From an optimization exercise on the open Yosys and OpenROAD flow, aimed at small area, a short achievable clock period and few clock cycles; shortcuts taken in it are not production practice. In this exercise RTL edits were held to simulation tests only and were not proved equivalent to the original. Not every run is shown, and edits may drop behaviour that the tests do not exercise.

Figure 1. Supply network (run 1).
Pins as bars on the die edge. Tap cells in grey.
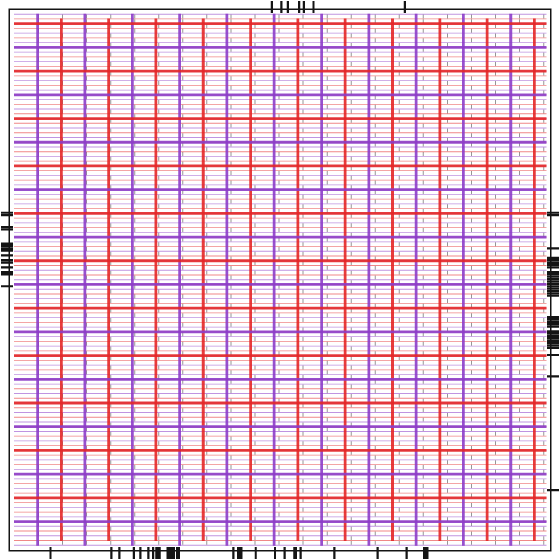
Figure 2. Placed cells, one colour a class (run 1).
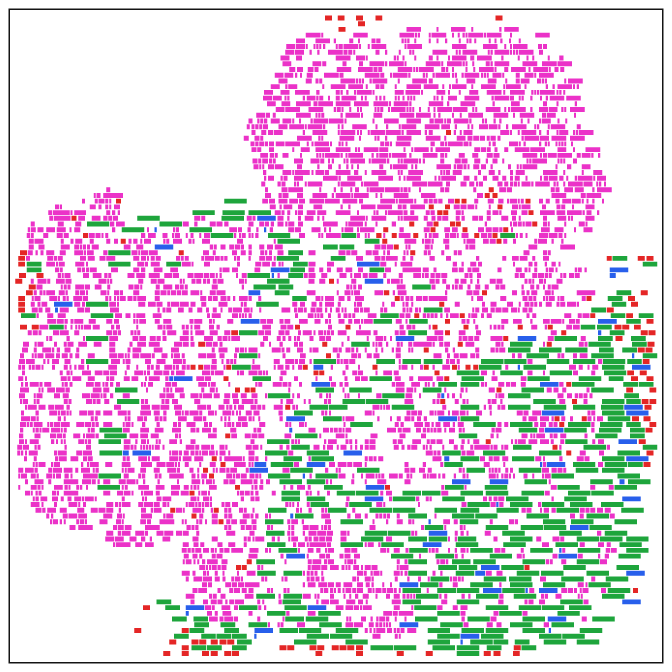
Figure 3. Routed clock nets over the placement (run 1).
Scale bar: 100 µm.
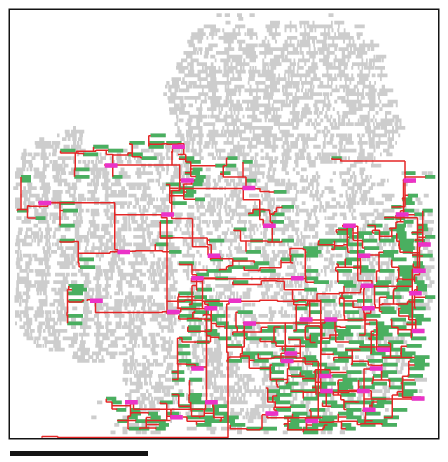
Figure 4. Wiring by layer (run 1).
Scale bar: 100 µm.
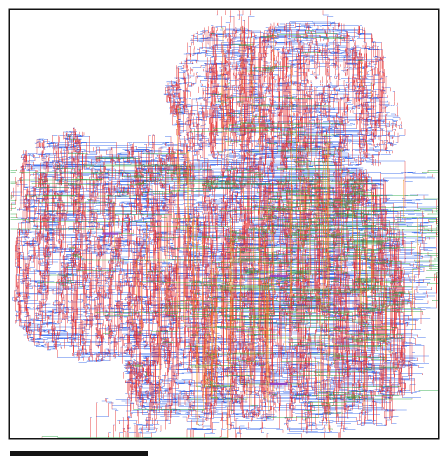
--- design/flow/run.sh ---
#!/bin/bash
# synth_recipe.tcl (not shown) runs the flow's synth.tcl, then flattens the netlist and writes it again
# the make line also repeats each setting of config.mk as NAME=value (left out here)
make -C /OpenROAD-flow-scripts/flow DESIGN_CONFIG=/design/flow/config.mk WORK_HOME=/design/flow/orfs CLKGATE_MAP_FILE= SYNTH_SCRIPT=/design/flow/synth_recipe.tcl finish
--- design/flow/config.mk ---
export PLATFORM = sky130hd
export DESIGN_NAME = fix_audio_ns
export DESIGN_NICKNAME = fix_audio_ns
export VERILOG_FILES = /design/flow/design.v
export SDC_FILE = /design/flow/constraint.sdc
export NUM_CORES = 4
export LEC_CHECK = 0
export CAP_MARGIN = 20
export CORE_MARGIN = 2
export CORE_UTILIZATION = 40
export SLEW_MARGIN = 20
--- design/flow/constraint.sdc ---
create_clock -name core_clock -period 90.0 [get_ports {clk}]
set_input_delay 18.0000 -clock core_clock [delete_from_list [all_inputs] [get_ports {clk}]]
set_output_delay 18.0000 -clock core_clock [all_outputs]
set_load 0.01 [all_outputs]
--- design/flow/design.v ---
module fix_audio_ns(
	output reg ack,
	output reg overflow,
	output reg [15:0] tx_data,
	input [15:0] rx_data,
	input [51:0] conf,
	input req,
	input enable,
	input rstn, clk
);
reg req_r;
reg [15:0] rx_r;
reg [51:0] cf;
always @(negedge rstn or posedge clk)
	if (!rstn) req_r <= 1'b0;
	else req_r <= req;
always @(posedge clk) begin
	rx_r <= rx_data;
	cf <= conf;
end
wire [1:0] sel_hpf = cf[1:0];
wire [1:0] sel_lpf = cf[3:2];
wire [15:0] pnc = cf[19:4];
wire [15:0] vol = cf[35:20];
wire [15:0] in_vol = cf[51:36];
wire hpf_en = |sel_hpf;
wire lpf_en = |sel_lpf;
wire kal_en = |pnc;
wire vol_en = vol != 16'd1024;
wire iv_en = in_vol != 16'd1024;
localparam [4:0]
	S_IDLE = 5'd0,
	S_H1 = 5'd2, S_H2 = 5'd3, S_H3 = 5'd4,
	S_L1 = 5'd5, S_L2 = 5'd6, S_L3 = 5'd7, S_L4 = 5'd8, S_L5 = 5'd9, S_L6 = 5'd10,
	S_L7 = 5'd11, S_L8 = 5'd12, S_L9 = 5'd13, S_L10 = 5'd14, S_L11 = 5'd15,
	S_K2 = 5'd16, S_K1 = 5'd17, S_VOL = 5'd18;
reg [4:0] st;
wire go = (st == S_IDLE) & (req_r ^ ack);    
wire s_inv = go;
reg [15:0] data, acc;
reg [15:0] hx, hy;                  
reg [15:0] x1, x2, x3, x4, x5;      
reg [15:0] y1, y2, y3, y4, y5;      
reg [15:0] es, eec;                 
reg [2:0] cnt;                      
reg ovf;
reg hpend, lpend;
reg [15:0] dr, dq;                  
reg [2:0] dph;
reg [15:0] coef;
always @(*) begin
	coef = 16'd0;
	case (st)
	S_H1: case (sel_hpf) 2'b11: coef = 16'd732; 2'b10: coef = 16'd931; default: coef = 16'd1011; endcase
	S_H2: case (sel_hpf) 2'b11: coef = -16'd732; 2'b10: coef = -16'd931; default: coef = -16'd1011; endcase
	S_H3: case (sel_hpf) 2'b11: coef = 16'd441; 2'b10: coef = 16'd838; default: coef = 16'd998; endcase
	S_L1, S_L6: case (sel_lpf) 2'b11: coef = 16'd30; 2'b10: coef = 16'd54; default: coef = 16'd321; endcase
	S_L2, S_L5: case (sel_lpf) 2'b11: coef = -16'd55; 2'b10: coef = -16'd3; default: coef = 16'd1362; endcase
	S_L3, S_L4: case (sel_lpf) 2'b11: coef = 16'd33; 2'b10: coef = 16'd56; default: coef = 16'd2518; endcase
	S_L7: case (sel_lpf) 2'b11: coef = -16'd3507; 2'b10: coef = -16'd2266; default: coef = 16'd2270; endcase
	S_L8: case (sel_lpf) 2'b11: coef = 16'd5000; 2'b10: coef = 16'd2479; default: coef = 16'd2647; endcase
	S_L9: case (sel_lpf) 2'b11: coef = -16'd3656; 2'b10: coef = -16'd1413; default: coef = 16'd1729; endcase
	S_L10: case (sel_lpf) 2'b11: coef = 16'd1366; 2'b10: coef = 16'd444; default: coef = 16'd631; endcase
	S_L11: case (sel_lpf) 2'b11: coef = -16'd206; 2'b10: coef = -16'd53; default: coef = 16'd100; endcase
	default: coef = 16'd0;
	endcase
end
wire [15:0] eec_nst = eec + pnc;
wire [15:0] kk = eec_nst + 16'd1024;
wire [15:0] ae = eec_nst[15] ? ~eec_nst + 16'd1 : eec_nst;
wire [15:0] ad = kk[15] ? ~kk + 16'd1 : kk;
wire sgn_k = eec_nst[15] ^ kk[15];
wire dovf = (ad == 16'd0) | ({6'd0, ae} >= {ad, 6'd0});
function [31:0] div4(input [15:0] r_in, input [15:0] n_in, input [15:0] d);
	reg [15:0] r, n;
	reg [16:0] r17, t;
	integer i;
	begin
		r = r_in; n = n_in;
		for (i = 0; i < 4; i = i + 1) begin
			r17 = {r, n[15]};
			t = r17 - {1'b0, d};
			n = {n[14:0], ~t[16]};
			r = t[16] ? r17[15:0] : t[15:0];
		end
		div4 = {r, n};
	end
endfunction
wire [31:0] dstep = s_inv ? div4({6'd0, ae[15:6]}, {ae[5:0], 10'd0}, ad) : div4(dr, dq, ad);
wire [15:0] kq = dstep[15:0];
wire kready = dph == 3'd4;
reg [15:0] opa, opb, opc;
reg nega;
always @(*) begin
	opa = coef; opb = data; opc = 16'd0; nega = 1'b0;
	if (s_inv) begin opa = rx_r; opb = in_vol; end
	else case (st)
	S_H1: opb = data;
	S_H2: begin opb = (cnt != 3'd0) ? hx : 16'd0; opc = acc; end
	S_H3: opb = hy;
	S_L1: opb = data;
	S_L2: begin opb = (cnt >= 3'd1) ? x1 : 16'd0; opc = acc; end
	S_L3: begin opb = (cnt >= 3'd2) ? x2 : 16'd0; opc = acc; end
	S_L4: begin opb = (cnt >= 3'd3) ? x3 : 16'd0; opc = acc; end
	S_L5: begin opb = (cnt >= 3'd4) ? x4 : 16'd0; opc = acc; end
	S_L6: begin opb = (cnt >= 3'd5) ? x5 : 16'd0; opc = acc; end
	S_L7: opb = y1;
	S_L8: begin opb = (cnt >= 3'd1) ? y2 : 16'd0; opc = acc; end
	S_L9: begin opb = (cnt >= 3'd2) ? y3 : 16'd0; opc = acc; end
	S_L10: begin opb = (cnt >= 3'd3) ? y4 : 16'd0; opc = acc; end
	S_L11: begin opb = (cnt >= 3'd4) ? y5 : 16'd0; opc = acc; end
	S_K2: begin opa = dq; nega = 1'b1; opb = eec_nst; opc = eec_nst; end
	S_K1: begin opa = dq; opb = data - es; opc = es; end
	S_VOL: begin opa = vol; opb = data; end
	default: ;
	endcase
end
wire [15:0] ma = opa[15] ? ~opa + 16'd1 : opa;
wire [15:0] mb = opb[15] ? ~opb + 16'd1 : opb;
wire [31:0] prod = ma * mb;
wire msgn = opa[15] ^ opb[15] ^ (nega & (opa != 16'h8000));
wire movf = |prod[30:25];
wire [16:0] msum = {opc[15], opc} + ({1'b0, prod[25:10]} ^ {17{msgn}}) + {16'd0, msgn};
wire [15:0] z = msum[15:0];
wire mac_ovf = movf | (msum[16] ^ msum[15]);
wire [16:0] dsub = {data[15], data} - {z[15], z};
wire sovf = dsub[16] ^ dsub[15];
wire [15:0] yo = (st == S_H3) ? ~dsub[15:0] + 16'd1 : dsub[15:0];
wire [4:0] after_l = kal_en ? S_K2 : S_VOL;
wire [4:0] after_h = lpf_en ? S_L1 : after_l;
wire [4:0] after_i = hpf_en ? S_H1 : after_h;
always @(negedge rstn or posedge clk) begin
	if (!rstn) begin
		st <= S_IDLE;
		ack <= 1'b0;
		overflow <= 1'b0;
		ovf <= 1'b0;
		cnt <= 3'd0;
		hpend <= 1'b0;
		lpend <= 1'b0;
		dph <= 3'd0;
		hy <= 16'd0;
		y1 <= 16'd0;
		es <= 16'd0;
		eec <= 16'd0;
	end
	else if (enable) begin
		hpend <= s_inv;
		lpend <= s_inv & ~hpf_en | (st == S_H3);
		if (s_inv) dph <= 3'd1;
		else if (dph != 3'd4) dph <= dph + 3'd1;
		if (s_inv) begin
			st <= after_i;
			ovf <= iv_en & mac_ovf | kal_en & dovf;
		end
		else case (st)
		S_IDLE: ;
		S_H3: begin st <= after_h; ovf <= ovf | mac_ovf | sovf; hy <= yo; end
		S_L11: begin st <= after_l; ovf <= ovf | mac_ovf | sovf; y1 <= yo; end
		S_K2: if (kready) begin st <= S_K1; ovf <= ovf | mac_ovf; eec <= z; end
		S_K1: begin st <= S_VOL; ovf <= ovf | mac_ovf; es <= z; end
		S_VOL: begin
			st <= S_IDLE;
			ack <= ~ack;
			overflow <= ovf | vol_en & mac_ovf;
			if (cnt != 3'd5) cnt <= cnt + 3'd1;
		end
		default: begin st <= st + 5'd1; ovf <= ovf | mac_ovf; end
		endcase
	end
end
always @(posedge clk) begin
	if (enable) begin
		if (dph != 3'd4 || s_inv) begin
			dr <= dstep[31:16];
			dq <= (dph == 3'd3 && !s_inv) ? (sgn_k ? ~kq + 16'd1 : kq) : kq;
		end
		if (s_inv) data <= iv_en ? z : rx_r;
		case (st)
		S_H1, S_L1, S_L2, S_L3, S_L4, S_L5, S_L7, S_L8, S_L9, S_L10: acc <= z;
		S_H2, S_L6, S_K1: data <= z;
		S_H3, S_L11: data <= yo;
		S_VOL: tx_data <= vol_en ? z : data;
		default: ;
		endcase
		if ((st == S_H2) | hpend & ~hpf_en) hx <= data;
		if ((st == S_L6) | lpend & ~lpf_en) begin
			x1 <= data; x2 <= x1; x3 <= x2; x4 <= x3; x5 <= x4;
		end
		if ((st == S_L11) | lpend & ~lpf_en) begin
			y2 <= y1; y3 <= y2; y4 <= y3; y5 <= y4;
		end
	end
end
endmodule
==> summary.md, run 1 <==
| Metric | Value |
|---|---|
| Utilization after layout | 0.4465 |
| R2R Setup Slk | approximately 70000 ps |
| Largest cells by area after synthesis | edfxtp_1 (19%), fa_1 (11%), ha_1 (10%) |
| Placed cell areas | 40080 µm² |
| Initial antenna violation count | 6 |
| Status | finished clean |
| Synth Area in Simple Gates | 0.1692 |
| First-pass GRT wire length | 190200 µm |
| Root Buffer | clkbuf_16 |
| Clk latency of the worst-skew pair | 600 ps |
| CP Max Fanout | 65 |
| Area leader, netlist | edfxtp_1 |
| Metal2 WL | around 56000 µm |
| Core footprint | 93050 µm² |
| # DRC | 0 |
| Rel. slew slack | 0.2290 |
| Final setup skew | 21.92 ps |
| Yosys Warn Count | 1 |
| Fin worst setup slack | 69660 ps |
| GR Util met1 | 0.3540 |
| Startpoint types | input port |
| Worst setup EP type | flop |
| DR top layer | met5 |
| Type of the most critical hold path | flop to flop |
| RSZ-0062 raised after global routing | no |
| Drt pass-1 iters | 8 |
| I/O Buffers | 89 |
| Placed cells | 5382 |
| Max Root-Sink Buffers | 3 |
| Final ANT Viol Nets | 0 |
| Synth async-reset ratio | 0.2082 |
| H-tree depth | 2 |
| Hold Fails Final Rpt | 0 |
| Hold_sp | y2[11]$_DFFE_PP_ |
| Max stage delay cell, worst path | clkdlybuf4s50_1 |
| Final setup fails | 0 |
| Number of distinct library cells after synthesis | 107 |
| Initial DRC Count | around 3300 |
| Final worst-path cycle share | 0.2260 |
| CTS tree | yes |
| Place WS | 69140 ps |
| I/O pins | 90 |
| GRT Total Usage | 0.2599 |
| # clock sinks | 389 |
| Final setup TNS | 0 ps |
| Most flops, register | cf |
| Slew at the pin closest to its max-slew limit | 1148 ps |
| Met3 Use GR | 0.04331 |
| Post-Synth XOR/XNOR Area | 0.06233 |
| R2R Path Start | eec[9]$_DFFE_PN0P_ |
| Number of flops mapped to enable cells by yosys | 240 |
| Max reg flops | 52 |
| Post-synthesis sequential area ratio | 0.2833 |
| Slew Viols, Final | 0 |
| Worst hold slack | 448.1 ps |
| Main combinational cell family by area after synthesis | adder cells |
| RD Place Congestion | 0.9868 |
| Maximum number of pins on one net before global-route repair | 66 |
Testbench counts for the RTL of run 1, summed over its fixed seeds: cycles 67,520.
-- Figure 1 (at the start) --
net	colour
VDD	red
VSS	purple
met5 straps	22
tap cells	1254

-- Figure 2 (at the start) --
class	colour	cells
remaining logic cells	magenta	3545
remaining buffers and delay cells	red	194
sequential cells	green	389
clock drivers and dummy loads	blue	79

-- Figure 3 (at the start) --
[clock wires] red | length: 5710 µm
[clock-net drivers] magenta | count: 43
[flip-flops] green | count: 389
routed clock nets	44

-- Figure 4 (at the start) --
layer	colour	wire length
M1	blue	53.4 mm
M4	orange	4950 µm
M5	purple	32.2 µm
M3	green	10800 µm
M2	red	56.2 mm

## run 1: critical path, delay by kind of cell
kind / cells / cell delay [ps]
and+or+nand+nor: 1 / 510
buffers and inverters: 3 / 1950
## run 1: kinds of logic after synthesis
family          Yosys count
flops                   389
buf+inv                 578
compound gates          955
xor+xnor                262
other cells               1
mux                     136
simple gates           1268
fa+ha+maj               517
## run 1: cells in the final DEF (no fill, tap or decap), types with 15 or more instances in the layout
cell type and n:
nand2b_1 65, o2111ai_1 17, a21o_1 54, inv_1 405, a22oi_1 60, nor2b_1 68, a221oi_1 20, clkdlybuf4s50_1 88
nand3_1 76, a211oi_1 21, o21ai_0 215, o211ai_1 22, edfxtp_1 240, dfxtp_1 68, a21boi_0 28, a31oi_1 35
a21oi_1 208, nor3_1 78, mux2_2 54, o21bai_1 20, dfrtp_1 81, a2111oi_0 15, nand4_1 32, xor2_1 77
or3_1 27, fa_1 204, nand3b_1 17, nand2_1 407, nor2_1 256, ha_1 312, clkbuf_16 46, xnor2_1 177
and2_1 65, and3_1 49, buf_4 106, or2_2 17, o21a_1 28, mux2i_1 68, nor4_1 21, o31ai_1 19
## run 1: path summary, 6_finish.rpt
check                      cells past startpoint            endpoint
max in group asynchronous                      2  eec[5]$_DFFE_PN0P_
max                                            4    x2[11]$_DFFE_PP_
min reg2reg                                    0    y3[11]$_DFFE_PP_
min in group asynchronous                      1   y1[8]$_DFFE_PN0P_
max reg2reg                                   75    dq[14]$_DFFE_PP_
min                                            0    y3[11]$_DFFE_PP_
## run 1: synth_stat cells, types with 60 or more instances
cell	count
nand3_1	78
dfrtp_1	81
clkbuf_1	131
xor2_1	79
nand2b_1	65
a21oi_1	208
edfxtp_1	240
and2_1	65
nand2_1	408
mux2i_1	68
nor2b_1	68
ha_1	312
fa_1	204
a22oi_1	60
dfxtp_1	68
o21ai_0	215
inv_1	405
xnor2_1	179
nor3_1	78
nor2_1	259
## run 1: layout make-up
type                    count  area, µm²
clock inverters            21      236.5
repair buffers            194       1677
flip-flops and latches    389      10600
diodes                      1      2.502
fillers                  9112      51500
well taps                1254       1569
clock buffers              58       1216
multi-input cells        3140      24730
inverters                 405       1520
Figure 5. Final layout (run 1).
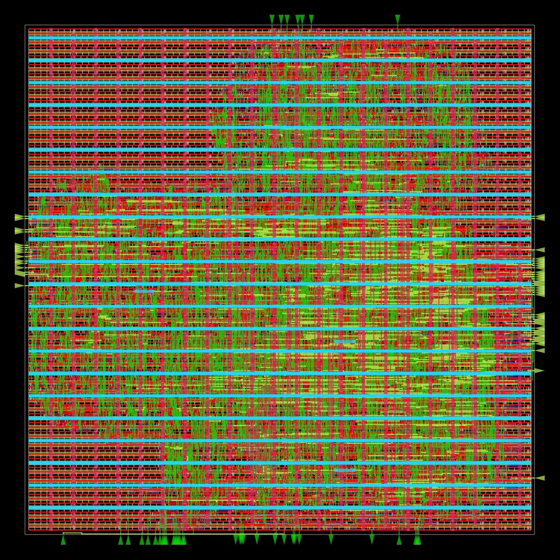

## Run 2: files that changed since run 1, shown whole
==> design/flow/design.v <==
module fix_audio_ns(
	output reg ack,
	output reg overflow,
	output reg [15:0] tx_data,
	input [15:0] rx_data,
	input [51:0] conf,
	input req,
	input enable,
	input rstn, clk
);
reg req_r;
reg [15:0] rx_r;
reg [51:0] cf;
always @(negedge rstn or posedge clk)
	if (!rstn) req_r <= 1'b0;
	else req_r <= req;
always @(posedge clk) begin
	rx_r <= rx_data;
	cf <= conf;
end
wire [1:0] sel_hpf = cf[1:0];
wire [1:0] sel_lpf = cf[3:2];
wire [15:0] pnc = cf[19:4];
wire [15:0] vol = cf[35:20];
wire [15:0] in_vol = cf[51:36];
wire hen = |sel_hpf;
wire len = |sel_lpf;
wire ken = |pnc;
wire vol_en = vol != 16'd1024;
wire iv_en = in_vol != 16'd1024;
function [15:0] hcoef(input [1:0] i, input [1:0] s);
	case (i)
	2'd0: hcoef = s == 2'b11 ? 16'd732 : s == 2'b10 ? 16'd931 : 16'd1011;
	2'd1: hcoef = s == 2'b11 ? -16'd732 : s == 2'b10 ? -16'd931 : -16'd1011;
	default: hcoef = s == 2'b11 ? 16'd441 : s == 2'b10 ? 16'd838 : 16'd998;
	endcase
endfunction
function [15:0] lcoef(input [3:0] i, input [1:0] s);
	case (i)
	4'd0, 4'd5: lcoef = s == 2'b11 ? 16'd30 : s == 2'b10 ? 16'd54 : 16'd321;
	4'd1, 4'd4: lcoef = s == 2'b11 ? -16'd55 : s == 2'b10 ? -16'd3 : 16'd1362;
	4'd2, 4'd3: lcoef = s == 2'b11 ? 16'd33 : s == 2'b10 ? 16'd56 : 16'd2518;
	4'd6: lcoef = s == 2'b11 ? -16'd3507 : s == 2'b10 ? -16'd2266 : 16'd2270;
	4'd7: lcoef = s == 2'b11 ? 16'd5000 : s == 2'b10 ? 16'd2479 : 16'd2647;
	4'd8: lcoef = s == 2'b11 ? -16'd3656 : s == 2'b10 ? -16'd1413 : 16'd1729;
	4'd9: lcoef = s == 2'b11 ? 16'd1366 : s == 2'b10 ? 16'd444 : 16'd631;
	default: lcoef = s == 2'b11 ? -16'd206 : s == 2'b10 ? -16'd53 : 16'd100;
	endcase
endfunction
function [17:0] smul(input [15:0] a, input [15:0] b, input nega);
	reg [15:0] ma, mb;
	reg [31:0] p;
	begin
		ma = a[15] ? ~a + 16'd1 : a;
		mb = b[15] ? ~b + 16'd1 : b;
		p = ma * mb;
		smul = {|p[30:25], a[15] ^ b[15] ^ (nega & (a != 16'h8000)), p[25:10]};
	end
endfunction
function [16:0] sacc(input [15:0] c, input [17:0] m);
	reg [16:0] s;
	begin
		s = {c[15], c} + ({1'b0, m[15:0]} ^ {17{m[16]}}) + {16'd0, m[16]};
		sacc = {m[17] | (s[16] ^ s[15]), s[15:0]};
	end
endfunction
localparam [3:0]
	P_IDLE = 4'd0, P_H = 4'd1, P_LA1 = 4'd2, P_LA2 = 4'd3, P_LA3 = 4'd4,
	P_L1 = 4'd5, P_L2 = 4'd6, P_L3 = 4'd7, P_K = 4'd8, P_VOL = 4'd9;
reg [3:0] st;
wire go = (st == P_IDLE) & (req_r ^ ack);
reg [15:0] data, lacc, ha, la;
reg [15:0] hx, hy;                  
reg [15:0] x1, x2, x3, x4, x5;      
reg [15:0] y1, y2, y3, y4, y5;      
reg [15:0] es, eec;                 
reg [2:0] cnt;                      
reg ovf, k2done;
reg hpend, lpend;
reg [15:0] dr, dq;                  
reg [2:0] dph;
wire [15:0] hxv = cnt != 3'd0 ? hx : 16'd0;
wire [15:0] x1v = cnt >= 3'd1 ? x1 : 16'd0;
wire [15:0] x2v = cnt >= 3'd2 ? x2 : 16'd0;
wire [15:0] x3v = cnt >= 3'd3 ? x3 : 16'd0;
wire [15:0] x4v = cnt >= 3'd4 ? x4 : 16'd0;
wire [15:0] x5v = cnt >= 3'd5 ? x5 : 16'd0;
wire [15:0] y2v = cnt >= 3'd1 ? y2 : 16'd0;
wire [15:0] y3v = cnt >= 3'd2 ? y3 : 16'd0;
wire [15:0] y4v = cnt >= 3'd3 ? y4 : 16'd0;
wire [15:0] y5v = cnt >= 3'd4 ? y5 : 16'd0;
wire [15:0] eec_nst = eec + pnc;
wire [15:0] kk = eec_nst + 16'd1024;
wire [15:0] ae = eec_nst[15] ? ~eec_nst + 16'd1 : eec_nst;
wire [15:0] ad = kk[15] ? ~kk + 16'd1 : kk;
wire sgn_k = eec_nst[15] ^ kk[15];
wire dovf = (ad == 16'd0) | ({6'd0, ae} >= {ad, 6'd0});
function [31:0] div4(input [15:0] r_in, input [15:0] n_in, input [15:0] d);
	reg [15:0] r, n;
	reg [16:0] r17, t;
	integer i;
	begin
		r = r_in; n = n_in;
		for (i = 0; i < 4; i = i + 1) begin
			r17 = {r, n[15]};
			t = r17 - {1'b0, d};
			n = {n[14:0], ~t[16]};
			r = t[16] ? r17[15:0] : t[15:0];
		end
		div4 = {r, n};
	end
endfunction
wire [31:0] dstep = go ? div4({6'd0, ae[15:6]}, {ae[5:0], 10'd0}, ad) : div4(dr, dq, ad);
wire [15:0] kq = dstep[15:0];
wire kready = dph == 3'd4;
reg [15:0] a1, b1, c1, a2, b2, c2s;
reg n2, pair, u1, u2;
always @(*) begin
	a1 = 16'd0; b1 = data; c1 = 16'd0;
	a2 = 16'd0; b2 = 16'd0; c2s = 16'd0; n2 = 1'b0;
	pair = 1'b0; u1 = 1'b0; u2 = 1'b0;
	if (go) begin
		a1 = in_vol; b1 = rx_r; u1 = iv_en;
		a2 = hen ? hcoef(2'd2, sel_hpf) : lcoef(4'd6, sel_lpf);
		b2 = hen ? hy : y1;
		u2 = hen | len;
	end
	else case (st)
	P_H: begin
		a1 = hcoef(2'd0, sel_hpf); b1 = data;
		a2 = hcoef(2'd1, sel_hpf); b2 = hxv;
		pair = 1'b1; u1 = 1'b1; u2 = 1'b1;
	end
	P_LA1: begin
		a1 = hen ? lcoef(4'd6, sel_lpf) : lcoef(4'd7, sel_lpf);
		b1 = hen ? y1 : y2v;
		c1 = hen ? 16'd0 : la;
		a2 = hen ? lcoef(4'd7, sel_lpf) : lcoef(4'd8, sel_lpf);
		b2 = hen ? y2v : y3v;
		pair = 1'b1; u1 = 1'b1; u2 = 1'b1;
	end
	P_LA2: begin
		a1 = hen ? lcoef(4'd8, sel_lpf) : lcoef(4'd9, sel_lpf);
		b1 = hen ? y3v : y4v;
		c1 = la;
		a2 = hen ? lcoef(4'd9, sel_lpf) : lcoef(4'd10, sel_lpf);
		b2 = hen ? y4v : y5v;
		pair = 1'b1; u1 = 1'b1; u2 = 1'b1;
	end
	P_LA3: begin
		a1 = lcoef(4'd10, sel_lpf); b1 = y5v; c1 = la; u1 = 1'b1;
		a2 = dq; n2 = 1'b1; b2 = eec_nst; c2s = eec_nst; u2 = ken & kready;
	end
	P_L1: begin
		a1 = lcoef(4'd0, sel_lpf); b1 = data;
		a2 = lcoef(4'd1, sel_lpf); b2 = x1v;
		pair = 1'b1; u1 = 1'b1; u2 = 1'b1;
	end
	P_L2: begin
		a1 = lcoef(4'd2, sel_lpf); b1 = x2v; c1 = lacc;
		a2 = lcoef(4'd3, sel_lpf); b2 = x3v;
		pair = 1'b1; u1 = 1'b1; u2 = 1'b1;
	end
	P_L3: begin
		a1 = lcoef(4'd4, sel_lpf); b1 = x4v; c1 = lacc;
		a2 = lcoef(4'd5, sel_lpf); b2 = x5v;
		pair = 1'b1; u1 = 1'b1; u2 = 1'b1;
	end
	P_K: begin
		a1 = dq; b1 = data - es; c1 = es; u1 = kready;
		a2 = dq; n2 = 1'b1; b2 = eec_nst; c2s = eec_nst; u2 = kready & ~k2done;
	end
	P_VOL: begin
		a1 = vol; b1 = data; u1 = vol_en;
	end
	default: ;
	endcase
end
wire [17:0] m1 = smul(a1, b1, 1'b0);
wire [17:0] m2 = smul(a2, b2, n2);
wire [16:0] s1 = sacc(c1, m1);
wire [16:0] s2 = sacc(pair ? s1[15:0] : c2s, m2);
wire ovf1 = u1 & s1[16];
wire ovf2 = u2 & s2[16];
wire [15:0] sa = (st == P_H) ? ha : la;
wire [16:0] dsub = {s2[15], s2[15:0]} - {sa[15], sa};
wire sovf = dsub[16] ^ dsub[15];
wire [15:0] yo = (st == P_H) ? ~dsub[15:0] + 16'd1 : dsub[15:0];
wire [3:0] after_l = ken ? P_K : P_VOL;
wire [3:0] after_h = len ? P_LA1 : after_l;
wire [3:0] after_i = hen ? P_H : after_h;
always @(negedge rstn or posedge clk) begin
	if (!rstn) begin
		st <= P_IDLE;
		ack <= 1'b0;
		overflow <= 1'b0;
		ovf <= 1'b0;
		k2done <= 1'b0;
		cnt <= 3'd0;
		hpend <= 1'b0;
		lpend <= 1'b0;
		dph <= 3'd0;
		hy <= 16'd0;
		y1 <= 16'd0;
		es <= 16'd0;
		eec <= 16'd0;
	end
	else if (enable) begin
		hpend <= go;
		lpend <= go & ~hen | (st == P_H);
		if (go) dph <= 3'd1;
		else if (dph != 3'd4) dph <= dph + 3'd1;
		if (go) begin
			st <= after_i;
			ovf <= ovf1 | ovf2 | ken & dovf;
			k2done <= 1'b0;
		end
		else case (st)
		P_IDLE: ;
		P_H: begin st <= after_h; ovf <= ovf | ovf1 | ovf2 | sovf; hy <= yo; end
		P_LA2: begin st <= hen ? P_LA3 : P_L1; ovf <= ovf | ovf1 | ovf2; end
		P_LA3: begin
			st <= P_L1; ovf <= ovf | ovf1 | ovf2;
			if (u2) begin k2done <= 1'b1; eec <= s2[15:0]; end
		end
		P_L3: begin st <= after_l; ovf <= ovf | ovf1 | ovf2 | sovf; y1 <= yo; end
		P_K: if (kready) begin
			st <= P_VOL; ovf <= ovf | ovf1 | ovf2;
			es <= s1[15:0];
			if (u2) eec <= s2[15:0];
		end
		P_VOL: begin
			st <= P_IDLE;
			ack <= ~ack;
			overflow <= ovf | ovf1;
			if (cnt != 3'd5) cnt <= cnt + 3'd1;
		end
		default: begin st <= st + 4'd1; ovf <= ovf | ovf1 | ovf2; end
		endcase
	end
end
always @(posedge clk) begin
	if (enable) begin
		if (dph != 3'd4 || go) begin
			dr <= dstep[31:16];
			dq <= (dph == 3'd3 && !go) ? (sgn_k ? ~kq + 16'd1 : kq) : kq;
		end
		if (go) begin
			data <= iv_en ? s1[15:0] : rx_r;
			if (hen) ha <= s2[15:0];
			else la <= s2[15:0];
		end
		case (st)
		P_LA1, P_LA2: la <= s2[15:0];
		P_LA3: la <= s1[15:0];
		P_L1, P_L2: lacc <= s2[15:0];
		P_H, P_L3: data <= yo;
		P_K: if (kready) data <= s1[15:0];
		P_VOL: tx_data <= vol_en ? s1[15:0] : data;
		default: ;
		endcase
		if ((st == P_H) | hpend & ~hen) hx <= data;
		if ((st == P_L3) | lpend & ~len) begin
			x1 <= data; x2 <= x1; x3 <= x2; x4 <= x3; x5 <= x4;
			y2 <= y1; y3 <= y2; y4 <= y3; y5 <= y4;
		end
	end
end
endmodule
Figure 6. Final layout (run 2).
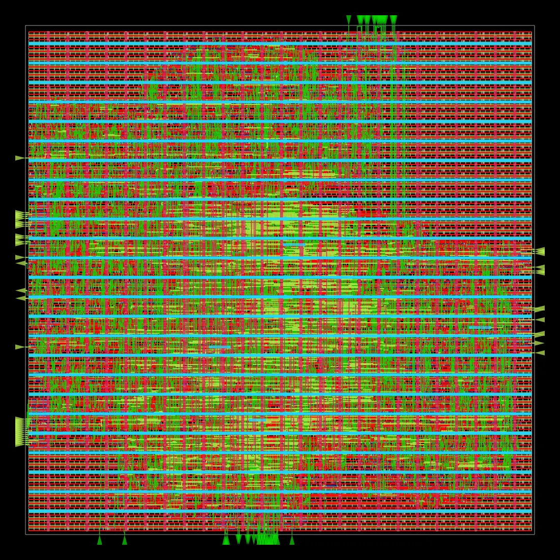
routed wire length: 168700 µm
chip height: 355.3 µm
utilization after layout: 0.4466

Figure 7. Placed cells, one colour a class (run 2).
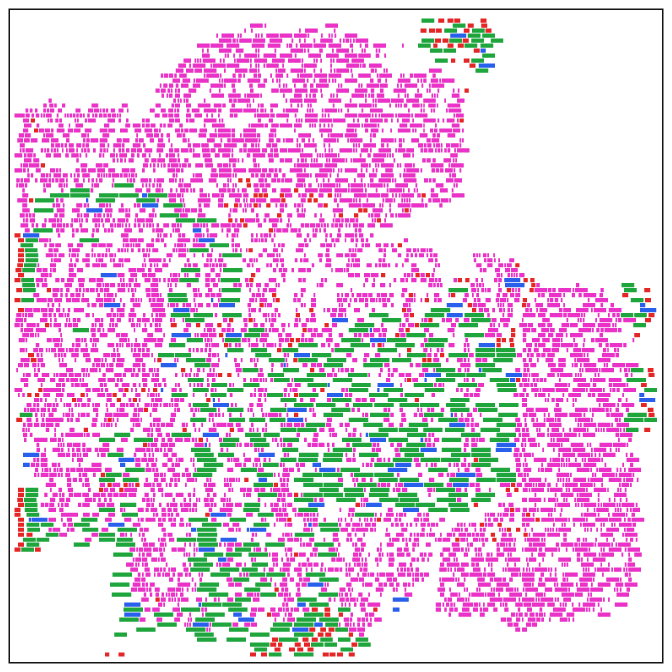
class	colour	cells
sequential cells	green	421
remaining logic cells	magenta	4877
clock drivers and dummy loads	blue	96
remaining buffers and delay cells	red	254

==> run 2 against run 1 <==
  * Register-to-register slack better by 1100 ps
  * Wire length up 35%
  * First-iteration DRC count is 30% higher
  * Area after synthesis grew 32%
  * Global-route usage is 0.46 points higher
  * Sequential share of layout area decreased by 4.3 points
  * Cell count rose by 33%
  * Utilization about the same
  * Maximum frequency is 2.2% lower
  * Largest cell class unchanged
==> summary.md, run 2 <==
| Metric | Value |
|---|---|
| Max Root-Sink Buffers | 3 |
| Reg area | about 12000 µm² |
| Most common cell after layout, fill and taps aside | nand2_1 |
| Final setup fails | 0 |
| Most flops, register | cf |
| H-tree depth | 2 |
| Hold Fails Final Rpt | 0 |
| Final setup TNS | 0 ps |
| Placed cells | 7177 |
| Commonest non-fill, non-tap cells in the layout | nand2_1 (646), inv_1 (623), ha_1 (430), fa_1 (397), nor2_1 (370) |
| Max reg flops | 52 |
| Root Buffer | clkbuf_16 |
| Worst setup EP type | flop |
| Maximum number of pins on one net before global-route repair | 78 |
| Post-route cell area | around 55000 µm² |
| RSZ-0062 raised after global routing | no |
| Number of distinct library cells after synthesis | 121 |
| Status | finished clean |
| Synth async-reset ratio | 0.1924 |
| Placed cell areas | 52720 µm² |
| Drt pass-1 iters | 6 |
| Startpoint types | input port |
| Core footprint | 122200 µm² |
| Place WS | 68620 ps |
| Metal2 WL | 75630 µm |
| RD Place Congestion | 0.9330 |
| I/O Buffers | 89 |
| First-pass GRT wire length | 254900 µm |
| Synth top cells by count | nand2_1 (647), inv_1 (624), ha_1 (430), fa_1 (397), nor2_1 (370) |
| Largest cells by area after synthesis | edfxtp_1 (17%), fa_1 (16%), ha_1 (11%) |
| CTS tree | yes |
| Slew at the pin closest to its max-slew limit | between 1000 and 1500 ps |
| DR top layer | met5 |
| Number of flops mapped to enable cells by yosys | ~270 |
| Slew Viols, Final | 0 |
| I/O pins | 90 |
| Most numerous cell in the Yosys netlist | nand2_1 |
| GRT Total Usage | 0.2645 |
| # clock sinks | 421 |
| Final worst-path cycle share | 0.2311 |
| Final ANT Viol Nets | 0 |
| Rel. slew slack | 0.1856 |
| CP Max Fanout | 77 |
| Yosys Warn Count | 1 |
Testbench counts for the RTL of run 2, summed over its fixed seeds: cycles 41,920.
==> run 2: cell types whose count changed in the layout (fill, tap and decap cells not counted), sizes merged, moves of 51 or more <==
cell   before  now
nand2     409  647
inv       408  631
fa        204  397
ha        312  430
nor2      260  372
a21oi     208  303
buf       106  166
xor2       79  132
o21ai     229  280
==> run 2: path summary, 6_finish.rpt <==
path | slack [ps] | depth (start not counted) | to | startpoint
max | 69200 | 6 | y4[1]$_DFFE_PP_ | enable
min reg2reg | 450 | 0 | x5[5]$_DFFE_PP_ | x4[5]$_DFFE_PP_
max reg2reg | 71170 | 77 | dq[14]$_DFFE_PP_ | eec[0]$_DFFE_PN0P_
max in group asynchronous | 71580 | 2 | ack$_DFFE_PN0P_ | rstn
min | 450 | 0 | x5[5]$_DFFE_PP_ | x4[5]$_DFFE_PP_
min in group asynchronous | 17190 | 1 | eec[5]$_DFFE_PN0P_ | rstn
==> run 2: final cells by class <==
class | instances | area share
well taps | 1625 | 0.03726
repair buffers | 254 | 0.03898
clock inverters | 29 | 0.006488
clock buffers | 67 | 0.02694
multi-input cells | 4252 | 0.6355
diodes | 2 | 0.00009171
flip-flops and latches | 421 | 0.2118
inverters | 625 | 0.04299
==> run 2: cells by family (layout without fill, tap and decap cells) <==
group                    after synthesis  in the layout  share of synthesized area
multiplexers                         157            157                    0.03388
flip-flops                           421            421                     0.2340
AO/OA/AOI/OAI                       1202           1202                     0.1646
XOR/XNOR                             359            359                    0.06482
buffers and inverters                871            975                    0.06794
other                                  1              4                 0.00007595
adder cells (fa/ha/maj)              829            829                     0.2703
AND/OR/NAND/NOR                     1703           1703                     0.1644
==> run 2: layer usage <==
layer  up-vias  GRT usage
li1      19290          -
met4         8    0.09966
met2      1806     0.4166
met5         -          0
met1     20790     0.3556
met3       283    0.05708
==> run 2: worst max-delay path, stage by stage <==
cell and delay [ps]:
clkdlybuf4s50_1 450, buf_4 390, inv_1 270, a21oi_4 170, buf_4 710, buf_4 910
Figure 8. Wiring by layer (run 2).
Scale bar: 100 µm.
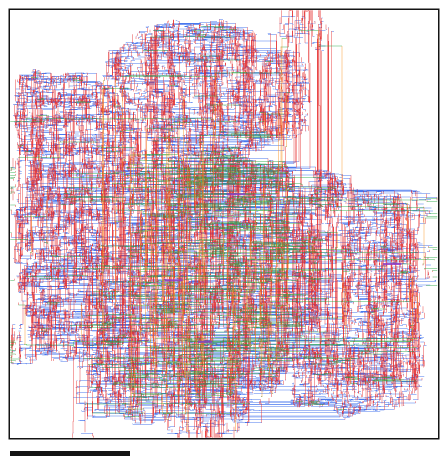

==> run 2 -> run 3 <==
--- a/design/flow/design.v
+++ b/design/flow/design.v
@@ -1 +1,22 @@
+module umul16 (input [15:0] a, input [15:0] b, output [31:0] p);
+  localparam N = 16, M = 16;
+  wire [N*M-1:0] s, c;
+  genvar i, j;
+  generate for (i = 0; i < M; i = i + 1) begin : row
+    for (j = 0; j < N; j = j + 1) begin : col
+      wire x = a[j] & b[i];
+      if (i == 0) begin : r0
+        assign s[j] = x; assign c[j] = 1'b0;
+      end else begin : rn
+        wire y, z;
+        if (j == N-1) begin : top assign y = 1'b0; end else begin : nt assign y = s[(i-1)*N+j+1]; end
+        assign z = c[(i-1)*N+j];
+        assign s[i*N+j] = x ^ y ^ z;
+        assign c[i*N+j] = (x & y) | (x & z) | (y & z);
+      end
+    end
+    assign p[i] = s[i*N];
+  end endgenerate
+  assign p[31:16] = {1'b0, s[M*N-1:(M-1)*N+1]} + c[M*N-1:(M-1)*N];
+endmodule
 module fix_audio_ns(
@@ -49,11 +70,7 @@
 endfunction
-function [17:0] smul(input [15:0] a, input [15:0] b, input nega);
-	reg [15:0] ma, mb;
-	reg [31:0] p;
-	begin
-		ma = a[15] ? ~a + 16'd1 : a;
-		mb = b[15] ? ~b + 16'd1 : b;
-		p = ma * mb;
-		smul = {|p[30:25], a[15] ^ b[15] ^ (nega & (a != 16'h8000)), p[25:10]};
-	end
+function [15:0] mag(input [15:0] a);
+	mag = a[15] ? ~a + 16'd1 : a;
+endfunction
+function [17:0] smul(input [31:0] p, input [15:0] a, input [15:0] b, input nega);
+	smul = {|p[30:25], a[15] ^ b[15] ^ (nega & (a != 16'h8000)), p[25:10]};
 endfunction
@@ -178,4 +195,7 @@
 end
-wire [17:0] m1 = smul(a1, b1, 1'b0);
-wire [17:0] m2 = smul(a2, b2, n2);
+wire [31:0] p1, p2;
+umul16 u_mul1(.a(mag(a1)), .b(mag(b1)), .p(p1));
+umul16 u_mul2(.a(mag(a2)), .b(mag(b2)), .p(p2));
+wire [17:0] m1 = smul(p1, a1, b1, 1'b0);
+wire [17:0] m2 = smul(p2, a2, b2, n2);
 wire [16:0] s1 = sacc(c1, m1);
--- a/design/flow/config.mk
+++ b/design/flow/config.mk
@@ -7,5 +7,5 @@
 export LEC_CHECK = 0
-export CAP_MARGIN = 20
+export CAP_MARGIN = 40
 export CORE_MARGIN = 2
 export CORE_UTILIZATION = 40
-export SLEW_MARGIN = 20
+export SLEW_MARGIN = 60
Figure 9. Wiring by layer (run 3).
Scale bar: 100 µm.
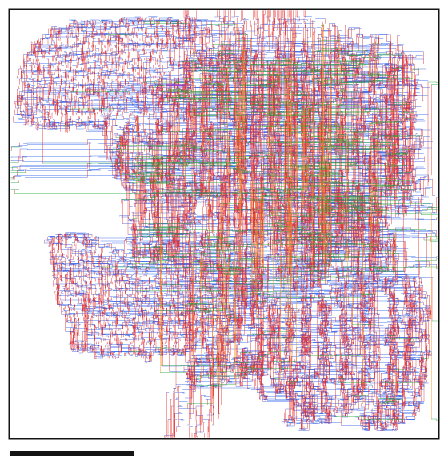
layer	colour	wire length
M1	blue	66.9 mm
M3	green	12600 µm
M4	orange	7610 µm
M2	red	67.2 mm
M5	purple	13.8 µm

==> run 3 against run 2 <==
  * Maximum frequency is 2.7% higher
  * Count of clock-buffer cells in the layout is 2 higher
  * Sequential share of layout area is 1.0 points higher
  * Global-route usage is 0.66 points lower
==> summary.md, run 3 <==
| Metric | Value |
|---|---|
| Critical path depth | 7 |
| Final setup TNS | 0 ps |
| First-pass GRT wire length | 233900 µm |
| Worst hold slack | 446.8 ps |
| Number of flops mapped to enable cells by yosys | 272 |
| CP cell instances | clkdlybuf4s50_1, buf_4, inv_1, a21oi_4, buf_8, buf_8, buf_16 |
| Rel. slew slack | 0.5706 |
| Hold_sp | x1[12]$_DFFE_PP_ |
| Worst stage delay on the critical path | 460 ps |
| Root Buffer | clkbuf_16 |
| I/O Buffers | 89 |
| Slew Viols, Final | 0 |
| H-tree depth | 2 |
| Max stage delay cell, worst path | clkdlybuf4s50_1 |
| Synth top cells by count | nor2_1 (729), fa_1 (419), nand2_1 (370), a21oi_1 (319), inv_1 (298) |
| I/O pins | 90 |
| # DRC | 0 |
| Layout fillers | approximately 11000 |
| Chip height | 344.5 µm |
| Slew at the pin closest to its max-slew limit | 644.1 ps |
| Most common cell after layout, fill and taps aside | nor2_1 |
| Initial DRC Count | 3845 |
| Area leader, netlist | fa_1 |
| Most numerous cell in the Yosys netlist | nor2_1 |
| Most flops, register | cf |
| Worst Setup EP | x1[15]$_DFFE_PP_ |
| # clock sinks | approximately 420 |
| Critical path origin | enable |
| Crit-path most repeated cell | buf_8 |
| Fin worst setup slack | about 70000 ps |
| Final ANT Viol Nets | 0 |
| Status | finished clean |
| RSZ-0062 raised after global routing | no |
| Final setup fails | 0 |
| Number of distinct library cells after synthesis | 110 |
| Post-route cell area | 52040 µm² |
| Placed cell areas | 50090 µm² |
| Final setup skew | 43.16 ps |
| Commonest non-fill, non-tap cells in the layout | nor2_1 (725), fa_1 (419), nand2_1 (368), a21oi_1 (311), inv_1 (295) |
| Maximum number of pins on one net before global-route repair | 77 |
| Initial antenna violation count | 2 |
| Clk latency of the worst-skew pair | 650 ps |
| Max reg flops | 52 |
| Drt pass-1 iters | 8 |
| Routed wire length | 154400 µm |
| Placed cells | ~6700 |
| Post-synthesis sequential area ratio | 0.2491 |
| FF-to-FF End | data[15]$_DFFE_PP_ |
| Worst setup EP type | flop |
| Crit path max-delay family | buffers and inverters |
| Startpoint types | input port |
| Type of the most critical hold path | flop to flop |
| Final worst-path cycle share | 0.2250 |
Testbench counts for the RTL of run 3, summed over its fixed seeds: cycles 41,920.
Figure 10. Routing congestion map (run 3).
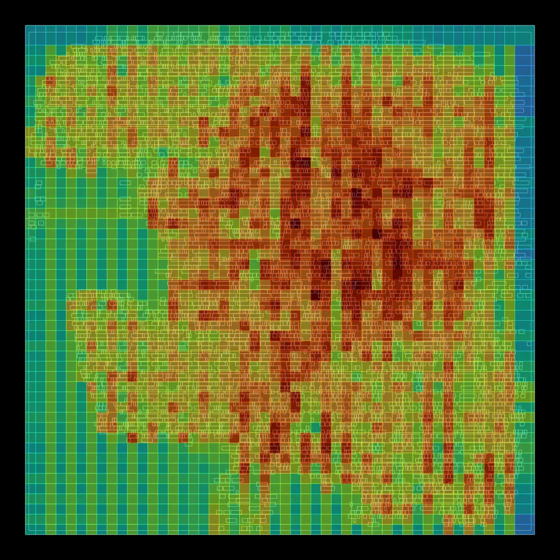
GR Util met2: 0.3957
met3 Use GR: 0.04641
utilization after layout: 0.4539
GRT Total Usage: 0.2579

[run 3: cell types whose count changed after synthesis, moves of 20 or more]
cell	previous run	this run
nand2b_1	85	109
ha_1	430	289
and2_1	96	31
nor2b_1	99	51
inv_1	624	298
a32oi_1	38	18
a22oi_1	28	48
o21a_1	35	60
fa_1	397	419
xor2_1	130	98
nand2_1	647	370
a21oi_1	299	319
nor2_1	370	729
[run 3: cell type report]
| class | count | area [µm²] | area share |
|---|---|---|---|
| multi-input combinational | 4144 | 33350 | 0.6408 |
| sequential | 421 | 11560 | 0.2221 |
| timing repair buffer | 281 | 2421 | 0.04652 |
| tap | 1512 | 1892 | 0.03635 |
| clock buffer | 69 | 1489 | 0.02861 |
| inverter | 300 | 1126 | 0.02164 |
| clock inverter | 23 | 205.2 | 0.003943 |
| antenna | 2 | 5.005 | 0.00009617 |
[run 3: logic make-up (layout without fill, tap and decap cells)]
group / after synthesis / after routing / share of synthesized area
mux: 134 / 134 / 0.03129
compound gates: 1239 / 1239 / 0.1772
fa+ha+maj: 716 / 716 / 0.2605
xor+xnor: 318 / 318 / 0.06131
other cells: 1 / 4 / 0.00008084
buf+inv: 558 / 673 / 0.04631
simple gates: 1735 / 1735 / 0.1742
flops: 421 / 421 / 0.2491
[run 3: layer usage]
metal | global-route usage | vias to the layer above | wire length (µm)
met4 | 0.1108 | 2 | 7609
met1 | 0.3567 | 19670 | 66950
li1 | - | 18270 | -
met5 | 0 | - | 13
met2 | 0.3957 | 1525 | 67180
met3 | 0.04641 | 282 | 12620
Figure 11. Routed clock nets over the placement (run 3).
Scale bar: 100 µm.
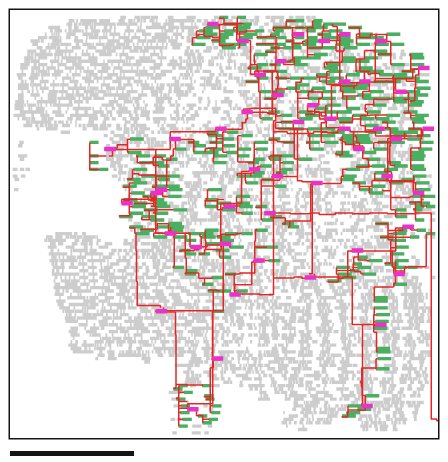

==> run 3 -> run 4 <==
--- a/design/flow/config.mk
+++ b/design/flow/config.mk
@@ -7,5 +7,5 @@
 export LEC_CHECK = 0
-export CAP_MARGIN = 40
+export CAP_MARGIN = 20
 export CORE_MARGIN = 2
 export CORE_UTILIZATION = 40
-export SLEW_MARGIN = 60
+export SLEW_MARGIN = 20
Figure 12. Routed clock nets over the placement (run 4).
Scale bar: 100 µm.
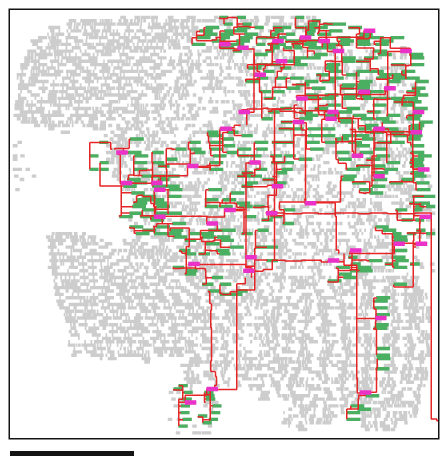
[flip-flops] green | count: 421
[clock-net drivers] magenta | count: 48
[clock wires] red | length: 6210 µm
routed clock nets	49

==> run 4 against run 3 <==
  * Highest routed layer unchanged
  * Count of clock-buffer cells in the layout unchanged
  * Maximum frequency down 2.9%
  * Critical endpoint unchanged
  * Sequential cell count unchanged
  * Critical path depth down 1
==> summary.md, run 4 <==
| Metric | Value |
|---|---|
| Root Buffer | clkbuf_16 |
| Commonest non-fill, non-tap cells in the layout | nor2_1 (729), fa_1 (419), nand2_1 (369), a21oi_1 (317), inv_1 (297) |
| Drt pass-1 iters | 8 |
| CTS tree | yes |
| Post-route cell area | 51180 µm² |
| Well Taps | 1512 |
| Worst stage delay on the critical path | 870 ps |
| RSZ-0062 raised after global routing | no |
| # clock sinks | 421 |
| Max stage delay cell, worst path | buf_4 |
| # DRC | 0 |
| Most common cell after layout, fill and taps aside | nor2_1 |
| Layout fillers | ~11000 |
| First-pass GRT wire length | 233600 µm |
| Most flops, register | cf |
| Crit-path most repeated cell | buf_4 |
| Rel. slew slack | 0.1693 |
| Layout clock buffers | 69 |
| CP cell instances | clkdlybuf4s50_1, buf_4, inv_1, a21oi_4, buf_4, buf_4 |
| Core footprint | 114700 µm² |
| # diodes | 3 |
| Final ANT Viol Nets | 0 |
| Footprint of the multi-input gates | approximately 33000 µm² |
| GRT Total Usage | 0.2564 |
| Worst setup EP type | flop |
| Clock network area share | 0.03153 |
| Status | finished clean |
| Placed cell areas | 49550 µm² |
| Synth async-reset ratio | 0.1924 |
| Buffer share of cell area | 0.04273 |
| Multi-input combinational area share | 0.6408 |
| CP Max Fanout | 76 |
| Synth top cells by count | nor2_1 (729), fa_1 (419), nand2_1 (370), a21oi_1 (319), inv_1 (298) |
| Signal inverters | 300 |
| Final setup TNS | 0 ps |
| Routed wire length | around 150000 µm |
| Slew Viols, Final | 0 |
| Initial DRC Count | between 3000 and 4000 |
| Reg area | approximately 12000 µm² |
| Clk latency of the worst-skew pair | 630 ps |
| Startpoint types | input port |
| Biggest Area Class | multi-input combinational cells |
| Final setup skew | ~34 ps |
| I/O Buffers | 89 |
| I/O pins | 90 |
| Chip height | about 340 µm |
| Most numerous cell in the Yosys netlist | nor2_1 |
| H-tree depth | 2 |
| Post-synthesis sequential area ratio | 0.2491 |
| Sequential cells | 421 |
Figure 13. Supply network (run 4).
Pins as bars on the die edge. Tap cells in grey.
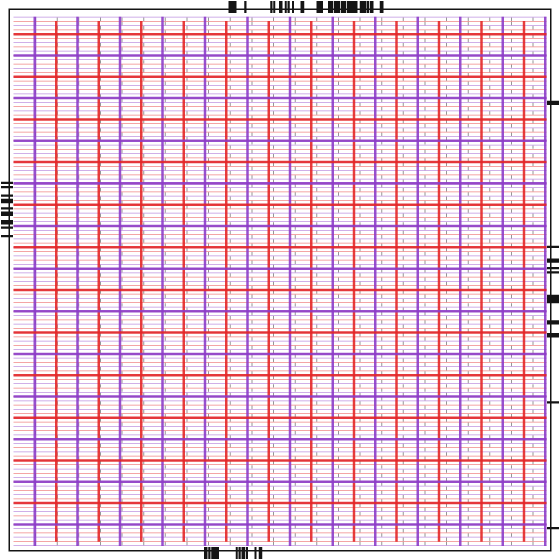
net	colour
VDD	red
VSS	purple
signal pins	90
tap cells	1512
rows	124
met4 straps	25

run 4: through the flow:
stage / setup WS (ps) / hold WS, ps / utilization / cells
5_1_grt: 68360 / 437.6 / 0.4464 / 6729
6_report: 69150 / 453.5 / 0.4464 / 6732
2_1_floorplan: 64020 / 417.4 / - / 5123
4_1_cts: 69250 / 443.8 / 0.4462 / 6729
3_5_place_dp: 68580 / 435.2 / 0.4321 / 6639
3_3_place_gp: 68640 / 429.5 / 0.4321 / 6639
run 4: per-layer routing:
layer,vias up,GRT usage,part of all wire
met5,-,0,0.000085
met4,2,0.09982,0.044
met3,289,0.04106,0.080
met2,1528,0.3977,0.44
met1,19760,0.3582,0.44
li1,18220,-,-
run 4: logic make-up (layout without fill, tap and decap cells):
family | count (synthesis) | in the layout | synth area share
muxes | 134 | 134 | 0.03129
other | 1 | 5 | 0.00008084
DFF | 421 | 421 | 0.2491
buffers and inverters | 558 | 652 | 0.04631
xor gates and xnor gates | 318 | 318 | 0.06131
AOI/OAI and AO/OA | 1239 | 1239 | 0.1772
adders and majority gates | 716 | 716 | 0.2605
and+or+nand+nor | 1735 | 1735 | 0.1742
run 4: worst max-delay path: cells and delay by family:
kind	cells	cell delay, ps
buffers and inverters	5	2690
AO/OA/AOI/OAI	1	190
run 4: final timing paths:
kind                                    from                  to  slack (ps)  cells after the start
setup / recovery                      enable    x1[15]$_DFFE_PP_       69150                      6
hold / removal              x3[12]$_DFFE_PP_    x4[12]$_DFFE_PP_         450                      0
setup reg to reg           st[0]$_DFFE_PN0P_  data[15]$_DFFE_PP_       69290                     63
hold reg to reg             x3[12]$_DFFE_PP_    x4[12]$_DFFE_PP_         450                      0
max in group asynchronous               rstn   y1[8]$_DFFE_PN0P_       71510                      2
min in group asynchronous               rstn  dph[2]$_DFFE_PN0P_       17240                      1
Figure 14. Routing congestion map (run 4).
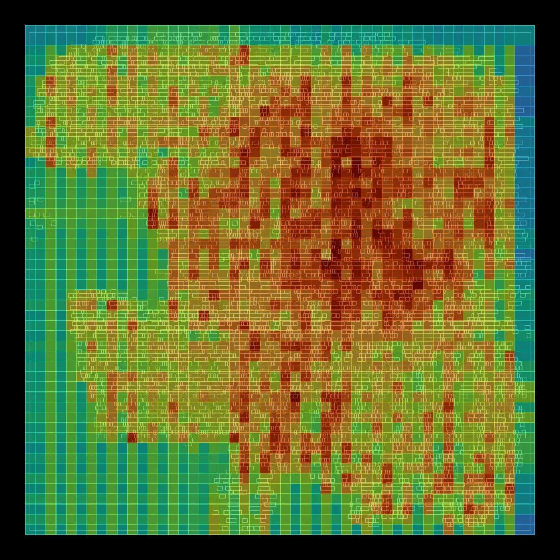

## Run 5: files that changed since run 4, shown whole
==> design/flow/design.v <==
module umul16 (input [15:0] a, input [15:0] b, output [31:0] p);
  localparam N = 16, M = 16;
  wire [N*M-1:0] s, c;
  genvar i, j;
  generate for (i = 0; i < M; i = i + 1) begin : row
    for (j = 0; j < N; j = j + 1) begin : col
      wire x = a[j] & b[i];
      if (i == 0) begin : r0
        assign s[j] = x; assign c[j] = 1'b0;
      end else begin : rn
        wire y, z;
        if (j == N-1) begin : top assign y = 1'b0; end else begin : nt assign y = s[(i-1)*N+j+1]; end
        assign z = c[(i-1)*N+j];
        assign s[i*N+j] = x ^ y ^ z;
        assign c[i*N+j] = (x & y) | (x & z) | (y & z);
      end
    end
    assign p[i] = s[i*N];
  end endgenerate
  assign p[31:16] = {1'b0, s[M*N-1:(M-1)*N+1]} + c[M*N-1:(M-1)*N];
endmodule
module fix_audio_ns(
	output reg ack,
	output reg overflow,
	output reg [15:0] tx_data,
	input [15:0] rx_data,
	input [51:0] conf,
	input req,
	input enable,
	input rstn, clk
);
reg [15:0] rx_r;
reg [51:0] cf;
always @(posedge clk) begin
	rx_r <= rx_data;
	cf <= conf;
end
wire [1:0] sel_hpf = cf[1:0];
wire [1:0] sel_lpf = cf[3:2];
wire [15:0] pnc = cf[19:4];
wire [15:0] vol = cf[35:20];
wire [15:0] in_vol = cf[51:36];
wire hen = |sel_hpf;
wire len = |sel_lpf;
wire ken = |pnc;
wire vol_en = vol != 16'd1024;
wire iv_en = in_vol != 16'd1024;
function [15:0] hcoef(input [1:0] i, input [1:0] s);
	case (i)
	2'd0: hcoef = s == 2'b11 ? 16'd732 : s == 2'b10 ? 16'd931 : 16'd1011;
	2'd1: hcoef = s == 2'b11 ? -16'd732 : s == 2'b10 ? -16'd931 : -16'd1011;
	default: hcoef = s == 2'b11 ? 16'd441 : s == 2'b10 ? 16'd838 : 16'd998;
	endcase
endfunction
function [15:0] lbcoef(input [2:0] i, input [1:0] s);
	case (i)
	3'd0, 3'd5: lbcoef = s == 2'b11 ? 16'd30 : s == 2'b10 ? 16'd54 : 16'd321;
	3'd1, 3'd4: lbcoef = s == 2'b11 ? -16'd55 : s == 2'b10 ? -16'd3 : 16'd1362;
	default: lbcoef = s == 2'b11 ? 16'd33 : s == 2'b10 ? 16'd56 : 16'd2518;
	endcase
endfunction
function [15:0] lacoef(input [2:0] i, input [1:0] s);
	case (i)
	3'd0: lacoef = s == 2'b11 ? -16'd3507 : s == 2'b10 ? -16'd2266 : 16'd2270;
	3'd1: lacoef = s == 2'b11 ? 16'd5000 : s == 2'b10 ? 16'd2479 : 16'd2647;
	3'd2: lacoef = s == 2'b11 ? -16'd3656 : s == 2'b10 ? -16'd1413 : 16'd1729;
	3'd3: lacoef = s == 2'b11 ? 16'd1366 : s == 2'b10 ? 16'd444 : 16'd631;
	default: lacoef = s == 2'b11 ? -16'd206 : s == 2'b10 ? -16'd53 : 16'd100;
	endcase
endfunction
function [15:0] mag(input [15:0] a);
	mag = a[15] ? ~a + 16'd1 : a;
endfunction
function [17:0] smul(input [31:0] p, input [15:0] a, input [15:0] b, input nega);
	smul = {|p[30:25], a[15] ^ b[15] ^ (nega & (a != 16'h8000)), p[25:10]};
endfunction
function [16:0] sacc(input [15:0] c, input [17:0] m);
	reg [16:0] s;
	begin
		s = {c[15], c} + ({1'b0, m[15:0]} ^ {17{m[16]}}) + {16'd0, m[16]};
		sacc = {m[17] | (s[16] ^ s[15]), s[15:0]};
	end
endfunction
localparam [2:0]
	P_IDLE = 3'd0, P_H = 3'd1, P_X = 3'd2, P_L1 = 3'd3, P_L2 = 3'd4, P_L3 = 3'd5,
	P_K = 3'd6, P_VOL = 3'd7;
reg [2:0] st;
reg go;                             
reg tg;                             
reg [15:0] data, lacc;
reg [15:0] hx, hy;                  
reg [15:0] x1, x2, x3, x4, x5;      
reg [15:0] y1, y2, y3, y4, y5;      
reg [15:0] es, eec;                 
reg [2:0] nsh;                      
reg ovf;
reg hpend, lpend;
reg [15:0] ha, la;
reg ha_v, ha_o, la_o;
reg [1:0] ha_sel, la_sel;
reg [2:0] ps;                       
reg [15:0] dused, dr, dq;
reg [2:0] dph;
wire [15:0] hxv = nsh != 3'd0 ? hx : 16'd0;
wire [15:0] x1v = nsh >= 3'd1 ? x1 : 16'd0;
wire [15:0] x2v = nsh >= 3'd2 ? x2 : 16'd0;
wire [15:0] x3v = nsh >= 3'd3 ? x3 : 16'd0;
wire [15:0] x4v = nsh >= 3'd4 ? x4 : 16'd0;
wire [15:0] x5v = nsh >= 3'd5 ? x5 : 16'd0;
wire [15:0] y2v = nsh >= 3'd1 ? y2 : 16'd0;
wire [15:0] y3v = nsh >= 3'd2 ? y3 : 16'd0;
wire [15:0] y4v = nsh >= 3'd3 ? y4 : 16'd0;
wire [15:0] y5v = nsh >= 3'd4 ? y5 : 16'd0;
function [15:0] ysel(input [2:0] i, input [15:0] v1, v2, v3, v4, v5);
	case (i)
	3'd0: ysel = v1;
	3'd1: ysel = v2;
	3'd2: ysel = v3;
	3'd3: ysel = v4;
	default: ysel = v5;
	endcase
endfunction
wire [15:0] eec_nst = eec + pnc;
wire [15:0] kk = dused + 16'd1024;
wire [15:0] ae = mag(dused);
wire [15:0] ad = mag(kk);
wire sgn_k = dused[15] ^ kk[15];
wire dovf = (ad == 16'd0) | ({6'd0, ae} >= {ad, 6'd0});
function [31:0] div4(input [15:0] r_in, input [15:0] n_in, input [15:0] d);
	reg [15:0] r, n;
	reg [16:0] r17, t;
	integer i;
	begin
		r = r_in; n = n_in;
		for (i = 0; i < 4; i = i + 1) begin
			r17 = {r, n[15]};
			t = r17 - {1'b0, d};
			n = {n[14:0], ~t[16]};
			r = t[16] ? r17[15:0] : t[15:0];
		end
		div4 = {r, n};
	end
endfunction
wire [31:0] dstep = dph == 3'd0 ? div4({6'd0, ae[15:6]}, {ae[5:0], 10'd0}, ad) : div4(dr, dq, ad);
wire [15:0] kq = dstep[15:0];
wire kready = (dph == 3'd4) & (dused == eec_nst);
wire idle_free = (st == P_IDLE) & ~go;
wire m1free = idle_free | (st == P_X);
wire m2free = m1free | go | (st == P_VOL);
wire ha_ok = ha_v & (ha_sel == sel_hpf);
wire [2:0] ps_e = la_sel == sel_lpf ? ps : 3'd0;
wire do_ha = m2free & hen & ~ha_ok;
wire do_la1 = m1free & len & (ps_e != 3'd5);
wire [2:0] i2 = do_la1 ? ps_e + 3'd1 : ps_e;
wire do_la2 = m2free & ~do_ha & len & (i2 != 3'd5);
wire k_go = (st == P_K) & kready;
reg [15:0] a1, b1, c1, a2, b2, c2s;
reg pair, u1;
always @(*) begin
	a1 = 16'd0; b1 = data; c1 = 16'd0; u1 = 1'b0;
	a2 = 16'd0; b2 = 16'd0; c2s = 16'd0;
	pair = 1'b0;
	case (st)
	P_H: begin
		a1 = hcoef(2'd0, sel_hpf); b1 = data;
		a2 = hcoef(2'd1, sel_hpf); b2 = hxv;
		pair = 1'b1; u1 = 1'b1;
	end
	P_L1: begin
		a1 = lbcoef(3'd0, sel_lpf); b1 = data;
		a2 = lbcoef(3'd1, sel_lpf); b2 = x1v;
		pair = 1'b1; u1 = 1'b1;
	end
	P_L2: begin
		a1 = lbcoef(3'd2, sel_lpf); b1 = x2v; c1 = lacc;
		a2 = lbcoef(3'd3, sel_lpf); b2 = x3v;
		pair = 1'b1; u1 = 1'b1;
	end
	P_L3: begin
		a1 = lbcoef(3'd4, sel_lpf); b1 = x4v; c1 = lacc;
		a2 = lbcoef(3'd5, sel_lpf); b2 = x5v;
		pair = 1'b1; u1 = 1'b1;
	end
	P_K: begin
		a1 = dq; b1 = data - es; c1 = es; u1 = kready;
		a2 = dq; b2 = eec_nst; c2s = eec_nst;
	end
	P_VOL: begin
		a1 = vol; b1 = data; u1 = vol_en;
	end
	default: ;
	endcase
	if (go) begin
		a1 = in_vol; b1 = rx_r; u1 = iv_en;
	end
	if (do_la1) begin
		a1 = lacoef(ps_e, sel_lpf); b1 = ysel(ps_e, y1, y2v, y3v, y4v, y5v);
		c1 = ps_e == 3'd0 ? 16'd0 : la;
	end
	if (do_ha) begin
		a2 = hcoef(2'd2, sel_hpf); b2 = hy; c2s = 16'd0;
	end
	if (do_la2) begin
		a2 = lacoef(i2, sel_lpf); b2 = ysel(i2, y1, y2v, y3v, y4v, y5v);
		pair = do_la1;
		c2s = ps_e == 3'd0 ? 16'd0 : la;
	end
end
wire [31:0] p1, p2;
umul16 u_mul1(.a(mag(a1)), .b(mag(b1)), .p(p1));
umul16 u_mul2(.a(mag(a2)), .b(mag(b2)), .p(p2));
wire [17:0] m1 = smul(p1, a1, b1, 1'b0);
wire [17:0] m2 = smul(p2, a2, b2, st == P_K);
wire [16:0] s1 = sacc(c1, m1);
wire [16:0] s2 = sacc(pair ? s1[15:0] : c2s, m2);
wire ovf1 = u1 & s1[16];
wire ovf12 = ovf1 | s2[16];
wire [15:0] sa = (st == P_H) ? ha : la;
wire [16:0] dsub = {s2[15], s2[15:0]} - {sa[15], sa};
wire sovf = dsub[16] ^ dsub[15];
wire [15:0] yo = (st == P_H) ? ~dsub[15:0] + 16'd1 : dsub[15:0];
wire shift_now = (st == P_L3) | lpend & ~len;
wire ha_ok_n = (ha_ok | do_ha) & (st != P_H);
wire [2:0] ps_n = ps_e + {2'd0, do_la1} + {2'd0, do_la2};
wire [2:0] after_l = ken ? P_K : P_VOL;
wire [2:0] after_h = len ? (ps_n == 3'd5 ? P_L1 : P_X) : after_l;
wire [2:0] after_i = hen ? (ha_ok_n ? P_H : P_X) : after_h;
reg [2:0] st_n;
reg ack_n;
always @(*) begin
	st_n = st; ack_n = ack;
	if (enable) begin
		if (go) st_n = after_i;
		else case (st)
		P_H: st_n = after_h;
		P_X: if (tg ? ps_n == 3'd5 : ha_ok_n) st_n = tg ? P_L1 : P_H;
		P_L1: st_n = P_L2;
		P_L2: st_n = P_L3;
		P_L3: st_n = after_l;
		P_K: if (kready) st_n = P_VOL;
		P_VOL: begin st_n = P_IDLE; ack_n = ~ack; end
		default: ;
		endcase
	end
end
always @(negedge rstn or posedge clk) begin
	if (!rstn) begin
		st <= P_IDLE;
		go <= 1'b0;
		ack <= 1'b0;
		overflow <= 1'b0;
		tg <= 1'b0;
		ovf <= 1'b0;
		nsh <= 3'd0;
		hpend <= 1'b0;
		lpend <= 1'b0;
		ha_v <= 1'b0;
		ps <= 3'd0;
		dph <= 3'd5;
		hy <= 16'd0;
		y1 <= 16'd0;
		es <= 16'd0;
		eec <= 16'd0;
	end
	else begin
		st <= st_n;
		ack <= ack_n;
		go <= (st_n == P_IDLE) & (req ^ ack_n);
		if (enable) begin
			hpend <= go;
			lpend <= go & ~hen | (st == P_H);
			if (go) begin
				tg <= ~hen;
				ovf <= ovf1;
			end
			case (st)
			P_H: begin
				tg <= 1'b1;
				ovf <= ovf | ovf12 | sovf | ha_o;
				hy <= yo;
			end
			P_L1, P_L2: ovf <= ovf | ovf12;
			P_L3: begin ovf <= ovf | ovf12 | sovf | la_o; y1 <= yo; end
			P_K: if (kready) begin
				ovf <= ovf | ovf12 | dovf;
				es <= s1[15:0];
				eec <= s2[15:0];
			end
			P_VOL: begin
				overflow <= ovf | ovf1;
			end
			default: ;
			endcase
			if (shift_now & nsh != 3'd5) nsh <= nsh + 3'd1;
			ha_v <= ha_ok_n;
			ps <= shift_now ? 3'd0 : ps_n;
			if (k_go | dph == 3'd5 | dused != eec_nst) dph <= 3'd0;
			else if (dph != 3'd4) dph <= dph + 3'd1;
		end
	end
end
always @(posedge clk) begin
	if (enable) begin
		if (k_go) dused <= s2[15:0] + pnc;
		else if (dph == 3'd5 | dused != eec_nst) dused <= eec_nst;
		else if (dph != 3'd4) begin
			dr <= dstep[31:16];
			dq <= dph == 3'd3 ? (sgn_k ? ~kq + 16'd1 : kq) : kq;
		end
		if (do_ha) begin
			ha <= s2[15:0]; ha_o <= s2[16]; ha_sel <= sel_hpf;
		end
		if (do_la1 | do_la2) begin
			la <= do_la2 ? s2[15:0] : s1[15:0];
			la_o <= (ps_e != 3'd0 & la_o) | do_la1 & s1[16] | do_la2 & s2[16];
			la_sel <= sel_lpf;
		end
		if (go) data <= iv_en ? s1[15:0] : rx_r;
		case (st)
		P_L1, P_L2: lacc <= s2[15:0];
		P_H, P_L3: data <= yo;
		P_K: if (kready) data <= s1[15:0];
		P_VOL: tx_data <= vol_en ? s1[15:0] : data;
		default: ;
		endcase
		if ((st == P_H) | hpend & ~hen) hx <= data;
		if (shift_now) begin
			x1 <= data; x2 <= x1; x3 <= x2; x4 <= x3; x5 <= x4;
			y2 <= y1; y3 <= y2; y4 <= y3; y5 <= y4;
		end
	end
end
endmodule
==> design/flow/config.mk <==
export PLATFORM = sky130hd
export DESIGN_NAME = fix_audio_ns
export DESIGN_NICKNAME = fix_audio_ns
export VERILOG_FILES = /design/flow/design.v
export SDC_FILE = /design/flow/constraint.sdc
export NUM_CORES = 4
export LEC_CHECK = 0
export CAP_MARGIN = 40
export CORE_MARGIN = 2
export CORE_UTILIZATION = 40
export SLEW_MARGIN = 60
Figure 15. Routing congestion map (run 5).
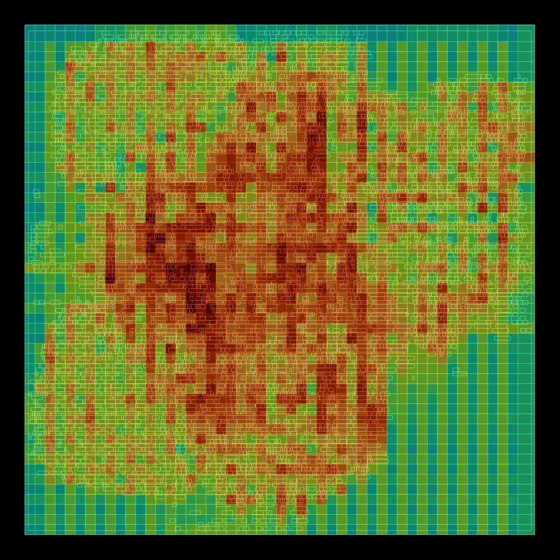
post-DR wirelength/cell: 23.15 µm
grt peak-use layer: met2
GR Util met2: 0.4082
GRT Total Usage: 0.2586

Figure 16. Final layout (run 5).
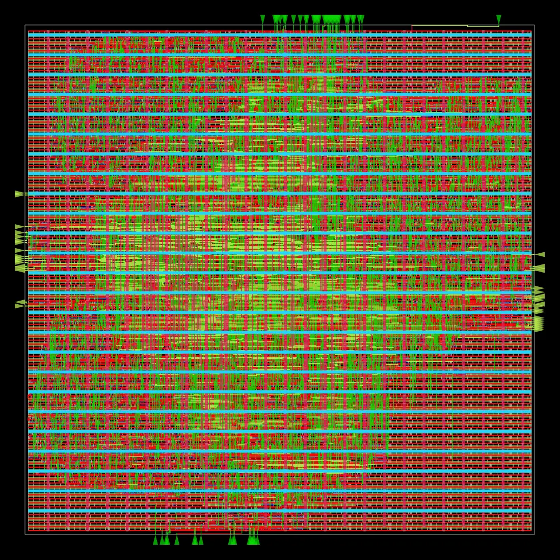
chip height: 349.5 µm
routed wire length: 159000 µm
full die area: 122200 µm²

==> run 5 against run 4 <==
  * Still clean on timing, DRC and antenna
  * Wire length up 3.4%
  * Register-to-register slack better by 1700 ps
  * Sequential cell count increased by 25
  * Critical path depth down 5
  * Critical path type is now flop to primary output
  * Critical endpoint is now tx_data[14]
  * Largest cell class unchanged
  * Highest routed layer is now met4
==> summary.md, run 5 <==
| Metric | Value |
|---|---|
| R2R Setup Slk | 70980 ps |
| RSZ-0062 raised after global routing | no |
| Status | finished clean |
| # DRC | 0 |
| Number of distinct library cells after synthesis | roughly 120 |
| First-pass GRT wire length | 241000 µm |
| Slew Viols, Final | 0 |
| Hold Fails Final Rpt | 0 |
| Placed cells | between 6000 and 7000 |
| Commonest non-fill, non-tap cells in the layout | nor2_1 (650), nand2_1 (421), fa_1 (420), a21oi_1 (330), inv_1 (321) |
| Yosys Warn Count | 1 |
| Area leader, netlist | edfxtp_1 |
| Hold Path End | x3[8]$_DFFE_PP_ |
| Synth async-reset ratio | 0.1883 |
| Number of flops mapped to enable cells by yosys | 294 |
| Max stage delay cell, worst path | clkdlybuf4s50_1 |
| Final setup skew | 30.82 ps |
| Most numerous cell in the Yosys netlist | nor2_1 |
| Final worst-path cycle share | 0.2196 |
| Final setup fails | 0 |
| CP Max Fanout | 1 |
| Max reg flops | 52 |
| Post-synthesis sequential area ratio | 0.2575 |
| Largest cells by area after synthesis | edfxtp_1 (18%), fa_1 (18%), ha_1 (7.9%) |
| Fin worst setup slack | 70240 ps |
| # clock sinks | around 450 |
| Hold_sp | x2[8]$_DFFE_PP_ |
| Core footprint | 118200 µm² |
| I/O pins | 90 |
| I/O Buffers | 89 |
| Final setup TNS | 0 ps |
| Initial DRC Count | around 4300 |
| Root Buffer | clkbuf_16 |
| Crit path max-delay family | buffers and inverters |
| Reg area | roughly 12000 µm² |
| H-tree depth | 2 |
Testbench counts for the RTL of run 5, summed over its fixed seeds: cycles 34,560.
[run 5: cell count changes in the layout (fill, tap and decap cells not counted), sizes merged, moves of 29 or more]
cell / delta
xor2: +29
nand2: +57
inv: +29
nand3: -50
o22ai: -31
o21ai: +44
nor2: -70
[run 5: routing by layer]
metal  GRT usage  part of all wire
met5           0                 0
met4      0.1069             0.047
met3     0.05326             0.090
met2      0.4082              0.45
met1      0.3456              0.42
[run 5: how the worst max path moves through the flow]
stage / start / end / slack [ps] / cells after the start
after floorplan: enable / x1[0]$_DFFE_PP_ / 68120 / 4
after global placement: enable / y2[14]$_DFFE_PP_ / 69430 / 5
after detailed placement: enable / y2[14]$_DFFE_PP_ / 69700 / 5
after CTS: ack$_DFF_PN0_ / ack / 70250 / 1
after global routing: cf[2]$_DFF_P_ / ovf$_DFFE_PN0P_ / 69880 / 62
final: tx_data[14]$_DFFE_PP_ / tx_data[14] / 70240 / 1
[run 5: cells by family (layout without fill, tap and decap cells)]
kind of cell | after synthesis | after routing | synth area share
buf+inv | 593 | 714 | 0.04806
flops | 446 | 446 | 0.2575
simple gates | 1623 | 1623 | 0.1559
mux | 145 | 145 | 0.03262
other cells | 1 | 3 | 0.00007853
xor+xnor | 360 | 360 | 0.06802
fa+ha+maj | 738 | 738 | 0.2589
compound gates | 1303 | 1303 | 0.1789
[run 5: layout make-up]
class	instances	area share
timing repair buffer	277	0.04359
clock inverter	32	0.006361
tap	1536	0.03579
inverter	331	0.02349
antenna	1	0.00004660
multi-input combinational	4171	0.6320
sequential	446	0.2291
clock buffer	74	0.02966
[run 5: stage by stage]
step | area (µm²) | hold slack, ps | utilization
after floorplan | 47750 | 402.9 | -
after global placement | 50880 | 430.6 | 0.4303
after detailed placement | 51580 | 435.2 | 0.4362
after CTS | 53510 | 438.8 | 0.4526
after global routing | 53700 | 452.1 | 0.4542
final | 53700 | 440.4 | 0.4542
Figure 17. Wiring by layer (run 5).
Scale bar: 100 µm.
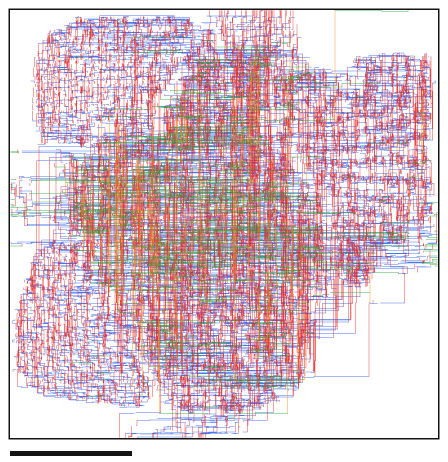

==> run 5 -> run 6 <==
--- a/design/flow/config.mk
+++ b/design/flow/config.mk
@@ -7,5 +7,5 @@
 export LEC_CHECK = 0
-export CAP_MARGIN = 40
+export CAP_MARGIN = 20
 export CORE_MARGIN = 2
 export CORE_UTILIZATION = 40
-export SLEW_MARGIN = 60
+export SLEW_MARGIN = 20
Figure 18. Wiring by layer (run 6).
Scale bar: 100 µm.
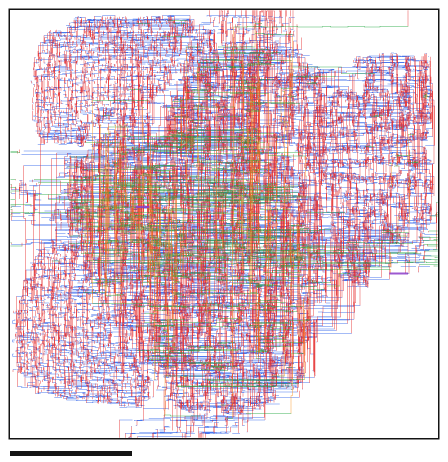
layer	colour	wire length
M1	blue	66.4 mm
M4	orange	6880 µm
M5	purple	23.0 µm
M2	red	71.0 mm
M3	green	14200 µm

==> run 6 against run 5 <==
  * Sequential cell count unchanged
  * Clock skew up 19 ps
  * Via count down 0.81%
  * Area after synthesis unchanged
  * Synthesized cell count unchanged
  * Cell count down 0.44%
  * Utilization down 0.78 points
  * Critical endpoint is now y3[4]$_DFFE_PP_
==> summary.md, run 6 <==
| Metric | Value |
|---|---|
| Hold Path End | x5[15]$_DFFE_PP_ |
| Clk latency of the worst-skew pair | 670 ps |
| Type of the most critical hold path | flop to flop |
| Worst setup EP type | flop |
| FF-to-FF End | ovf$_DFFE_PN0P_ |
| Worst Path Buf+Inv | 4 |
| # DRC | 0 |
| First-pass GRT wire length | 238900 µm |
| Synth async-reset ratio | 0.1883 |
| Met3 Use GR | 0.05337 |
| Hold Crit Depth | 0 |
| R2R Setup Slk | between 70000 and 80000 ps |
| Layout fillers | between 10000 and 15000 |
| Final setup skew | ~50 ps |
| Core footprint | between 100000 and 150000 µm² |
| Yosys Warn Count | 1 |
| Utilization after layout | 0.4464 |
| Initial antenna violation count | 4 |
| Commonest non-fill, non-tap cells in the layout | nor2_1 (652), nand2_1 (425), fa_1 (421), a21oi_1 (334) |
| Status | finished clean |
| R2R Path Start | cf[2]$_DFF_P_ |
| Max Root-Sink Buffers | 3 |
| Crit-path most repeated cell | buf_4 |
| Root Buffer | clkbuf_16 |
| Largest cells by area after synthesis | edfxtp_1 (18%), fa_1 (18%), ha_1 (7.9%) |
| Grt peak-use layer | met2 |
| Fin worst setup slack | approximately 70000 ps |
| Number of distinct library cells after synthesis | ~120 |
| Max stage delay cell, worst path | buf_4 |
| Initial DRC Count | between 4000 and 5000 |
| Full die area | 122200 µm² |
| Area leader, netlist | edfxtp_1 |
| Max reg flops | 52 |
| Synth top cells by count | nor2_1 (655), nand2_1 (425), fa_1 (421), a21oi_1 (336) |
| Final setup fails | 0 |
| Number of flops mapped to enable cells by yosys | a little under 300 |
| RSZ-0062 raised after global routing | no |
| Drt pass-1 iters | 9 |
| Crit path max-delay family | buffers and inverters |
| Most flops, register | cf |
| RD Place Congestion | ~1.0 |
| Post-synthesis sequential area ratio | 0.2575 |
| GR Util met2 | 0.4075 |
| Rel. slew slack | 0.2753 |
Figure 19. Final layout (run 6).
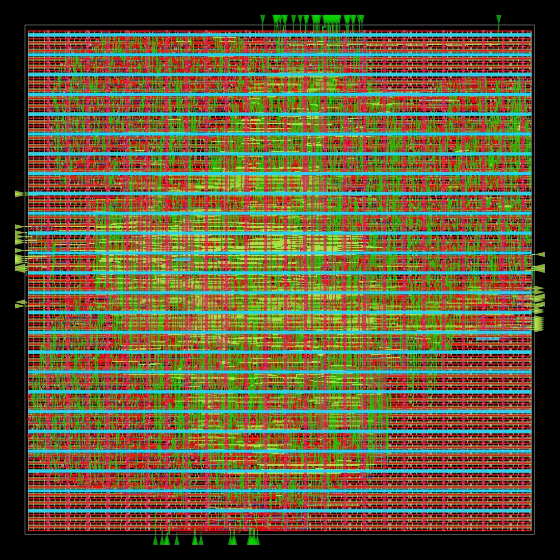
post-route cell area: 52780 µm²
fin cells: 6838
routed wire length: 158500 µm

==> run 6: through the flow <==
stage	std cells	instance area [µm²]
2_1_floorplan	5210	47750
3_3_place_gp	6736	50880
3_5_place_dp	6736	50900
4_1_cts	6835	52730
5_1_grt	6836	52780
6_report	6838	52780
==> run 6: area by class of cell <==
class                           instances  area, µm²  area share
Multi-Input combinational cell       4171      33330      0.6315
Sequential cell                       446      12300      0.2330
Timing Repair Buffer                  253       2135     0.04044
Tap cell                             1536       1922     0.03641
Clock buffer                           69       1448     0.02743
Inverter                              331       1252     0.02373
Clock inverter                         30      390.4    0.007396
Antenna cell                            2      5.005  0.00009482
==> run 6: kinds of logic (layout without fill, tap and decap cells) <==
| family | count (synthesis) | after routing | share of synthesized area |
|---|---|---|---|
| AND/OR/NAND/NOR | 1623 | 1623 | 0.1559 |
| AO/OA/AOI/OAI | 1303 | 1303 | 0.1789 |
| adder cells (fa/ha/maj) | 738 | 738 | 0.2589 |
| buffers and inverters | 593 | 683 | 0.04806 |
| flip-flops | 446 | 446 | 0.2575 |
| XOR/XNOR | 360 | 360 | 0.06802 |
| multiplexers | 145 | 145 | 0.03262 |
| other | 1 | 4 | 0.00007853 |
==> run 6: worst max-delay path by stage <==
stage                       start               end  slack (ps)  cells past startpoint
finish                     enable   y3[4]$_DFFE_PP_       69970                      5
global placement           enable  y2[14]$_DFFE_PP_       69430                      5
floorplan                  enable   x1[0]$_DFFE_PP_       68120                      4
detailed placement         enable  y2[14]$_DFFE_PP_       69410                      5
global route        cf[2]$_DFF_P_   ovf$_DFFE_PN0P_       68920                     59
CTS                        enable   y2[0]$_DFFE_PP_       70070                      5
==> run 6: worst reg2reg max path: cells and delay by family, from the launching register on <==
family / cells / cell delay [ps]
flip-flops: 1 / 300
XOR/XNOR: 5 / 2210
AND/OR/NAND/NOR: 11 / 2090
AO/OA/AOI/OAI: 15 / 3780
adder cells (fa/ha/maj): 23 / 10190
buffers and inverters: 7 / 1220
==> run 6: routing by layer <==
metal | part of all wire | routed length (µm)
met3 | 0.089 | 14180
met5 | 0.00015 | 23
met1 | 0.42 | 66430
met4 | 0.043 | 6876
met2 | 0.45 | 71020
Figure 20. Routed clock nets over the placement (run 6).
Scale bar: 100 µm.
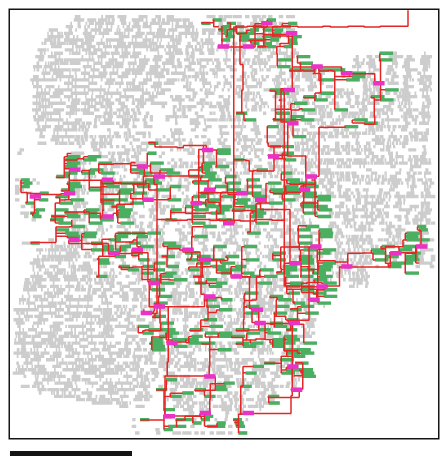

==> run 6 -> run 7 <==
--- a/design/flow/design.v
+++ b/design/flow/design.v
@@ -31,8 +31,5 @@
 );
-reg [15:0] rx_r;
 reg [51:0] cf;
-always @(posedge clk) begin
-	rx_r <= rx_data;
+always @(posedge clk)
 	cf <= conf;
-end
 wire [1:0] sel_hpf = cf[1:0];
@@ -89,3 +86,3 @@
 reg tg;                             
-reg [15:0] data, lacc;
+reg [15:0] data;
 reg [15:0] hx, hy;                  
@@ -151,3 +148,3 @@
 wire [2:0] ps_e = la_sel == sel_lpf ? ps : 3'd0;
-wire do_ha = m2free & hen & ~ha_ok;
+wire do_ha = m2free & hen & ~ha_ok & ~((st == P_X) & tg);
 wire do_la1 = m1free & len & (ps_e != 3'd5);
@@ -174,3 +171,3 @@
 	P_L2: begin
-		a1 = lbcoef(3'd2, sel_lpf); b1 = x2v; c1 = lacc;
+		a1 = lbcoef(3'd2, sel_lpf); b1 = x2v; c1 = ha;
 		a2 = lbcoef(3'd3, sel_lpf); b2 = x3v;
@@ -179,3 +176,3 @@
 	P_L3: begin
-		a1 = lbcoef(3'd4, sel_lpf); b1 = x4v; c1 = lacc;
+		a1 = lbcoef(3'd4, sel_lpf); b1 = x4v; c1 = ha;
 		a2 = lbcoef(3'd5, sel_lpf); b2 = x5v;
@@ -193,3 +190,3 @@
 	if (go) begin
-		a1 = in_vol; b1 = rx_r; u1 = iv_en;
+		a1 = in_vol; b1 = data; u1 = iv_en;
 	end
@@ -302,2 +299,3 @@
 always @(posedge clk) begin
+	if ((st == P_IDLE) & ~(go & enable)) data <= rx_data;
 	if (enable) begin
@@ -317,5 +315,5 @@
 		end
-		if (go) data <= iv_en ? s1[15:0] : rx_r;
+		if (go & iv_en) data <= s1[15:0];
 		case (st)
-		P_L1, P_L2: lacc <= s2[15:0];
+		P_L1, P_L2: ha <= s2[15:0];
 		P_H, P_L3: data <= yo;
--- a/design/flow/config.mk
+++ b/design/flow/config.mk
@@ -7,5 +7,5 @@
 export LEC_CHECK = 0
-export CAP_MARGIN = 20
+export CAP_MARGIN = 40
 export CORE_MARGIN = 2
 export CORE_UTILIZATION = 40
-export SLEW_MARGIN = 20
+export SLEW_MARGIN = 60
Figure 21. Routed clock nets over the placement (run 7).
Scale bar: 100 µm.
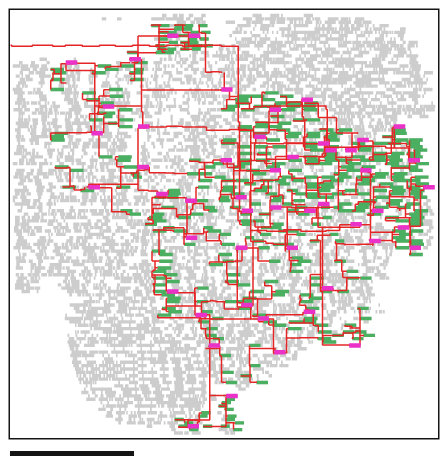
[clock wires] red | length: 6740 µm
[flip-flops] green | count: 414
[clock-net drivers] magenta | count: 50
routed clock nets	51

==> run 7 against run 6 <==
  * Global-route usage is 0.49 points higher
  * Clock skew is 14 ps lower
  * Setup slack better by 230 ps
  * Synthesized cell count is 0.81% higher
  * Sequential cell count is 32 lower
  * Via count is 1.3% higher
  * First-iteration DRC count is 3.4% higher
  * Non-clock buffer count is 25 higher
==> summary.md, run 7 <==
| Metric | Value |
|---|---|
| Clk latency of the worst-skew pair | 640 ps |
| I/O Buffers | 89 |
| Commonest non-fill, non-tap cells in the layout | nor2_1 (714), nand2_1 (432), fa_1 (420), inv_1 (358), a21oi_1 (354) |
| Max reg flops | 52 |
| Utilization after layout | 0.4519 |
| Max Root-Sink Buffers | 3 |
| CP Max Fanout | 1 |
| Number of flops mapped to enable cells by yosys | approximately 260 |
| Final setup skew | between 30 and 40 ps |
| Drt pass-1 iters | 11 |
| Rel. slew slack | 0.5836 |
| Fin cells | ~6900 |
| Worst stage delay on the critical path | around 630 ps |
| Core footprint | between 100000 and 150000 µm² |
| Placed cells | 6790 |
| Hold Fails Final Rpt | 0 |
| Status | finished clean |
| Post-DR wirelength/cell | 22.99 µm |
| Final worst-path cycle share | 0.2200 |
| Initial DRC Count | 4435 |
| Largest cells by area after synthesis | fa_1 (18%), edfxtp_1 (17%), ha_1 (8.1%) |
| Hold_sp | x3[13]$_DFFE_PP_ |
| Type of the most critical hold path | flop to flop |
| Root Buffer | clkbuf_16 |
| Full die area | 119600 µm² |
| Worst Path Buf+Inv | 1 |
| RSZ-0062 raised after global routing | no |
| Slew Viols, Final | 0 |
| Chip height | 345.8 µm |
| Most common cell after layout, fill and taps aside | nor2_1 |
| Initial antenna violation count | 5 |
| Number of distinct library cells after synthesis | 115 |
Testbench counts for the RTL of run 7, summed over its fixed seeds: cycles 34,560.
Figure 22. Supply network (run 7).
Pins as bars on the die edge. Tap cells in grey.
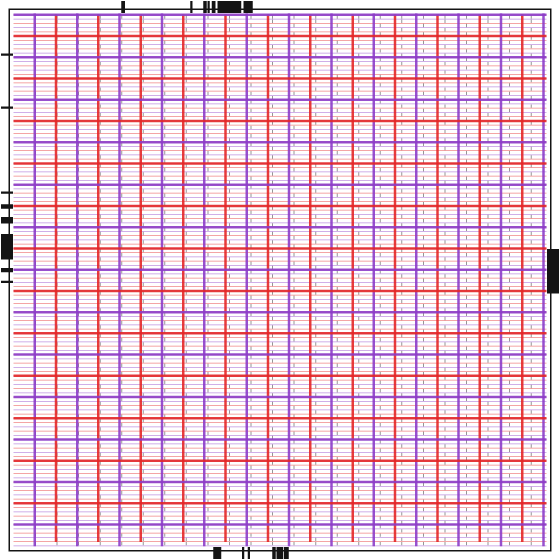
net	colour
VSS	purple
VDD	red
met5 straps	25
signal pins	90
tap cells	1524
met1 rails	126

run 7: cell count changes after synthesis, sizes merged, moves of 23 or more:
cell / delta
a21oi: +24
a22oi: -23
edfxtp: -32
inv: +36
nand2b: -33
nor2: +69
run 7: worst max path at each step:
stage / start / end / slack [ps] / depth (start not counted)
final: tx_data[1]$_DFFE_PP_ / tx_data[1] / 70200 / 1
after global routing: enable / x2[12]$_DFFE_PP_ / 70150 / 6
after CTS: tx_data[15]$_DFFE_PP_ / tx_data[15] / 70230 / 1
after detailed placement: enable / x4[10]$_DFFE_PP_ / 69670 / 6
after global placement: enable / x4[8]$_DFFE_PP_ / 69400 / 5
after floorplan: enable / x1[0]$_DFFE_PP_ / 68080 / 4
run 7: worst register-to-register path: cells and delay by family, from the launching register on:
family | cells | cell delay (ps)
simple gates | 13 | 2840
compound gates | 17 | 3260
buf+inv | 7 | 1610
xor+xnor | 4 | 1100
fa+ha+maj | 21 | 9440
flops | 1 | 310
run 7: area by class of cell:
class,count,area (µm²)
fillers,11360,63610
multi-input cells,4210,33750
flip-flops and latches,414,11340
repair buffers,278,2350
well taps,1524,1907
inverters,367,1383
clock buffers,61,1355
clock inverters,30,352.8
diodes,1,2.502
run 7: layer usage:
| metal | track usage | up-vias | routed length (µm) |
|---|---|---|---|
| met4 | 0.1087 | 4 | 7825 |
| met2 | 0.4180 | 1762 | 71250 |
| li1 | - | 18530 | - |
| met5 | 0 | - | 24 |
| met3 | 0.04389 | 340 | 13710 |
| met1 | 0.3501 | 20010 | 65500 |
run 7: kinds of logic (layout without fill, tap and decap cells):
family                   after synthesis  after routing  share of synthesized area
AND/OR/NAND/NOR                     1652           1652                     0.1583
AO/OA/AOI/OAI                       1322           1322                     0.1838
adder cells (fa/ha/maj)              741            741                     0.2652
buffers and inverters                628            736                    0.05157
flip-flops                           414            414                     0.2425
XOR/XNOR                             357            357                    0.06764
multiplexers                         136            136                    0.03087
other                                  1              3                 0.00008025
Figure 23. Final layout (run 7).
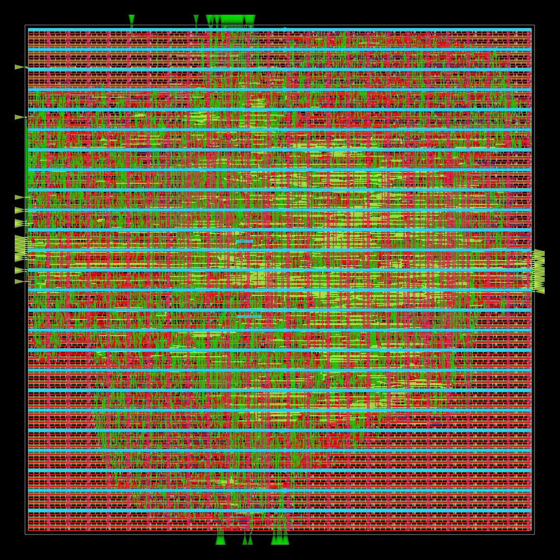

==> run 7 -> run 8 <==
--- a/design/flow/config.mk
+++ b/design/flow/config.mk
@@ -9,3 +9,3 @@
 export CORE_MARGIN = 2
-export CORE_UTILIZATION = 40
+export CORE_UTILIZATION = 65
 export SLEW_MARGIN = 60
Figure 24. Final layout (run 8).
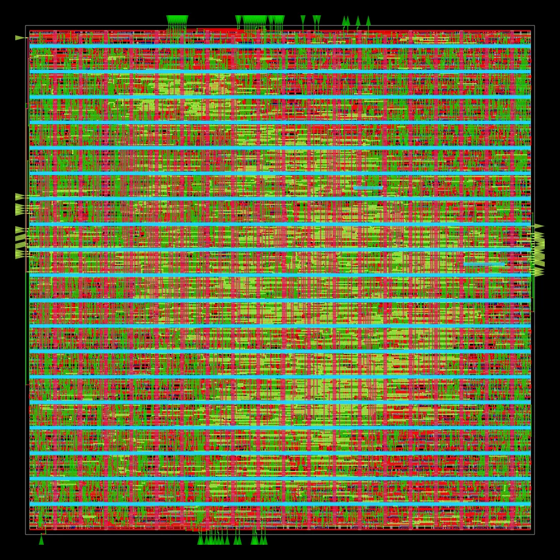
post-route cell area: 51600 µm²
full die area: 74050 µm²

Figure 25. Wiring by layer (run 8).
Scale bar: 100 µm.
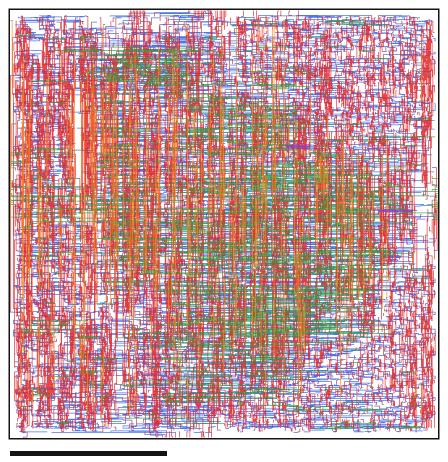
layer	colour	wire length
M3	green	18600 µm
M2	red	69.4 mm
M1	blue	57.6 mm
M4	orange	11800 µm
M5	purple	34.0 µm

==> run 8 against run 7 <==
  * Setup slack gained 58 ps
  * Critical path depth rose by 5
  * Sequential cell count unchanged
  * Critical path type is now input port to flop
  * Synthesized cell count did not move
  * Maximum frequency is 0.29% higher
  * Cell count shrank 8.3%
  * Sequential share of layout area rose by 0.34 points
  * Still clean
==> summary.md, run 8 <==
| Metric | Value |
|---|---|
| Status | finished clean |
| Final worst-path cycle share | 0.2193 |
| RD Place Congestion | 1.016 |
| Drt pass-1 iters | 11 |
| Clk latency of the worst-skew pair | 650 ps |
| Post-DR wirelength/cell | about 25 µm |
| Fin worst setup slack | 70260 ps |
| Initial antenna violation count | 5 |
| H-tree depth | 2 |
| Post-synthesis sequential area ratio | 0.2425 |
| RSZ-0062 raised after global routing | no |
| R2R Path Start | st[1]$_DFF_PN0_ |
| Startpoint types | input port |
| I/O Buffers | between 80 and 90 |
| Maximum number of pins on one net before global-route repair | 75 |
| Most common cell after layout, fill and taps aside | nor2_1 |
| Chip height | 272.1 µm |
| CP Max Fanout | 71 |
| Core footprint | 71360 µm² |
| # clock sinks | 414 |
| Max reg flops | 52 |
| Yosys Warn Count | 1 |
| Commonest non-fill, non-tap cells in the layout | nor2_1 (715), nand2_1 (432), fa_1 (421), a21oi_1 (360), inv_1 (357) |
| GRT Total Usage | 0.4273 |
| Number of flops mapped to enable cells by yosys | 262 |
| Routed wire length | 157500 µm |
| Rel. slew slack | 0.5488 |
| Hold_sp | x2[6]$_DFFE_PP_ |
| Area leader, netlist | fa_1 |
| Max Root-Sink Buffers | 3 |
| Synth top cells by count | nor2_1 (725), nand2_1 (436), fa_1 (421), a21oi_1 (364), inv_1 (361) |
| Worst hold slack | 444.1 ps |
| CTS tree | yes |
| Final setup skew | 57.52 ps |
| First-pass GRT wire length | 240400 µm |
| Number of distinct library cells after synthesis | 115 |
| Critical path origin | enable |
| Final ANT Viol Nets | 0 |
| # DRC | 0 |
| I/O pins | 90 |
| Utilization after layout | 0.7231 |
| Final setup fails | 0 |
| Largest cells by area after synthesis | fa_1 (18%), edfxtp_1 (17%), ha_1 (8.1%) |
| Most numerous cell in the Yosys netlist | nor2_1 |
| Final setup TNS | 0 ps |
| Slew at the pin closest to its max-slew limit | 669.7 ps |
| Place WS | 69750 ps |
| Synth async-reset ratio | 0.2029 |
| Most flops, register | cf |
| Type of the most critical hold path | flop to flop |
| Worst setup EP type | flop |
run 8: cell counts after synthesis:
No cell type changed its count.
run 8: final timing paths:
kind	cells after the start	slack (ps)	end
max in group asynchronous	2	71820	es[3]$_DFFE_PN0P_
min in group asynchronous	1	17310	eec[8]$_DFFE_PN0P_
min	0	440	x3[6]$_DFFE_PP_
max reg2reg	59	71230	data[15]$_DFF_P_
min reg2reg	0	440	x3[6]$_DFFE_PP_
max	6	70260	x5[8]$_DFFE_PP_
run 8: cell type report:
class / count / area (µm²)
antenna: 3 / 7.507
clock buffer: 55 / 1259
clock inverter: 35 / 429.2
fill: 5568 / 19760
inverter: 367 / 1389
multi-input combinational: 4210 / 33650
sequential: 414 / 11340
tap: 950 / 1189
timing repair buffer: 280 / 2341
run 8: per-layer routing:
metal | global-route usage | wire [µm]
met5 | 0 | 34
met4 | 0.2627 | 11830
met3 | 0.09283 | 18600
met2 | 0.6547 | 69390
met1 | 0.5566 | 57620
run 8: cells by family after synthesis:
| logic type | count (synthesis) | share of synthesized area |
|---|---|---|
| other cells | 1 | 0.00008025 |
| flops | 414 | 0.2425 |
| compound gates | 1322 | 0.1838 |
| simple gates | 1652 | 0.1583 |
| fa+ha+maj | 741 | 0.2652 |
| mux | 136 | 0.03087 |
| buf+inv | 628 | 0.05157 |
| xor+xnor | 357 | 0.06764 |
run 8: critical path, cell delays in order:
cell     delay, ps
buf_2           80
buf_4          460
nand2_1        320
inv_8          460
buf_8          280
buf_16         300
run 8: stage by stage:
stage | instances | area (µm²)
floorplan | 5252 | 46730
global placement | 6203 | 49230
detailed placement | 6214 | 49690
CTS | 6304 | 51370
global route | 6312 | 51600
finish | 6314 | 51600
Figure 26. Routed clock nets over the placement (run 8).
Scale bar: 100 µm.
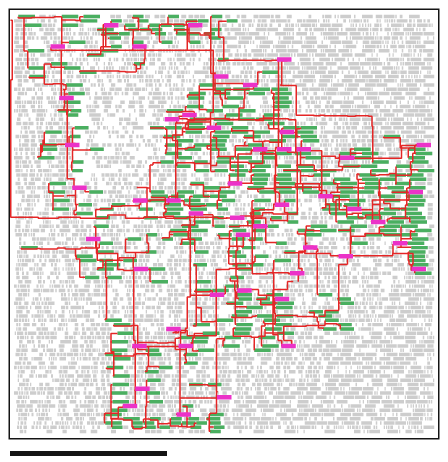

==> run 8 -> run 9 <==
--- a/design/flow/config.mk
+++ b/design/flow/config.mk
@@ -7,5 +7,5 @@
 export LEC_CHECK = 0
-export CAP_MARGIN = 40
+export CAP_MARGIN = 20
 export CORE_MARGIN = 2
-export CORE_UTILIZATION = 65
-export SLEW_MARGIN = 60
+export CORE_UTILIZATION = 40
+export SLEW_MARGIN = 20
Figure 27. Routed clock nets over the placement (run 9).
Scale bar: 100 µm.
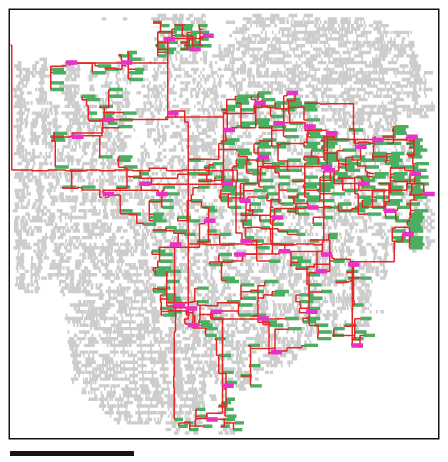
[clock wires] red | length: 6720 µm
[flip-flops] green | count: 414
[clock-net drivers] magenta | count: 50
routed clock nets	51

==> run 9 against run 8 <==
  * Still clean
  * Critical endpoint is now x5[5]$_DFFE_PP_
  * Die area rose by 61%
  * Design area grew 0.10%
  * Area after synthesis unchanged
==> summary.md, run 9 <==
| Metric | Value |
|---|---|
| Startpoint types | input port |
| Rel. slew slack | 0.1609 |
| Worst stage delay on the critical path | 940 ps |
| Number of distinct library cells after synthesis | 115 |
| Largest cells by area after synthesis | fa_1 (18%), edfxtp_1 (17%), ha_1 (8.1%) |
| CTS tree | yes |
| Most numerous cell in the Yosys netlist | nor2_1 |
| Maximum number of pins on one net before global-route repair | 88 |
| Slew at the pin closest to its max-slew limit | 1254 ps |
| Final setup fails | 0 |
| RSZ-0062 raised after global routing | no |
| Max reg flops | 52 |
| Commonest non-fill, non-tap cells in the layout | nor2_1 (722), nand2_1 (436), fa_1 (421), a21oi_1 (360), inv_1 (360) |
| Number of flops mapped to enable cells by yosys | 262 |
| Area leader, netlist | fa_1 |
| Synth top cells by count | nor2_1 (725), nand2_1 (436), fa_1 (421), a21oi_1 (364), inv_1 (361) |
| Status | finished clean |
| CP Max Fanout | 87 |
| Post-DR wirelength/cell | about 23 µm |
| Fin worst setup slack | 69910 ps |
| Drt pass-1 iters | 10 |
| Post-synthesis sequential area ratio | 0.2425 |
| Crit-path most repeated cell | buf_4 |
| Final ANT Viol Nets | 0 |
| Max stage delay cell, worst path | buf_4 |
| I/O Buffers | 89 |
| Worst Path Buf+Inv | 4 |
Figure 28. Wiring by layer (run 9).
Scale bar: 100 µm.
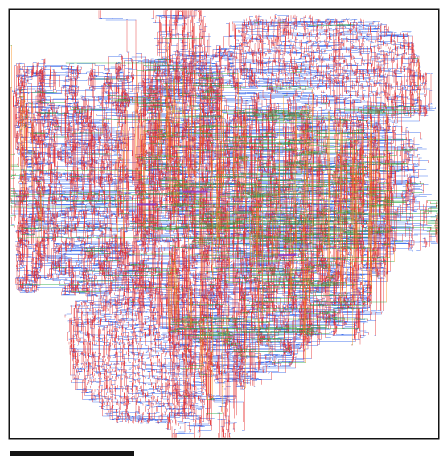
layer	colour	wire length
M5	purple	45.1 µm
M3	green	13900 µm
M2	red	70.5 mm
M4	orange	8440 µm
M1	blue	64.6 mm

==> run 9: cell count changes in the layout (fill, tap and decap cells not counted), sizes merged <==
| cell | change |
|---|---|
| clkinvlp | +2 |
| bufinv | -6 |
| clkinv | -9 |
| buf | -22 |
| clkbuf | +18 |
==> run 9: metrics by stage <==
stage | hold slack, ps | cells | utilization
6_report | 448.8 | 6871 | 0.4451
5_1_grt | 457.2 | 6868 | 0.4450
4_1_cts | 445.5 | 6867 | 0.4449
3_5_place_dp | 434.9 | 6773 | 0.4304
3_3_place_gp | 428.9 | 6773 | 0.4303
2_1_floorplan | 421.9 | 5252 | -
==> run 9: cell families (layout without fill, tap and decap cells) <==
logic type,after synthesis,count (layout),synth area share
xor gates and xnor gates,357,357,0.06764
other,1,5,0.00008025
buffers and inverters,628,720,0.05157
AOI/OAI and AO/OA,1322,1322,0.1838
DFF,414,414,0.2425
adders and majority gates,741,741,0.2652
muxes,136,136,0.03087
and+or+nand+nor,1652,1652,0.1583
==> run 9: path summary, 6_finish.rpt <==
check,endpoint,cells past startpoint,from
min in group asynchronous,dph[1]$_DFFE_PN0P_,1,rstn
max,x5[5]$_DFFE_PP_,5,enable
min reg2reg,x3[3]$_DFFE_PP_,0,x2[3]$_DFFE_PP_
min,x3[3]$_DFFE_PP_,0,x2[3]$_DFFE_PP_
max reg2reg,data[15]$_DFF_P_,60,cf[3]$_DFF_P_
max in group asynchronous,es[8]$_DFFE_PN0P_,2,rstn
==> run 9: final cells by class <==
class	instances	area, µm²
multi-input cells	4210	33170
flip-flops and latches	414	11340
clock buffers	72	1468
clock inverters	22	221.5
inverters	367	1383
fillers	11390	64390
diodes	3	7.507
well taps	1524	1907
repair buffers	259	2160
==> run 9: metal layers <==
layer | routed length, µm | up-vias | part of all wire
li1 | - | 18500 | -
met1 | 64620 | 19940 | 0.41
met2 | 70540 | 1661 | 0.45
met3 | 13890 | 348 | 0.088
met4 | 8444 | 6 | 0.054
met5 | 45 | - | 0.00029
Figure 29. Placed cells, one colour a class (run 9).
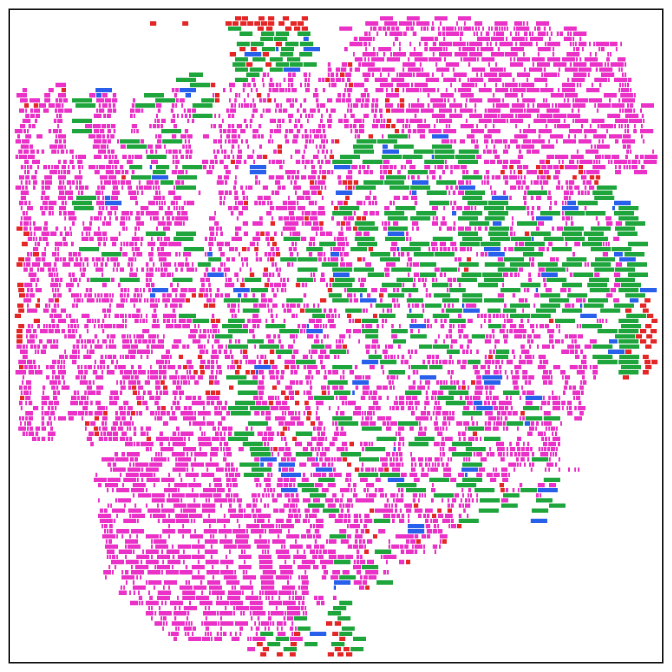

==> run 9 -> run 10 <==
--- a/design/flow/design.v
+++ b/design/flow/design.v
@@ -99,3 +99,4 @@
 reg [15:0] dused, dr, dq;
-reg [2:0] dph;
+reg [2:0] dph;                      
+reg dlong;                          
 wire [15:0] hxv = nsh != 3'd0 ? hx : 16'd0;
@@ -140,4 +141,8 @@
 endfunction
-wire [31:0] dstep = dph == 3'd0 ? div4({6'd0, ae[15:6]}, {ae[5:0], 10'd0}, ad) : div4(dr, dq, ad);
+wire [15:0] dr0 = dph != 3'd0 ? dr : dlong ? {6'd0, ae[15:6]} : {2'd0, ae[15:2]};
+wire [15:0] dq0 = dph != 3'd0 ? dq : dlong ? {ae[5:0], 10'd0} : {ae[1:0], 14'd0};
+wire [31:0] dstep = div4(dr0, dq0, ad);
 wire [15:0] kq = dstep[15:0];
+wire dshort_bad = ~dlong & ({2'd0, ae[15:2]} >= ad);
+wire dlast = dlong ? dph == 3'd3 : dph == 3'd2;
 wire kready = (dph == 3'd4) & (dused == eec_nst);
@@ -256,2 +261,3 @@
 		dph <= 3'd5;
+		dlong <= 1'b0;
 		hy <= 16'd0;
@@ -293,3 +299,7 @@
 			ps <= shift_now ? 3'd0 : ps_n;
-			if (k_go | dph == 3'd5 | dused != eec_nst) dph <= 3'd0;
+			if (k_go | dph == 3'd5 | dused != eec_nst) begin
+				dph <= 3'd0; dlong <= 1'b0;
+			end
+			else if (dph == 3'd0 & dshort_bad) dlong <= 1'b1;
+			else if (dlast) dph <= 3'd4;
 			else if (dph != 3'd4) dph <= dph + 3'd1;
@@ -303,5 +313,5 @@
 		else if (dph == 3'd5 | dused != eec_nst) dused <= eec_nst;
-		else if (dph != 3'd4) begin
+		else if (dph != 3'd4 & ~(dph == 3'd0 & dshort_bad)) begin
 			dr <= dstep[31:16];
-			dq <= dph == 3'd3 ? (sgn_k ? ~kq + 16'd1 : kq) : kq;
+			dq <= dlast ? (sgn_k ? ~kq + 16'd1 : kq) : kq;
 		end
Figure 30. Placed cells, one colour a class (run 10).
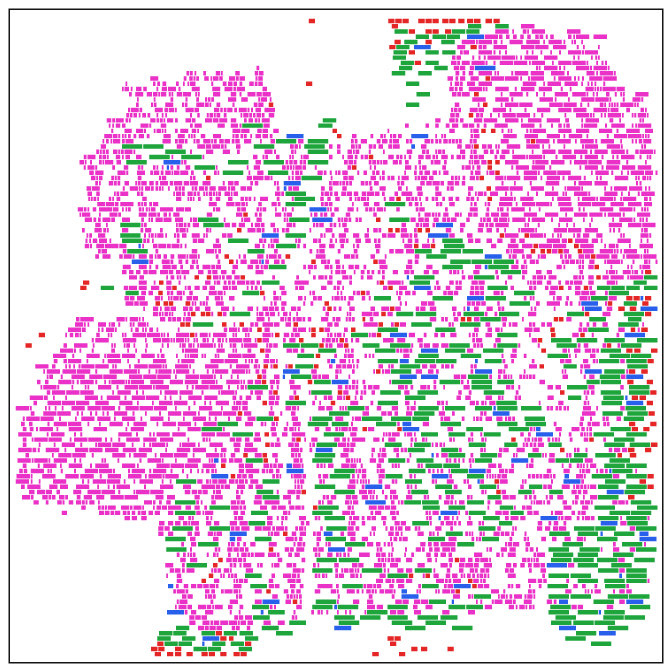
class	colour	cells
clock drivers and dummy loads	blue	96
sequential cells	green	415
remaining logic cells	magenta	4261
remaining buffers and delay cells	red	248

==> run 10 against run 9 <==
  * Setup slack worse by 320 ps
  * Cell count down 5.3%
  * Area after synthesis is 4.0% lower
  * Critical path depth unchanged
  * First-iteration DRC count up 6.2%
  * Hold slack is essentially flat
  * Utilization is 0.31 points higher
  * Register-to-register slack worse by 700 ps
  * Count of clock-buffer cells in the layout down 5
  * Synthesized cell count shrank 6.1%
  * Highest routed layer is now met4
  * Sequential cell count up 1
  * Critical endpoint is now x3[9]$_DFFE_PP_
==> summary.md, run 10 <==
| Metric | Value |
|---|---|
| Status | finished clean |
| Yosys Warn Count | 1 |
| Metal2 WL | 71090 µm |
| Rel. slew slack | 0.1828 |
| Most flops, register | cf |
| Final setup TNS | 0 ps |
| Largest cells by area after synthesis | fa_1 (19%), edfxtp_1 (18%), ha_1 (7.1%) |
| Max reg flops | 52 |
| Hold Fails Final Rpt | 0 |
| Slew at the pin closest to its max-slew limit | between 1000 and 1500 ps |
| Synth async-reset ratio | 0.2048 |
| Initial antenna violation count | 4 |
| Fin worst setup slack | between 60000 and 70000 ps |
| Maximum number of pins on one net before global-route repair | 78 |
| # diodes | 0 |
| I/O pins | 90 |
| Placed cell areas | between 40000 and 50000 µm² |
| CTS tree | yes |
| GR Util met2 | 0.4259 |
| Worst Setup EP | x3[9]$_DFFE_PP_ |
| Critical path origin | enable |
| Full die area | 114900 µm² |
| RSZ-0062 raised after global routing | no |
| Worst setup EP type | flop |
Testbench counts for the RTL of run 10, summed over its fixed seeds: cycles 33,600.
Figure 31. Final layout (run 10).
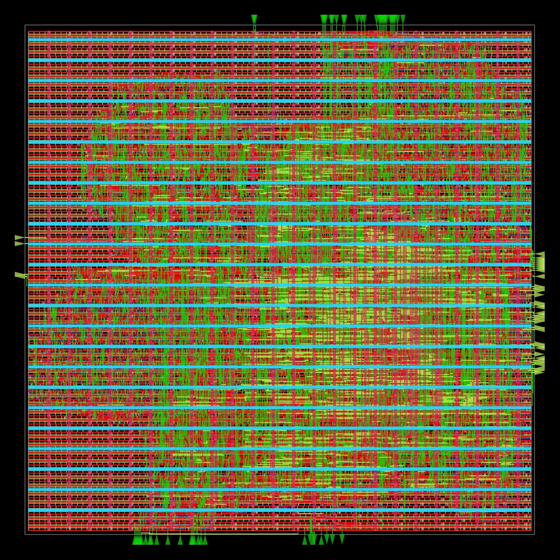
utilization after layout: 0.4482
chip height: 338.9 µm
routed wire length: 156500 µm
DIE WIDTH: 338.9 µm
fin cells: 6508

-- run 10: changes by cell type in the layout (fill, tap and decap cells not counted), sizes merged, moves of 17 or more --
cell and delta:
a21boi -21, nor2b -17, nand2 -88, ha -47, nor2 -81, inv -33
nand3 +33, a21oi -61, xnor2 -66, o21ai -66, nor3 -17
-- run 10: metrics by stage --
step	util	hold WS, ps
after floorplan	-	406.4
after detailed placement	0.4324	435.5
after global placement	0.4320	430.2
final	0.4482	448.5
after CTS	0.4481	449.6
after global routing	0.4482	454.7
-- run 10: cell families after synthesis --
logic type | after synthesis | synth area share
AND/OR/NAND/NOR | 1564 | 0.1625
XOR/XNOR | 308 | 0.06138
AO/OA/AOI/OAI | 1246 | 0.1848
multiplexers | 118 | 0.02786
flip-flops | 415 | 0.2532
buffers and inverters | 595 | 0.05017
adder cells (fa/ha/maj) | 685 | 0.2601
-- run 10: layout make-up --
| cell class | instances | area (µm²) | share of cell area |
|---|---|---|---|
| clock buffers | 67 | 1430 | 0.02875 |
| clock inverters | 29 | 312.8 | 0.006289 |
| inverters | 340 | 1281 | 0.02576 |
| multi-input cells | 3921 | 31410 | 0.6315 |
| flip-flops and latches | 415 | 11360 | 0.2285 |
| well taps | 1488 | 1862 | 0.03743 |
| repair buffers | 248 | 2079 | 0.04181 |
-- run 10: how the worst min path moves through the flow --
stage	start	endpoint	slack, ps	depth (start not counted)
6_report	x4[11]$_DFFE_PP_	x5[11]$_DFFE_PP_	450	0
5_1_grt	x4[11]$_DFFE_PP_	x5[11]$_DFFE_PP_	450	0
4_1_cts	x2[14]$_DFFE_PP_	x3[14]$_DFFE_PP_	450	0
3_5_place_dp	x3[0]$_DFFE_PP_	x4[0]$_DFFE_PP_	440	0
3_3_place_gp	x1[5]$_DFFE_PP_	x2[5]$_DFFE_PP_	430	0
2_1_floorplan	cf[0]$_DFF_P_	ha_sel[0]$_DFFE_PP_	410	0
-- run 10: critical path, stage by stage --
cell	delay [ps]
clkdlybuf4s50_1	460
buf_4	440
nand2b_1	280
inv_6	540
buf_4	850
Figure 32. Wiring by layer (run 10).
Scale bar: 100 µm.
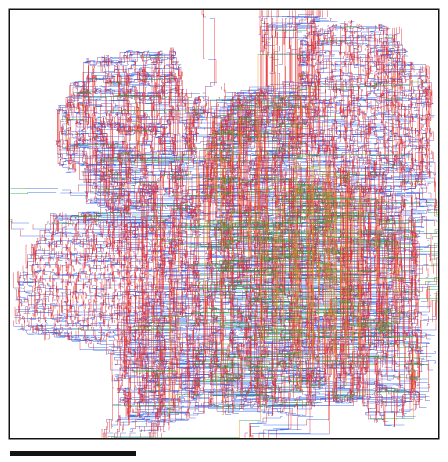

==> run 10 -> run 11 <==
--- a/design/flow/config.mk
+++ b/design/flow/config.mk
@@ -7,5 +7,5 @@
 export LEC_CHECK = 0
-export CAP_MARGIN = 20
+export CAP_MARGIN = 40
 export CORE_MARGIN = 2
 export CORE_UTILIZATION = 40
-export SLEW_MARGIN = 20
+export SLEW_MARGIN = 60
Figure 33. Wiring by layer (run 11).
Scale bar: 100 µm.
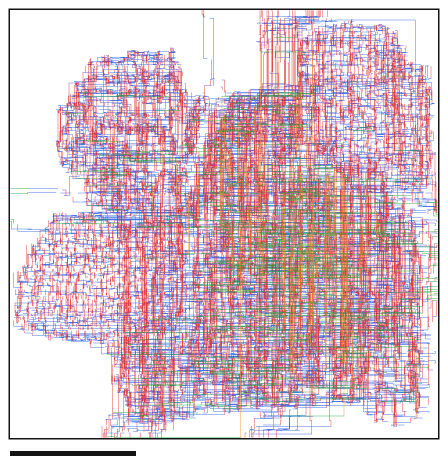
layer	colour	wire length
M2	red	71.5 mm
M4	orange	7170 µm
M1	blue	65.4 mm
M3	green	13200 µm

Figure 34. Routed clock nets over the placement (run 11).
Scale bar: 100 µm.
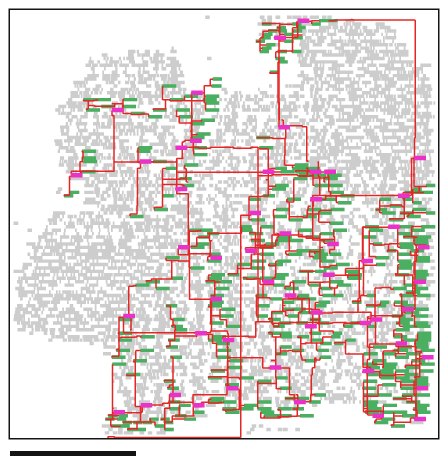
[flip-flops] green | count: 415
[clock-net drivers] magenta | count: 51
[clock wires] red | length: 7000 µm
routed clock nets	52

==> run 11 against run 10 <==
  * Via count rose by 0.10%
  * Register-to-register slack improved by 530 ps
  * Synthesized cell count unchanged
  * Setup slack gained 480 ps
  * Die area is the same
  * Largest cell class unchanged
  * Hold slack worse by 0.87 ps
  * Sequential share of layout area shrank 0.48 points
==> summary.md, run 11 <==
| Metric | Value |
|---|---|
| Yosys Warn Count | 1 |
| Slew Viols, Final | 0 |
| Startpoint types | input port |
| Final ANT Viol Nets | 0 |
| Worst setup EP type | flop |
| Worst R2R Path Depth | 62 |
| Initial DRC Count | 4536 |
| Largest cells by area after synthesis | fa_1 (19%), edfxtp_1 (18%), ha_1 (7.1%) |
| # diodes | 0 |
| Placed cell areas | 48720 µm² |
| Synth top cells by count | nor2_1 (645), fa_1 (417), nand2_1 (348), inv_1 (334), a21oi_1 (304) |
| Worst Setup EP | x2[9]$_DFFE_PP_ |
| Post-synthesis sequential area ratio | 0.2532 |
| Worst hold slack | 447.6 ps |
| Most common cell after layout, fill and taps aside | nor2_1 |
| Critical path origin | enable |
| Final setup fails | 0 |
| Root Buffer | clkbuf_16 |
| Core footprint | approximately 110000 µm² |
| Drt pass-1 iters | 9 |
| CP cell instances | clkdlybuf4s50_1, buf_4, nand2b_1, inv_8, buf_8, buf_16 |
| I/O pins | 90 |
| Grt peak-use layer | met2 |
| Maximum number of pins on one net before global-route repair | 78 |
| RD Place Congestion | 1.009 |
| Most numerous cell in the Yosys netlist | nor2_1 |
| # DRC | 0 |
| Status | finished clean |
run 11: cells by family after synthesis:
kind of cell | Yosys count | synth area share
fa+ha+maj | 685 | 0.2601
mux | 118 | 0.02786
simple gates | 1564 | 0.1625
buf+inv | 595 | 0.05017
compound gates | 1246 | 0.1848
flops | 415 | 0.2532
xor+xnor | 308 | 0.06138
run 11: cell type report:
type,instances,area share
Sequential cell,415,0.2237
Clock buffer,61,0.02716
Inverter,340,0.02527
Clock inverter,35,0.008988
Timing Repair Buffer,279,0.04612
Multi-Input combinational cell,3921,0.6322
Tap cell,1488,0.03664
run 11: worst min path at each step:
stage | to | slack [ps] | cells past startpoint
floorplan | ha_sel[0]$_DFFE_PP_ | 410 | 0
global placement | x2[5]$_DFFE_PP_ | 430 | 0
detailed placement | x2[10]$_DFFE_PP_ | 440 | 0
CTS | x2[0]$_DFFE_PP_ | 450 | 0
global route | y5[15]$_DFFE_PP_ | 460 | 0
finish | x2[0]$_DFFE_PP_ | 450 | 0
run 11: layer usage:
metal  up-vias  share of wire  wire length [µm]
li1      17640              -                 -
met4         0          0.046              7165
met2      1613           0.45             71510
met5         -              0                 0
met3       280          0.084             13210
met1     19480           0.42             65360
run 11: worst max-delay path: cells and delay by family:
kind / cells / cell delay (ps)
and+or+nand+nor: 1 / 290
buffers and inverters: 5 / 1930
Figure 35. Final layout (run 11).
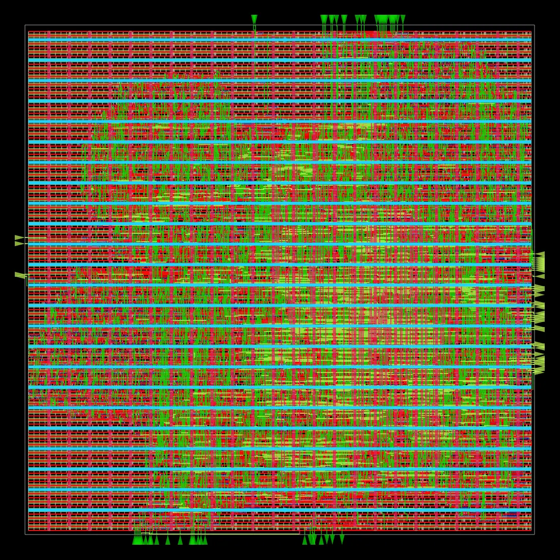

==> run 11 -> run 12 <==
--- a/design/flow/design.v
+++ b/design/flow/design.v
@@ -151,4 +151,4 @@
 wire m2free = m1free | go | (st == P_VOL);
-wire ha_ok = ha_v & (ha_sel == sel_hpf);
-wire [2:0] ps_e = la_sel == sel_lpf ? ps : 3'd0;
+reg ha_ok;                          
+reg [2:0] ps_e;                     
 wire do_ha = m2free & hen & ~ha_ok & ~((st == P_X) & tg);
@@ -260,2 +260,4 @@
 		ps <= 3'd0;
+		ha_ok <= 1'b0;
+		ps_e <= 3'd0;
 		dph <= 3'd5;
@@ -271,2 +273,5 @@
 		go <= (st_n == P_IDLE) & (req ^ ack_n);
+		ha_ok <= (enable ? ha_ok_n : ha_v) & ((enable & do_ha ? sel_hpf : ha_sel) == conf[1:0]);
+		ps_e <= (enable & (do_la1 | do_la2) ? sel_lpf : la_sel) == conf[3:2] ?
+			(enable ? (shift_now ? 3'd0 : ps_n) : ps) : 3'd0;
 		if (enable) begin
Figure 36. Final layout (run 12).
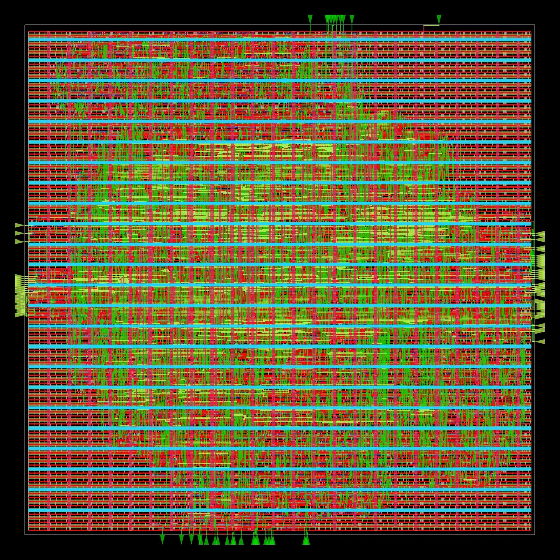
full die area: 114900 µm²
post-route cell area: 50350 µm²

==> run 12 against run 11 <==
  * Design area shrank 0.90%
  * Count of clock-buffer cells in the layout rose by 9
  * Utilization down 0.41 points
  * Die area about the same
  * Highest routed layer unchanged
  * Still clean on timing, DRC and antenna
  * Synthesized cell count about the same
  * Critical path depth down 5
  * Maximum frequency up 0.81%
  * Cell count fell by 0.11%
  * Setup slack better by 160 ps
  * Wire length decreased by 1.6%
==> summary.md, run 12 <==
| Metric | Value |
|---|---|
| Status | finished clean |
| Yosys Warn Count | 1 |
| Area leader, netlist | fa_1 |
| CTS tree | yes |
| Most common cell after layout, fill and taps aside | nor2_1 |
| # diodes | 0 |
| Most numerous cell in the Yosys netlist | nor2_1 |
| GRT Total Usage | 0.2680 |
| Rel. slew slack | 0.5727 |
| I/O pins | 90 |
| Hold Fails Final Rpt | 0 |
| Chip height | 338.9 µm |
| Post-DR wirelength/cell | 23.70 µm |
| Clk latency of the worst-skew pair | 660 ps |
| Final setup TNS | 0 ps |
| First-pass GRT wire length | 236500 µm |
| I/O Buffers | 89 |
| Core footprint | 111000 µm² |
| Root Buffer | clkbuf_16 |
| Utilization after layout | 0.4537 |
| Synth top cells by count | nor2_1 (625), nand2_1 (434), fa_1 (417), inv_1 (319), o21ai_0 (315) |
| Commonest non-fill, non-tap cells in the layout | nor2_1 (620), nand2_1 (430), fa_1 (417), inv_1 (315), o21ai_0 (298) |
| DIE WIDTH | 338.9 µm |
| Max Root-Sink Buffers | 3 |
| Initial DRC Count | around 4400 |
| Worst stage delay on the critical path | 600 ps |
| Drt pass-1 iters | 6 |
Testbench counts for the RTL of run 12, summed over its fixed seeds: cycles 33,600.
Figure 37. Routed clock nets over the placement (run 12).
Scale bar: 100 µm.
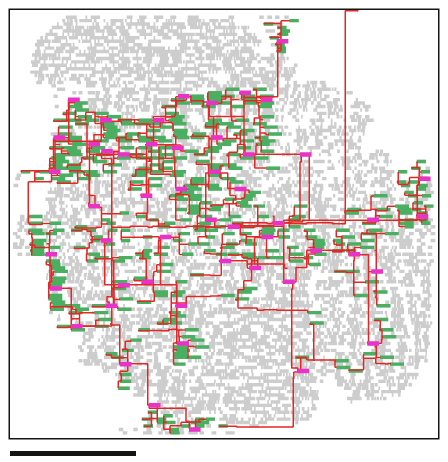
[clock-net drivers] magenta | count: 51
[clock wires] red | length: 6660 µm
[flip-flops] green | count: 419
routed clock nets	52

[run 12: changes by cell type after synthesis, moves of 13 or more]
| cell | previous run | this run |
|---|---|---|
| buf_2 | 11 | 30 |
| nand2_1 | 348 | 434 |
| inv_1 | 334 | 319 |
| nor2_1 | 645 | 625 |
| a21oi_1 | 304 | 276 |
| o21ai_0 | 280 | 315 |
| xnor2_1 | 177 | 194 |
| clkbuf_1 | 221 | 195 |
| nor2b_1 | 42 | 59 |
| o21a_1 | 36 | 21 |
| a222oi_1 | 47 | 28 |
| mux2i_1 | 63 | 76 |
[run 12: layout make-up]
cell class / count / area (µm²)
Clock buffer: 70 / 1463
Clock inverter: 25 / 245.2
Fill cell: 10800 / 60620
Inverter: 324 / 1225
Multi-Input combinational cell: 3931 / 31720
Sequential cell: 419 / 11470
Tap cell: 1488 / 1862
Timing Repair Buffer: 275 / 2371
[run 12: cell families after synthesis]
group | Yosys count | share of synthesized area
XOR/XNOR | 317 | 0.06236
multiplexers | 138 | 0.03291
AO/OA/AOI/OAI | 1203 | 0.1758
buffers and inverters | 584 | 0.05082
AND/OR/NAND/NOR | 1588 | 0.1625
adder cells (fa/ha/maj) | 685 | 0.2602
flip-flops | 419 | 0.2554
[run 12: metrics by stage]
stage / cell area [µm²] / hold slack (ps) / setup slack, ps
after global placement: 47830 / 428.3 / 69400
after global routing: 50350 / 440.9 / 70120
final: 50350 / 442.9 / 70230
after detailed placement: 48510 / 432.6 / 69670
after CTS: 50220 / 429.5 / 70250
after floorplan: 44860 / 421.9 / 68320
[run 12: path summary, 6_finish.rpt]
| path | startpoint | end | slack, ps | depth (start not counted) |
|---|---|---|---|---|
| max reg2reg | cf[3]$_DFF_P_ | ovf$_DFFE_PN0P_ | 71110 | 62 |
| max | tx_data[0]$_DFFE_PP_ | tx_data[0] | 70230 | 1 |
| min | x1[1]$_DFFE_PP_ | x2[1]$_DFFE_PP_ | 440 | 0 |
| min reg2reg | x1[1]$_DFFE_PP_ | x2[1]$_DFFE_PP_ | 440 | 0 |
| max in group asynchronous | rstn | dph[2]$_DFFE_PN1P_ | 71950 | 2 |
| min in group asynchronous | rstn | eec[10]$_DFFE_PN0P_ | 17220 | 1 |
[run 12: layer usage]
metal	GRT usage	routed length, µm	vias up
li1	-	-	17440
met1	0.3801	66980	19060
met2	0.4057	68250	1661
met3	0.05064	13480	263
met4	0.09824	6073	0
met5	0	0	-

## separate check: timing with driven ports
In the flow no input, the clock included, has a driving cell. The finished layouts below were timed again as built, in two steps.
Step 1: set_driving_cell puts a clkbuf_16 on clk and a buf_2 on each other input, an assumption about the parent block.
Step 2 also shifts input and output timing later by t, the mid clock arrival at the registers, as if the neighbouring blocks saw the same clock.
Three values: no drivers, after step 1, after step 2; two values: the first two.
run	shift t [ns]	setup WS [ns]	worst register clock-pin slew, ns
run 1	0.641	69.657 / 69.616 / 68.974	0.07 / 0.07
run 2	0.723	69.197 / 69.241 / 68.518	0.07 / 0.07
run 3	0.700	69.750 / 69.801 / 69.101	0.07 / 0.07
run 4	0.692	69.153 / 69.203 / 68.512	0.07 / 0.07
run 5	0.728	70.239 / 70.164 / 69.705	0.07 / 0.07
run 6	0.716	69.971 / 70.018 / 69.302	0.07 / 0.07
run 7	0.699	70.201 / 70.127 / 69.607	0.07 / 0.07
run 8	0.692	70.259 / 70.228 / 69.611	0.08 / 0.08
run 9	0.724	69.911 / 69.960 / 69.237	0.07 / 0.07
run 10	0.701	69.590 / 69.628 / 68.928	0.07 / 0.07
run 11	0.711	70.069 / 70.108 / 69.398	0.08 / 0.08
run 12	0.707	70.229 / 70.158 / 69.625	0.07 / 0.07
After both steps every run listed still meets setup and hold. The setup slack of run 1, which loses most, moves by -0.041 ns with the drivers and by -0.683 ns with both steps.
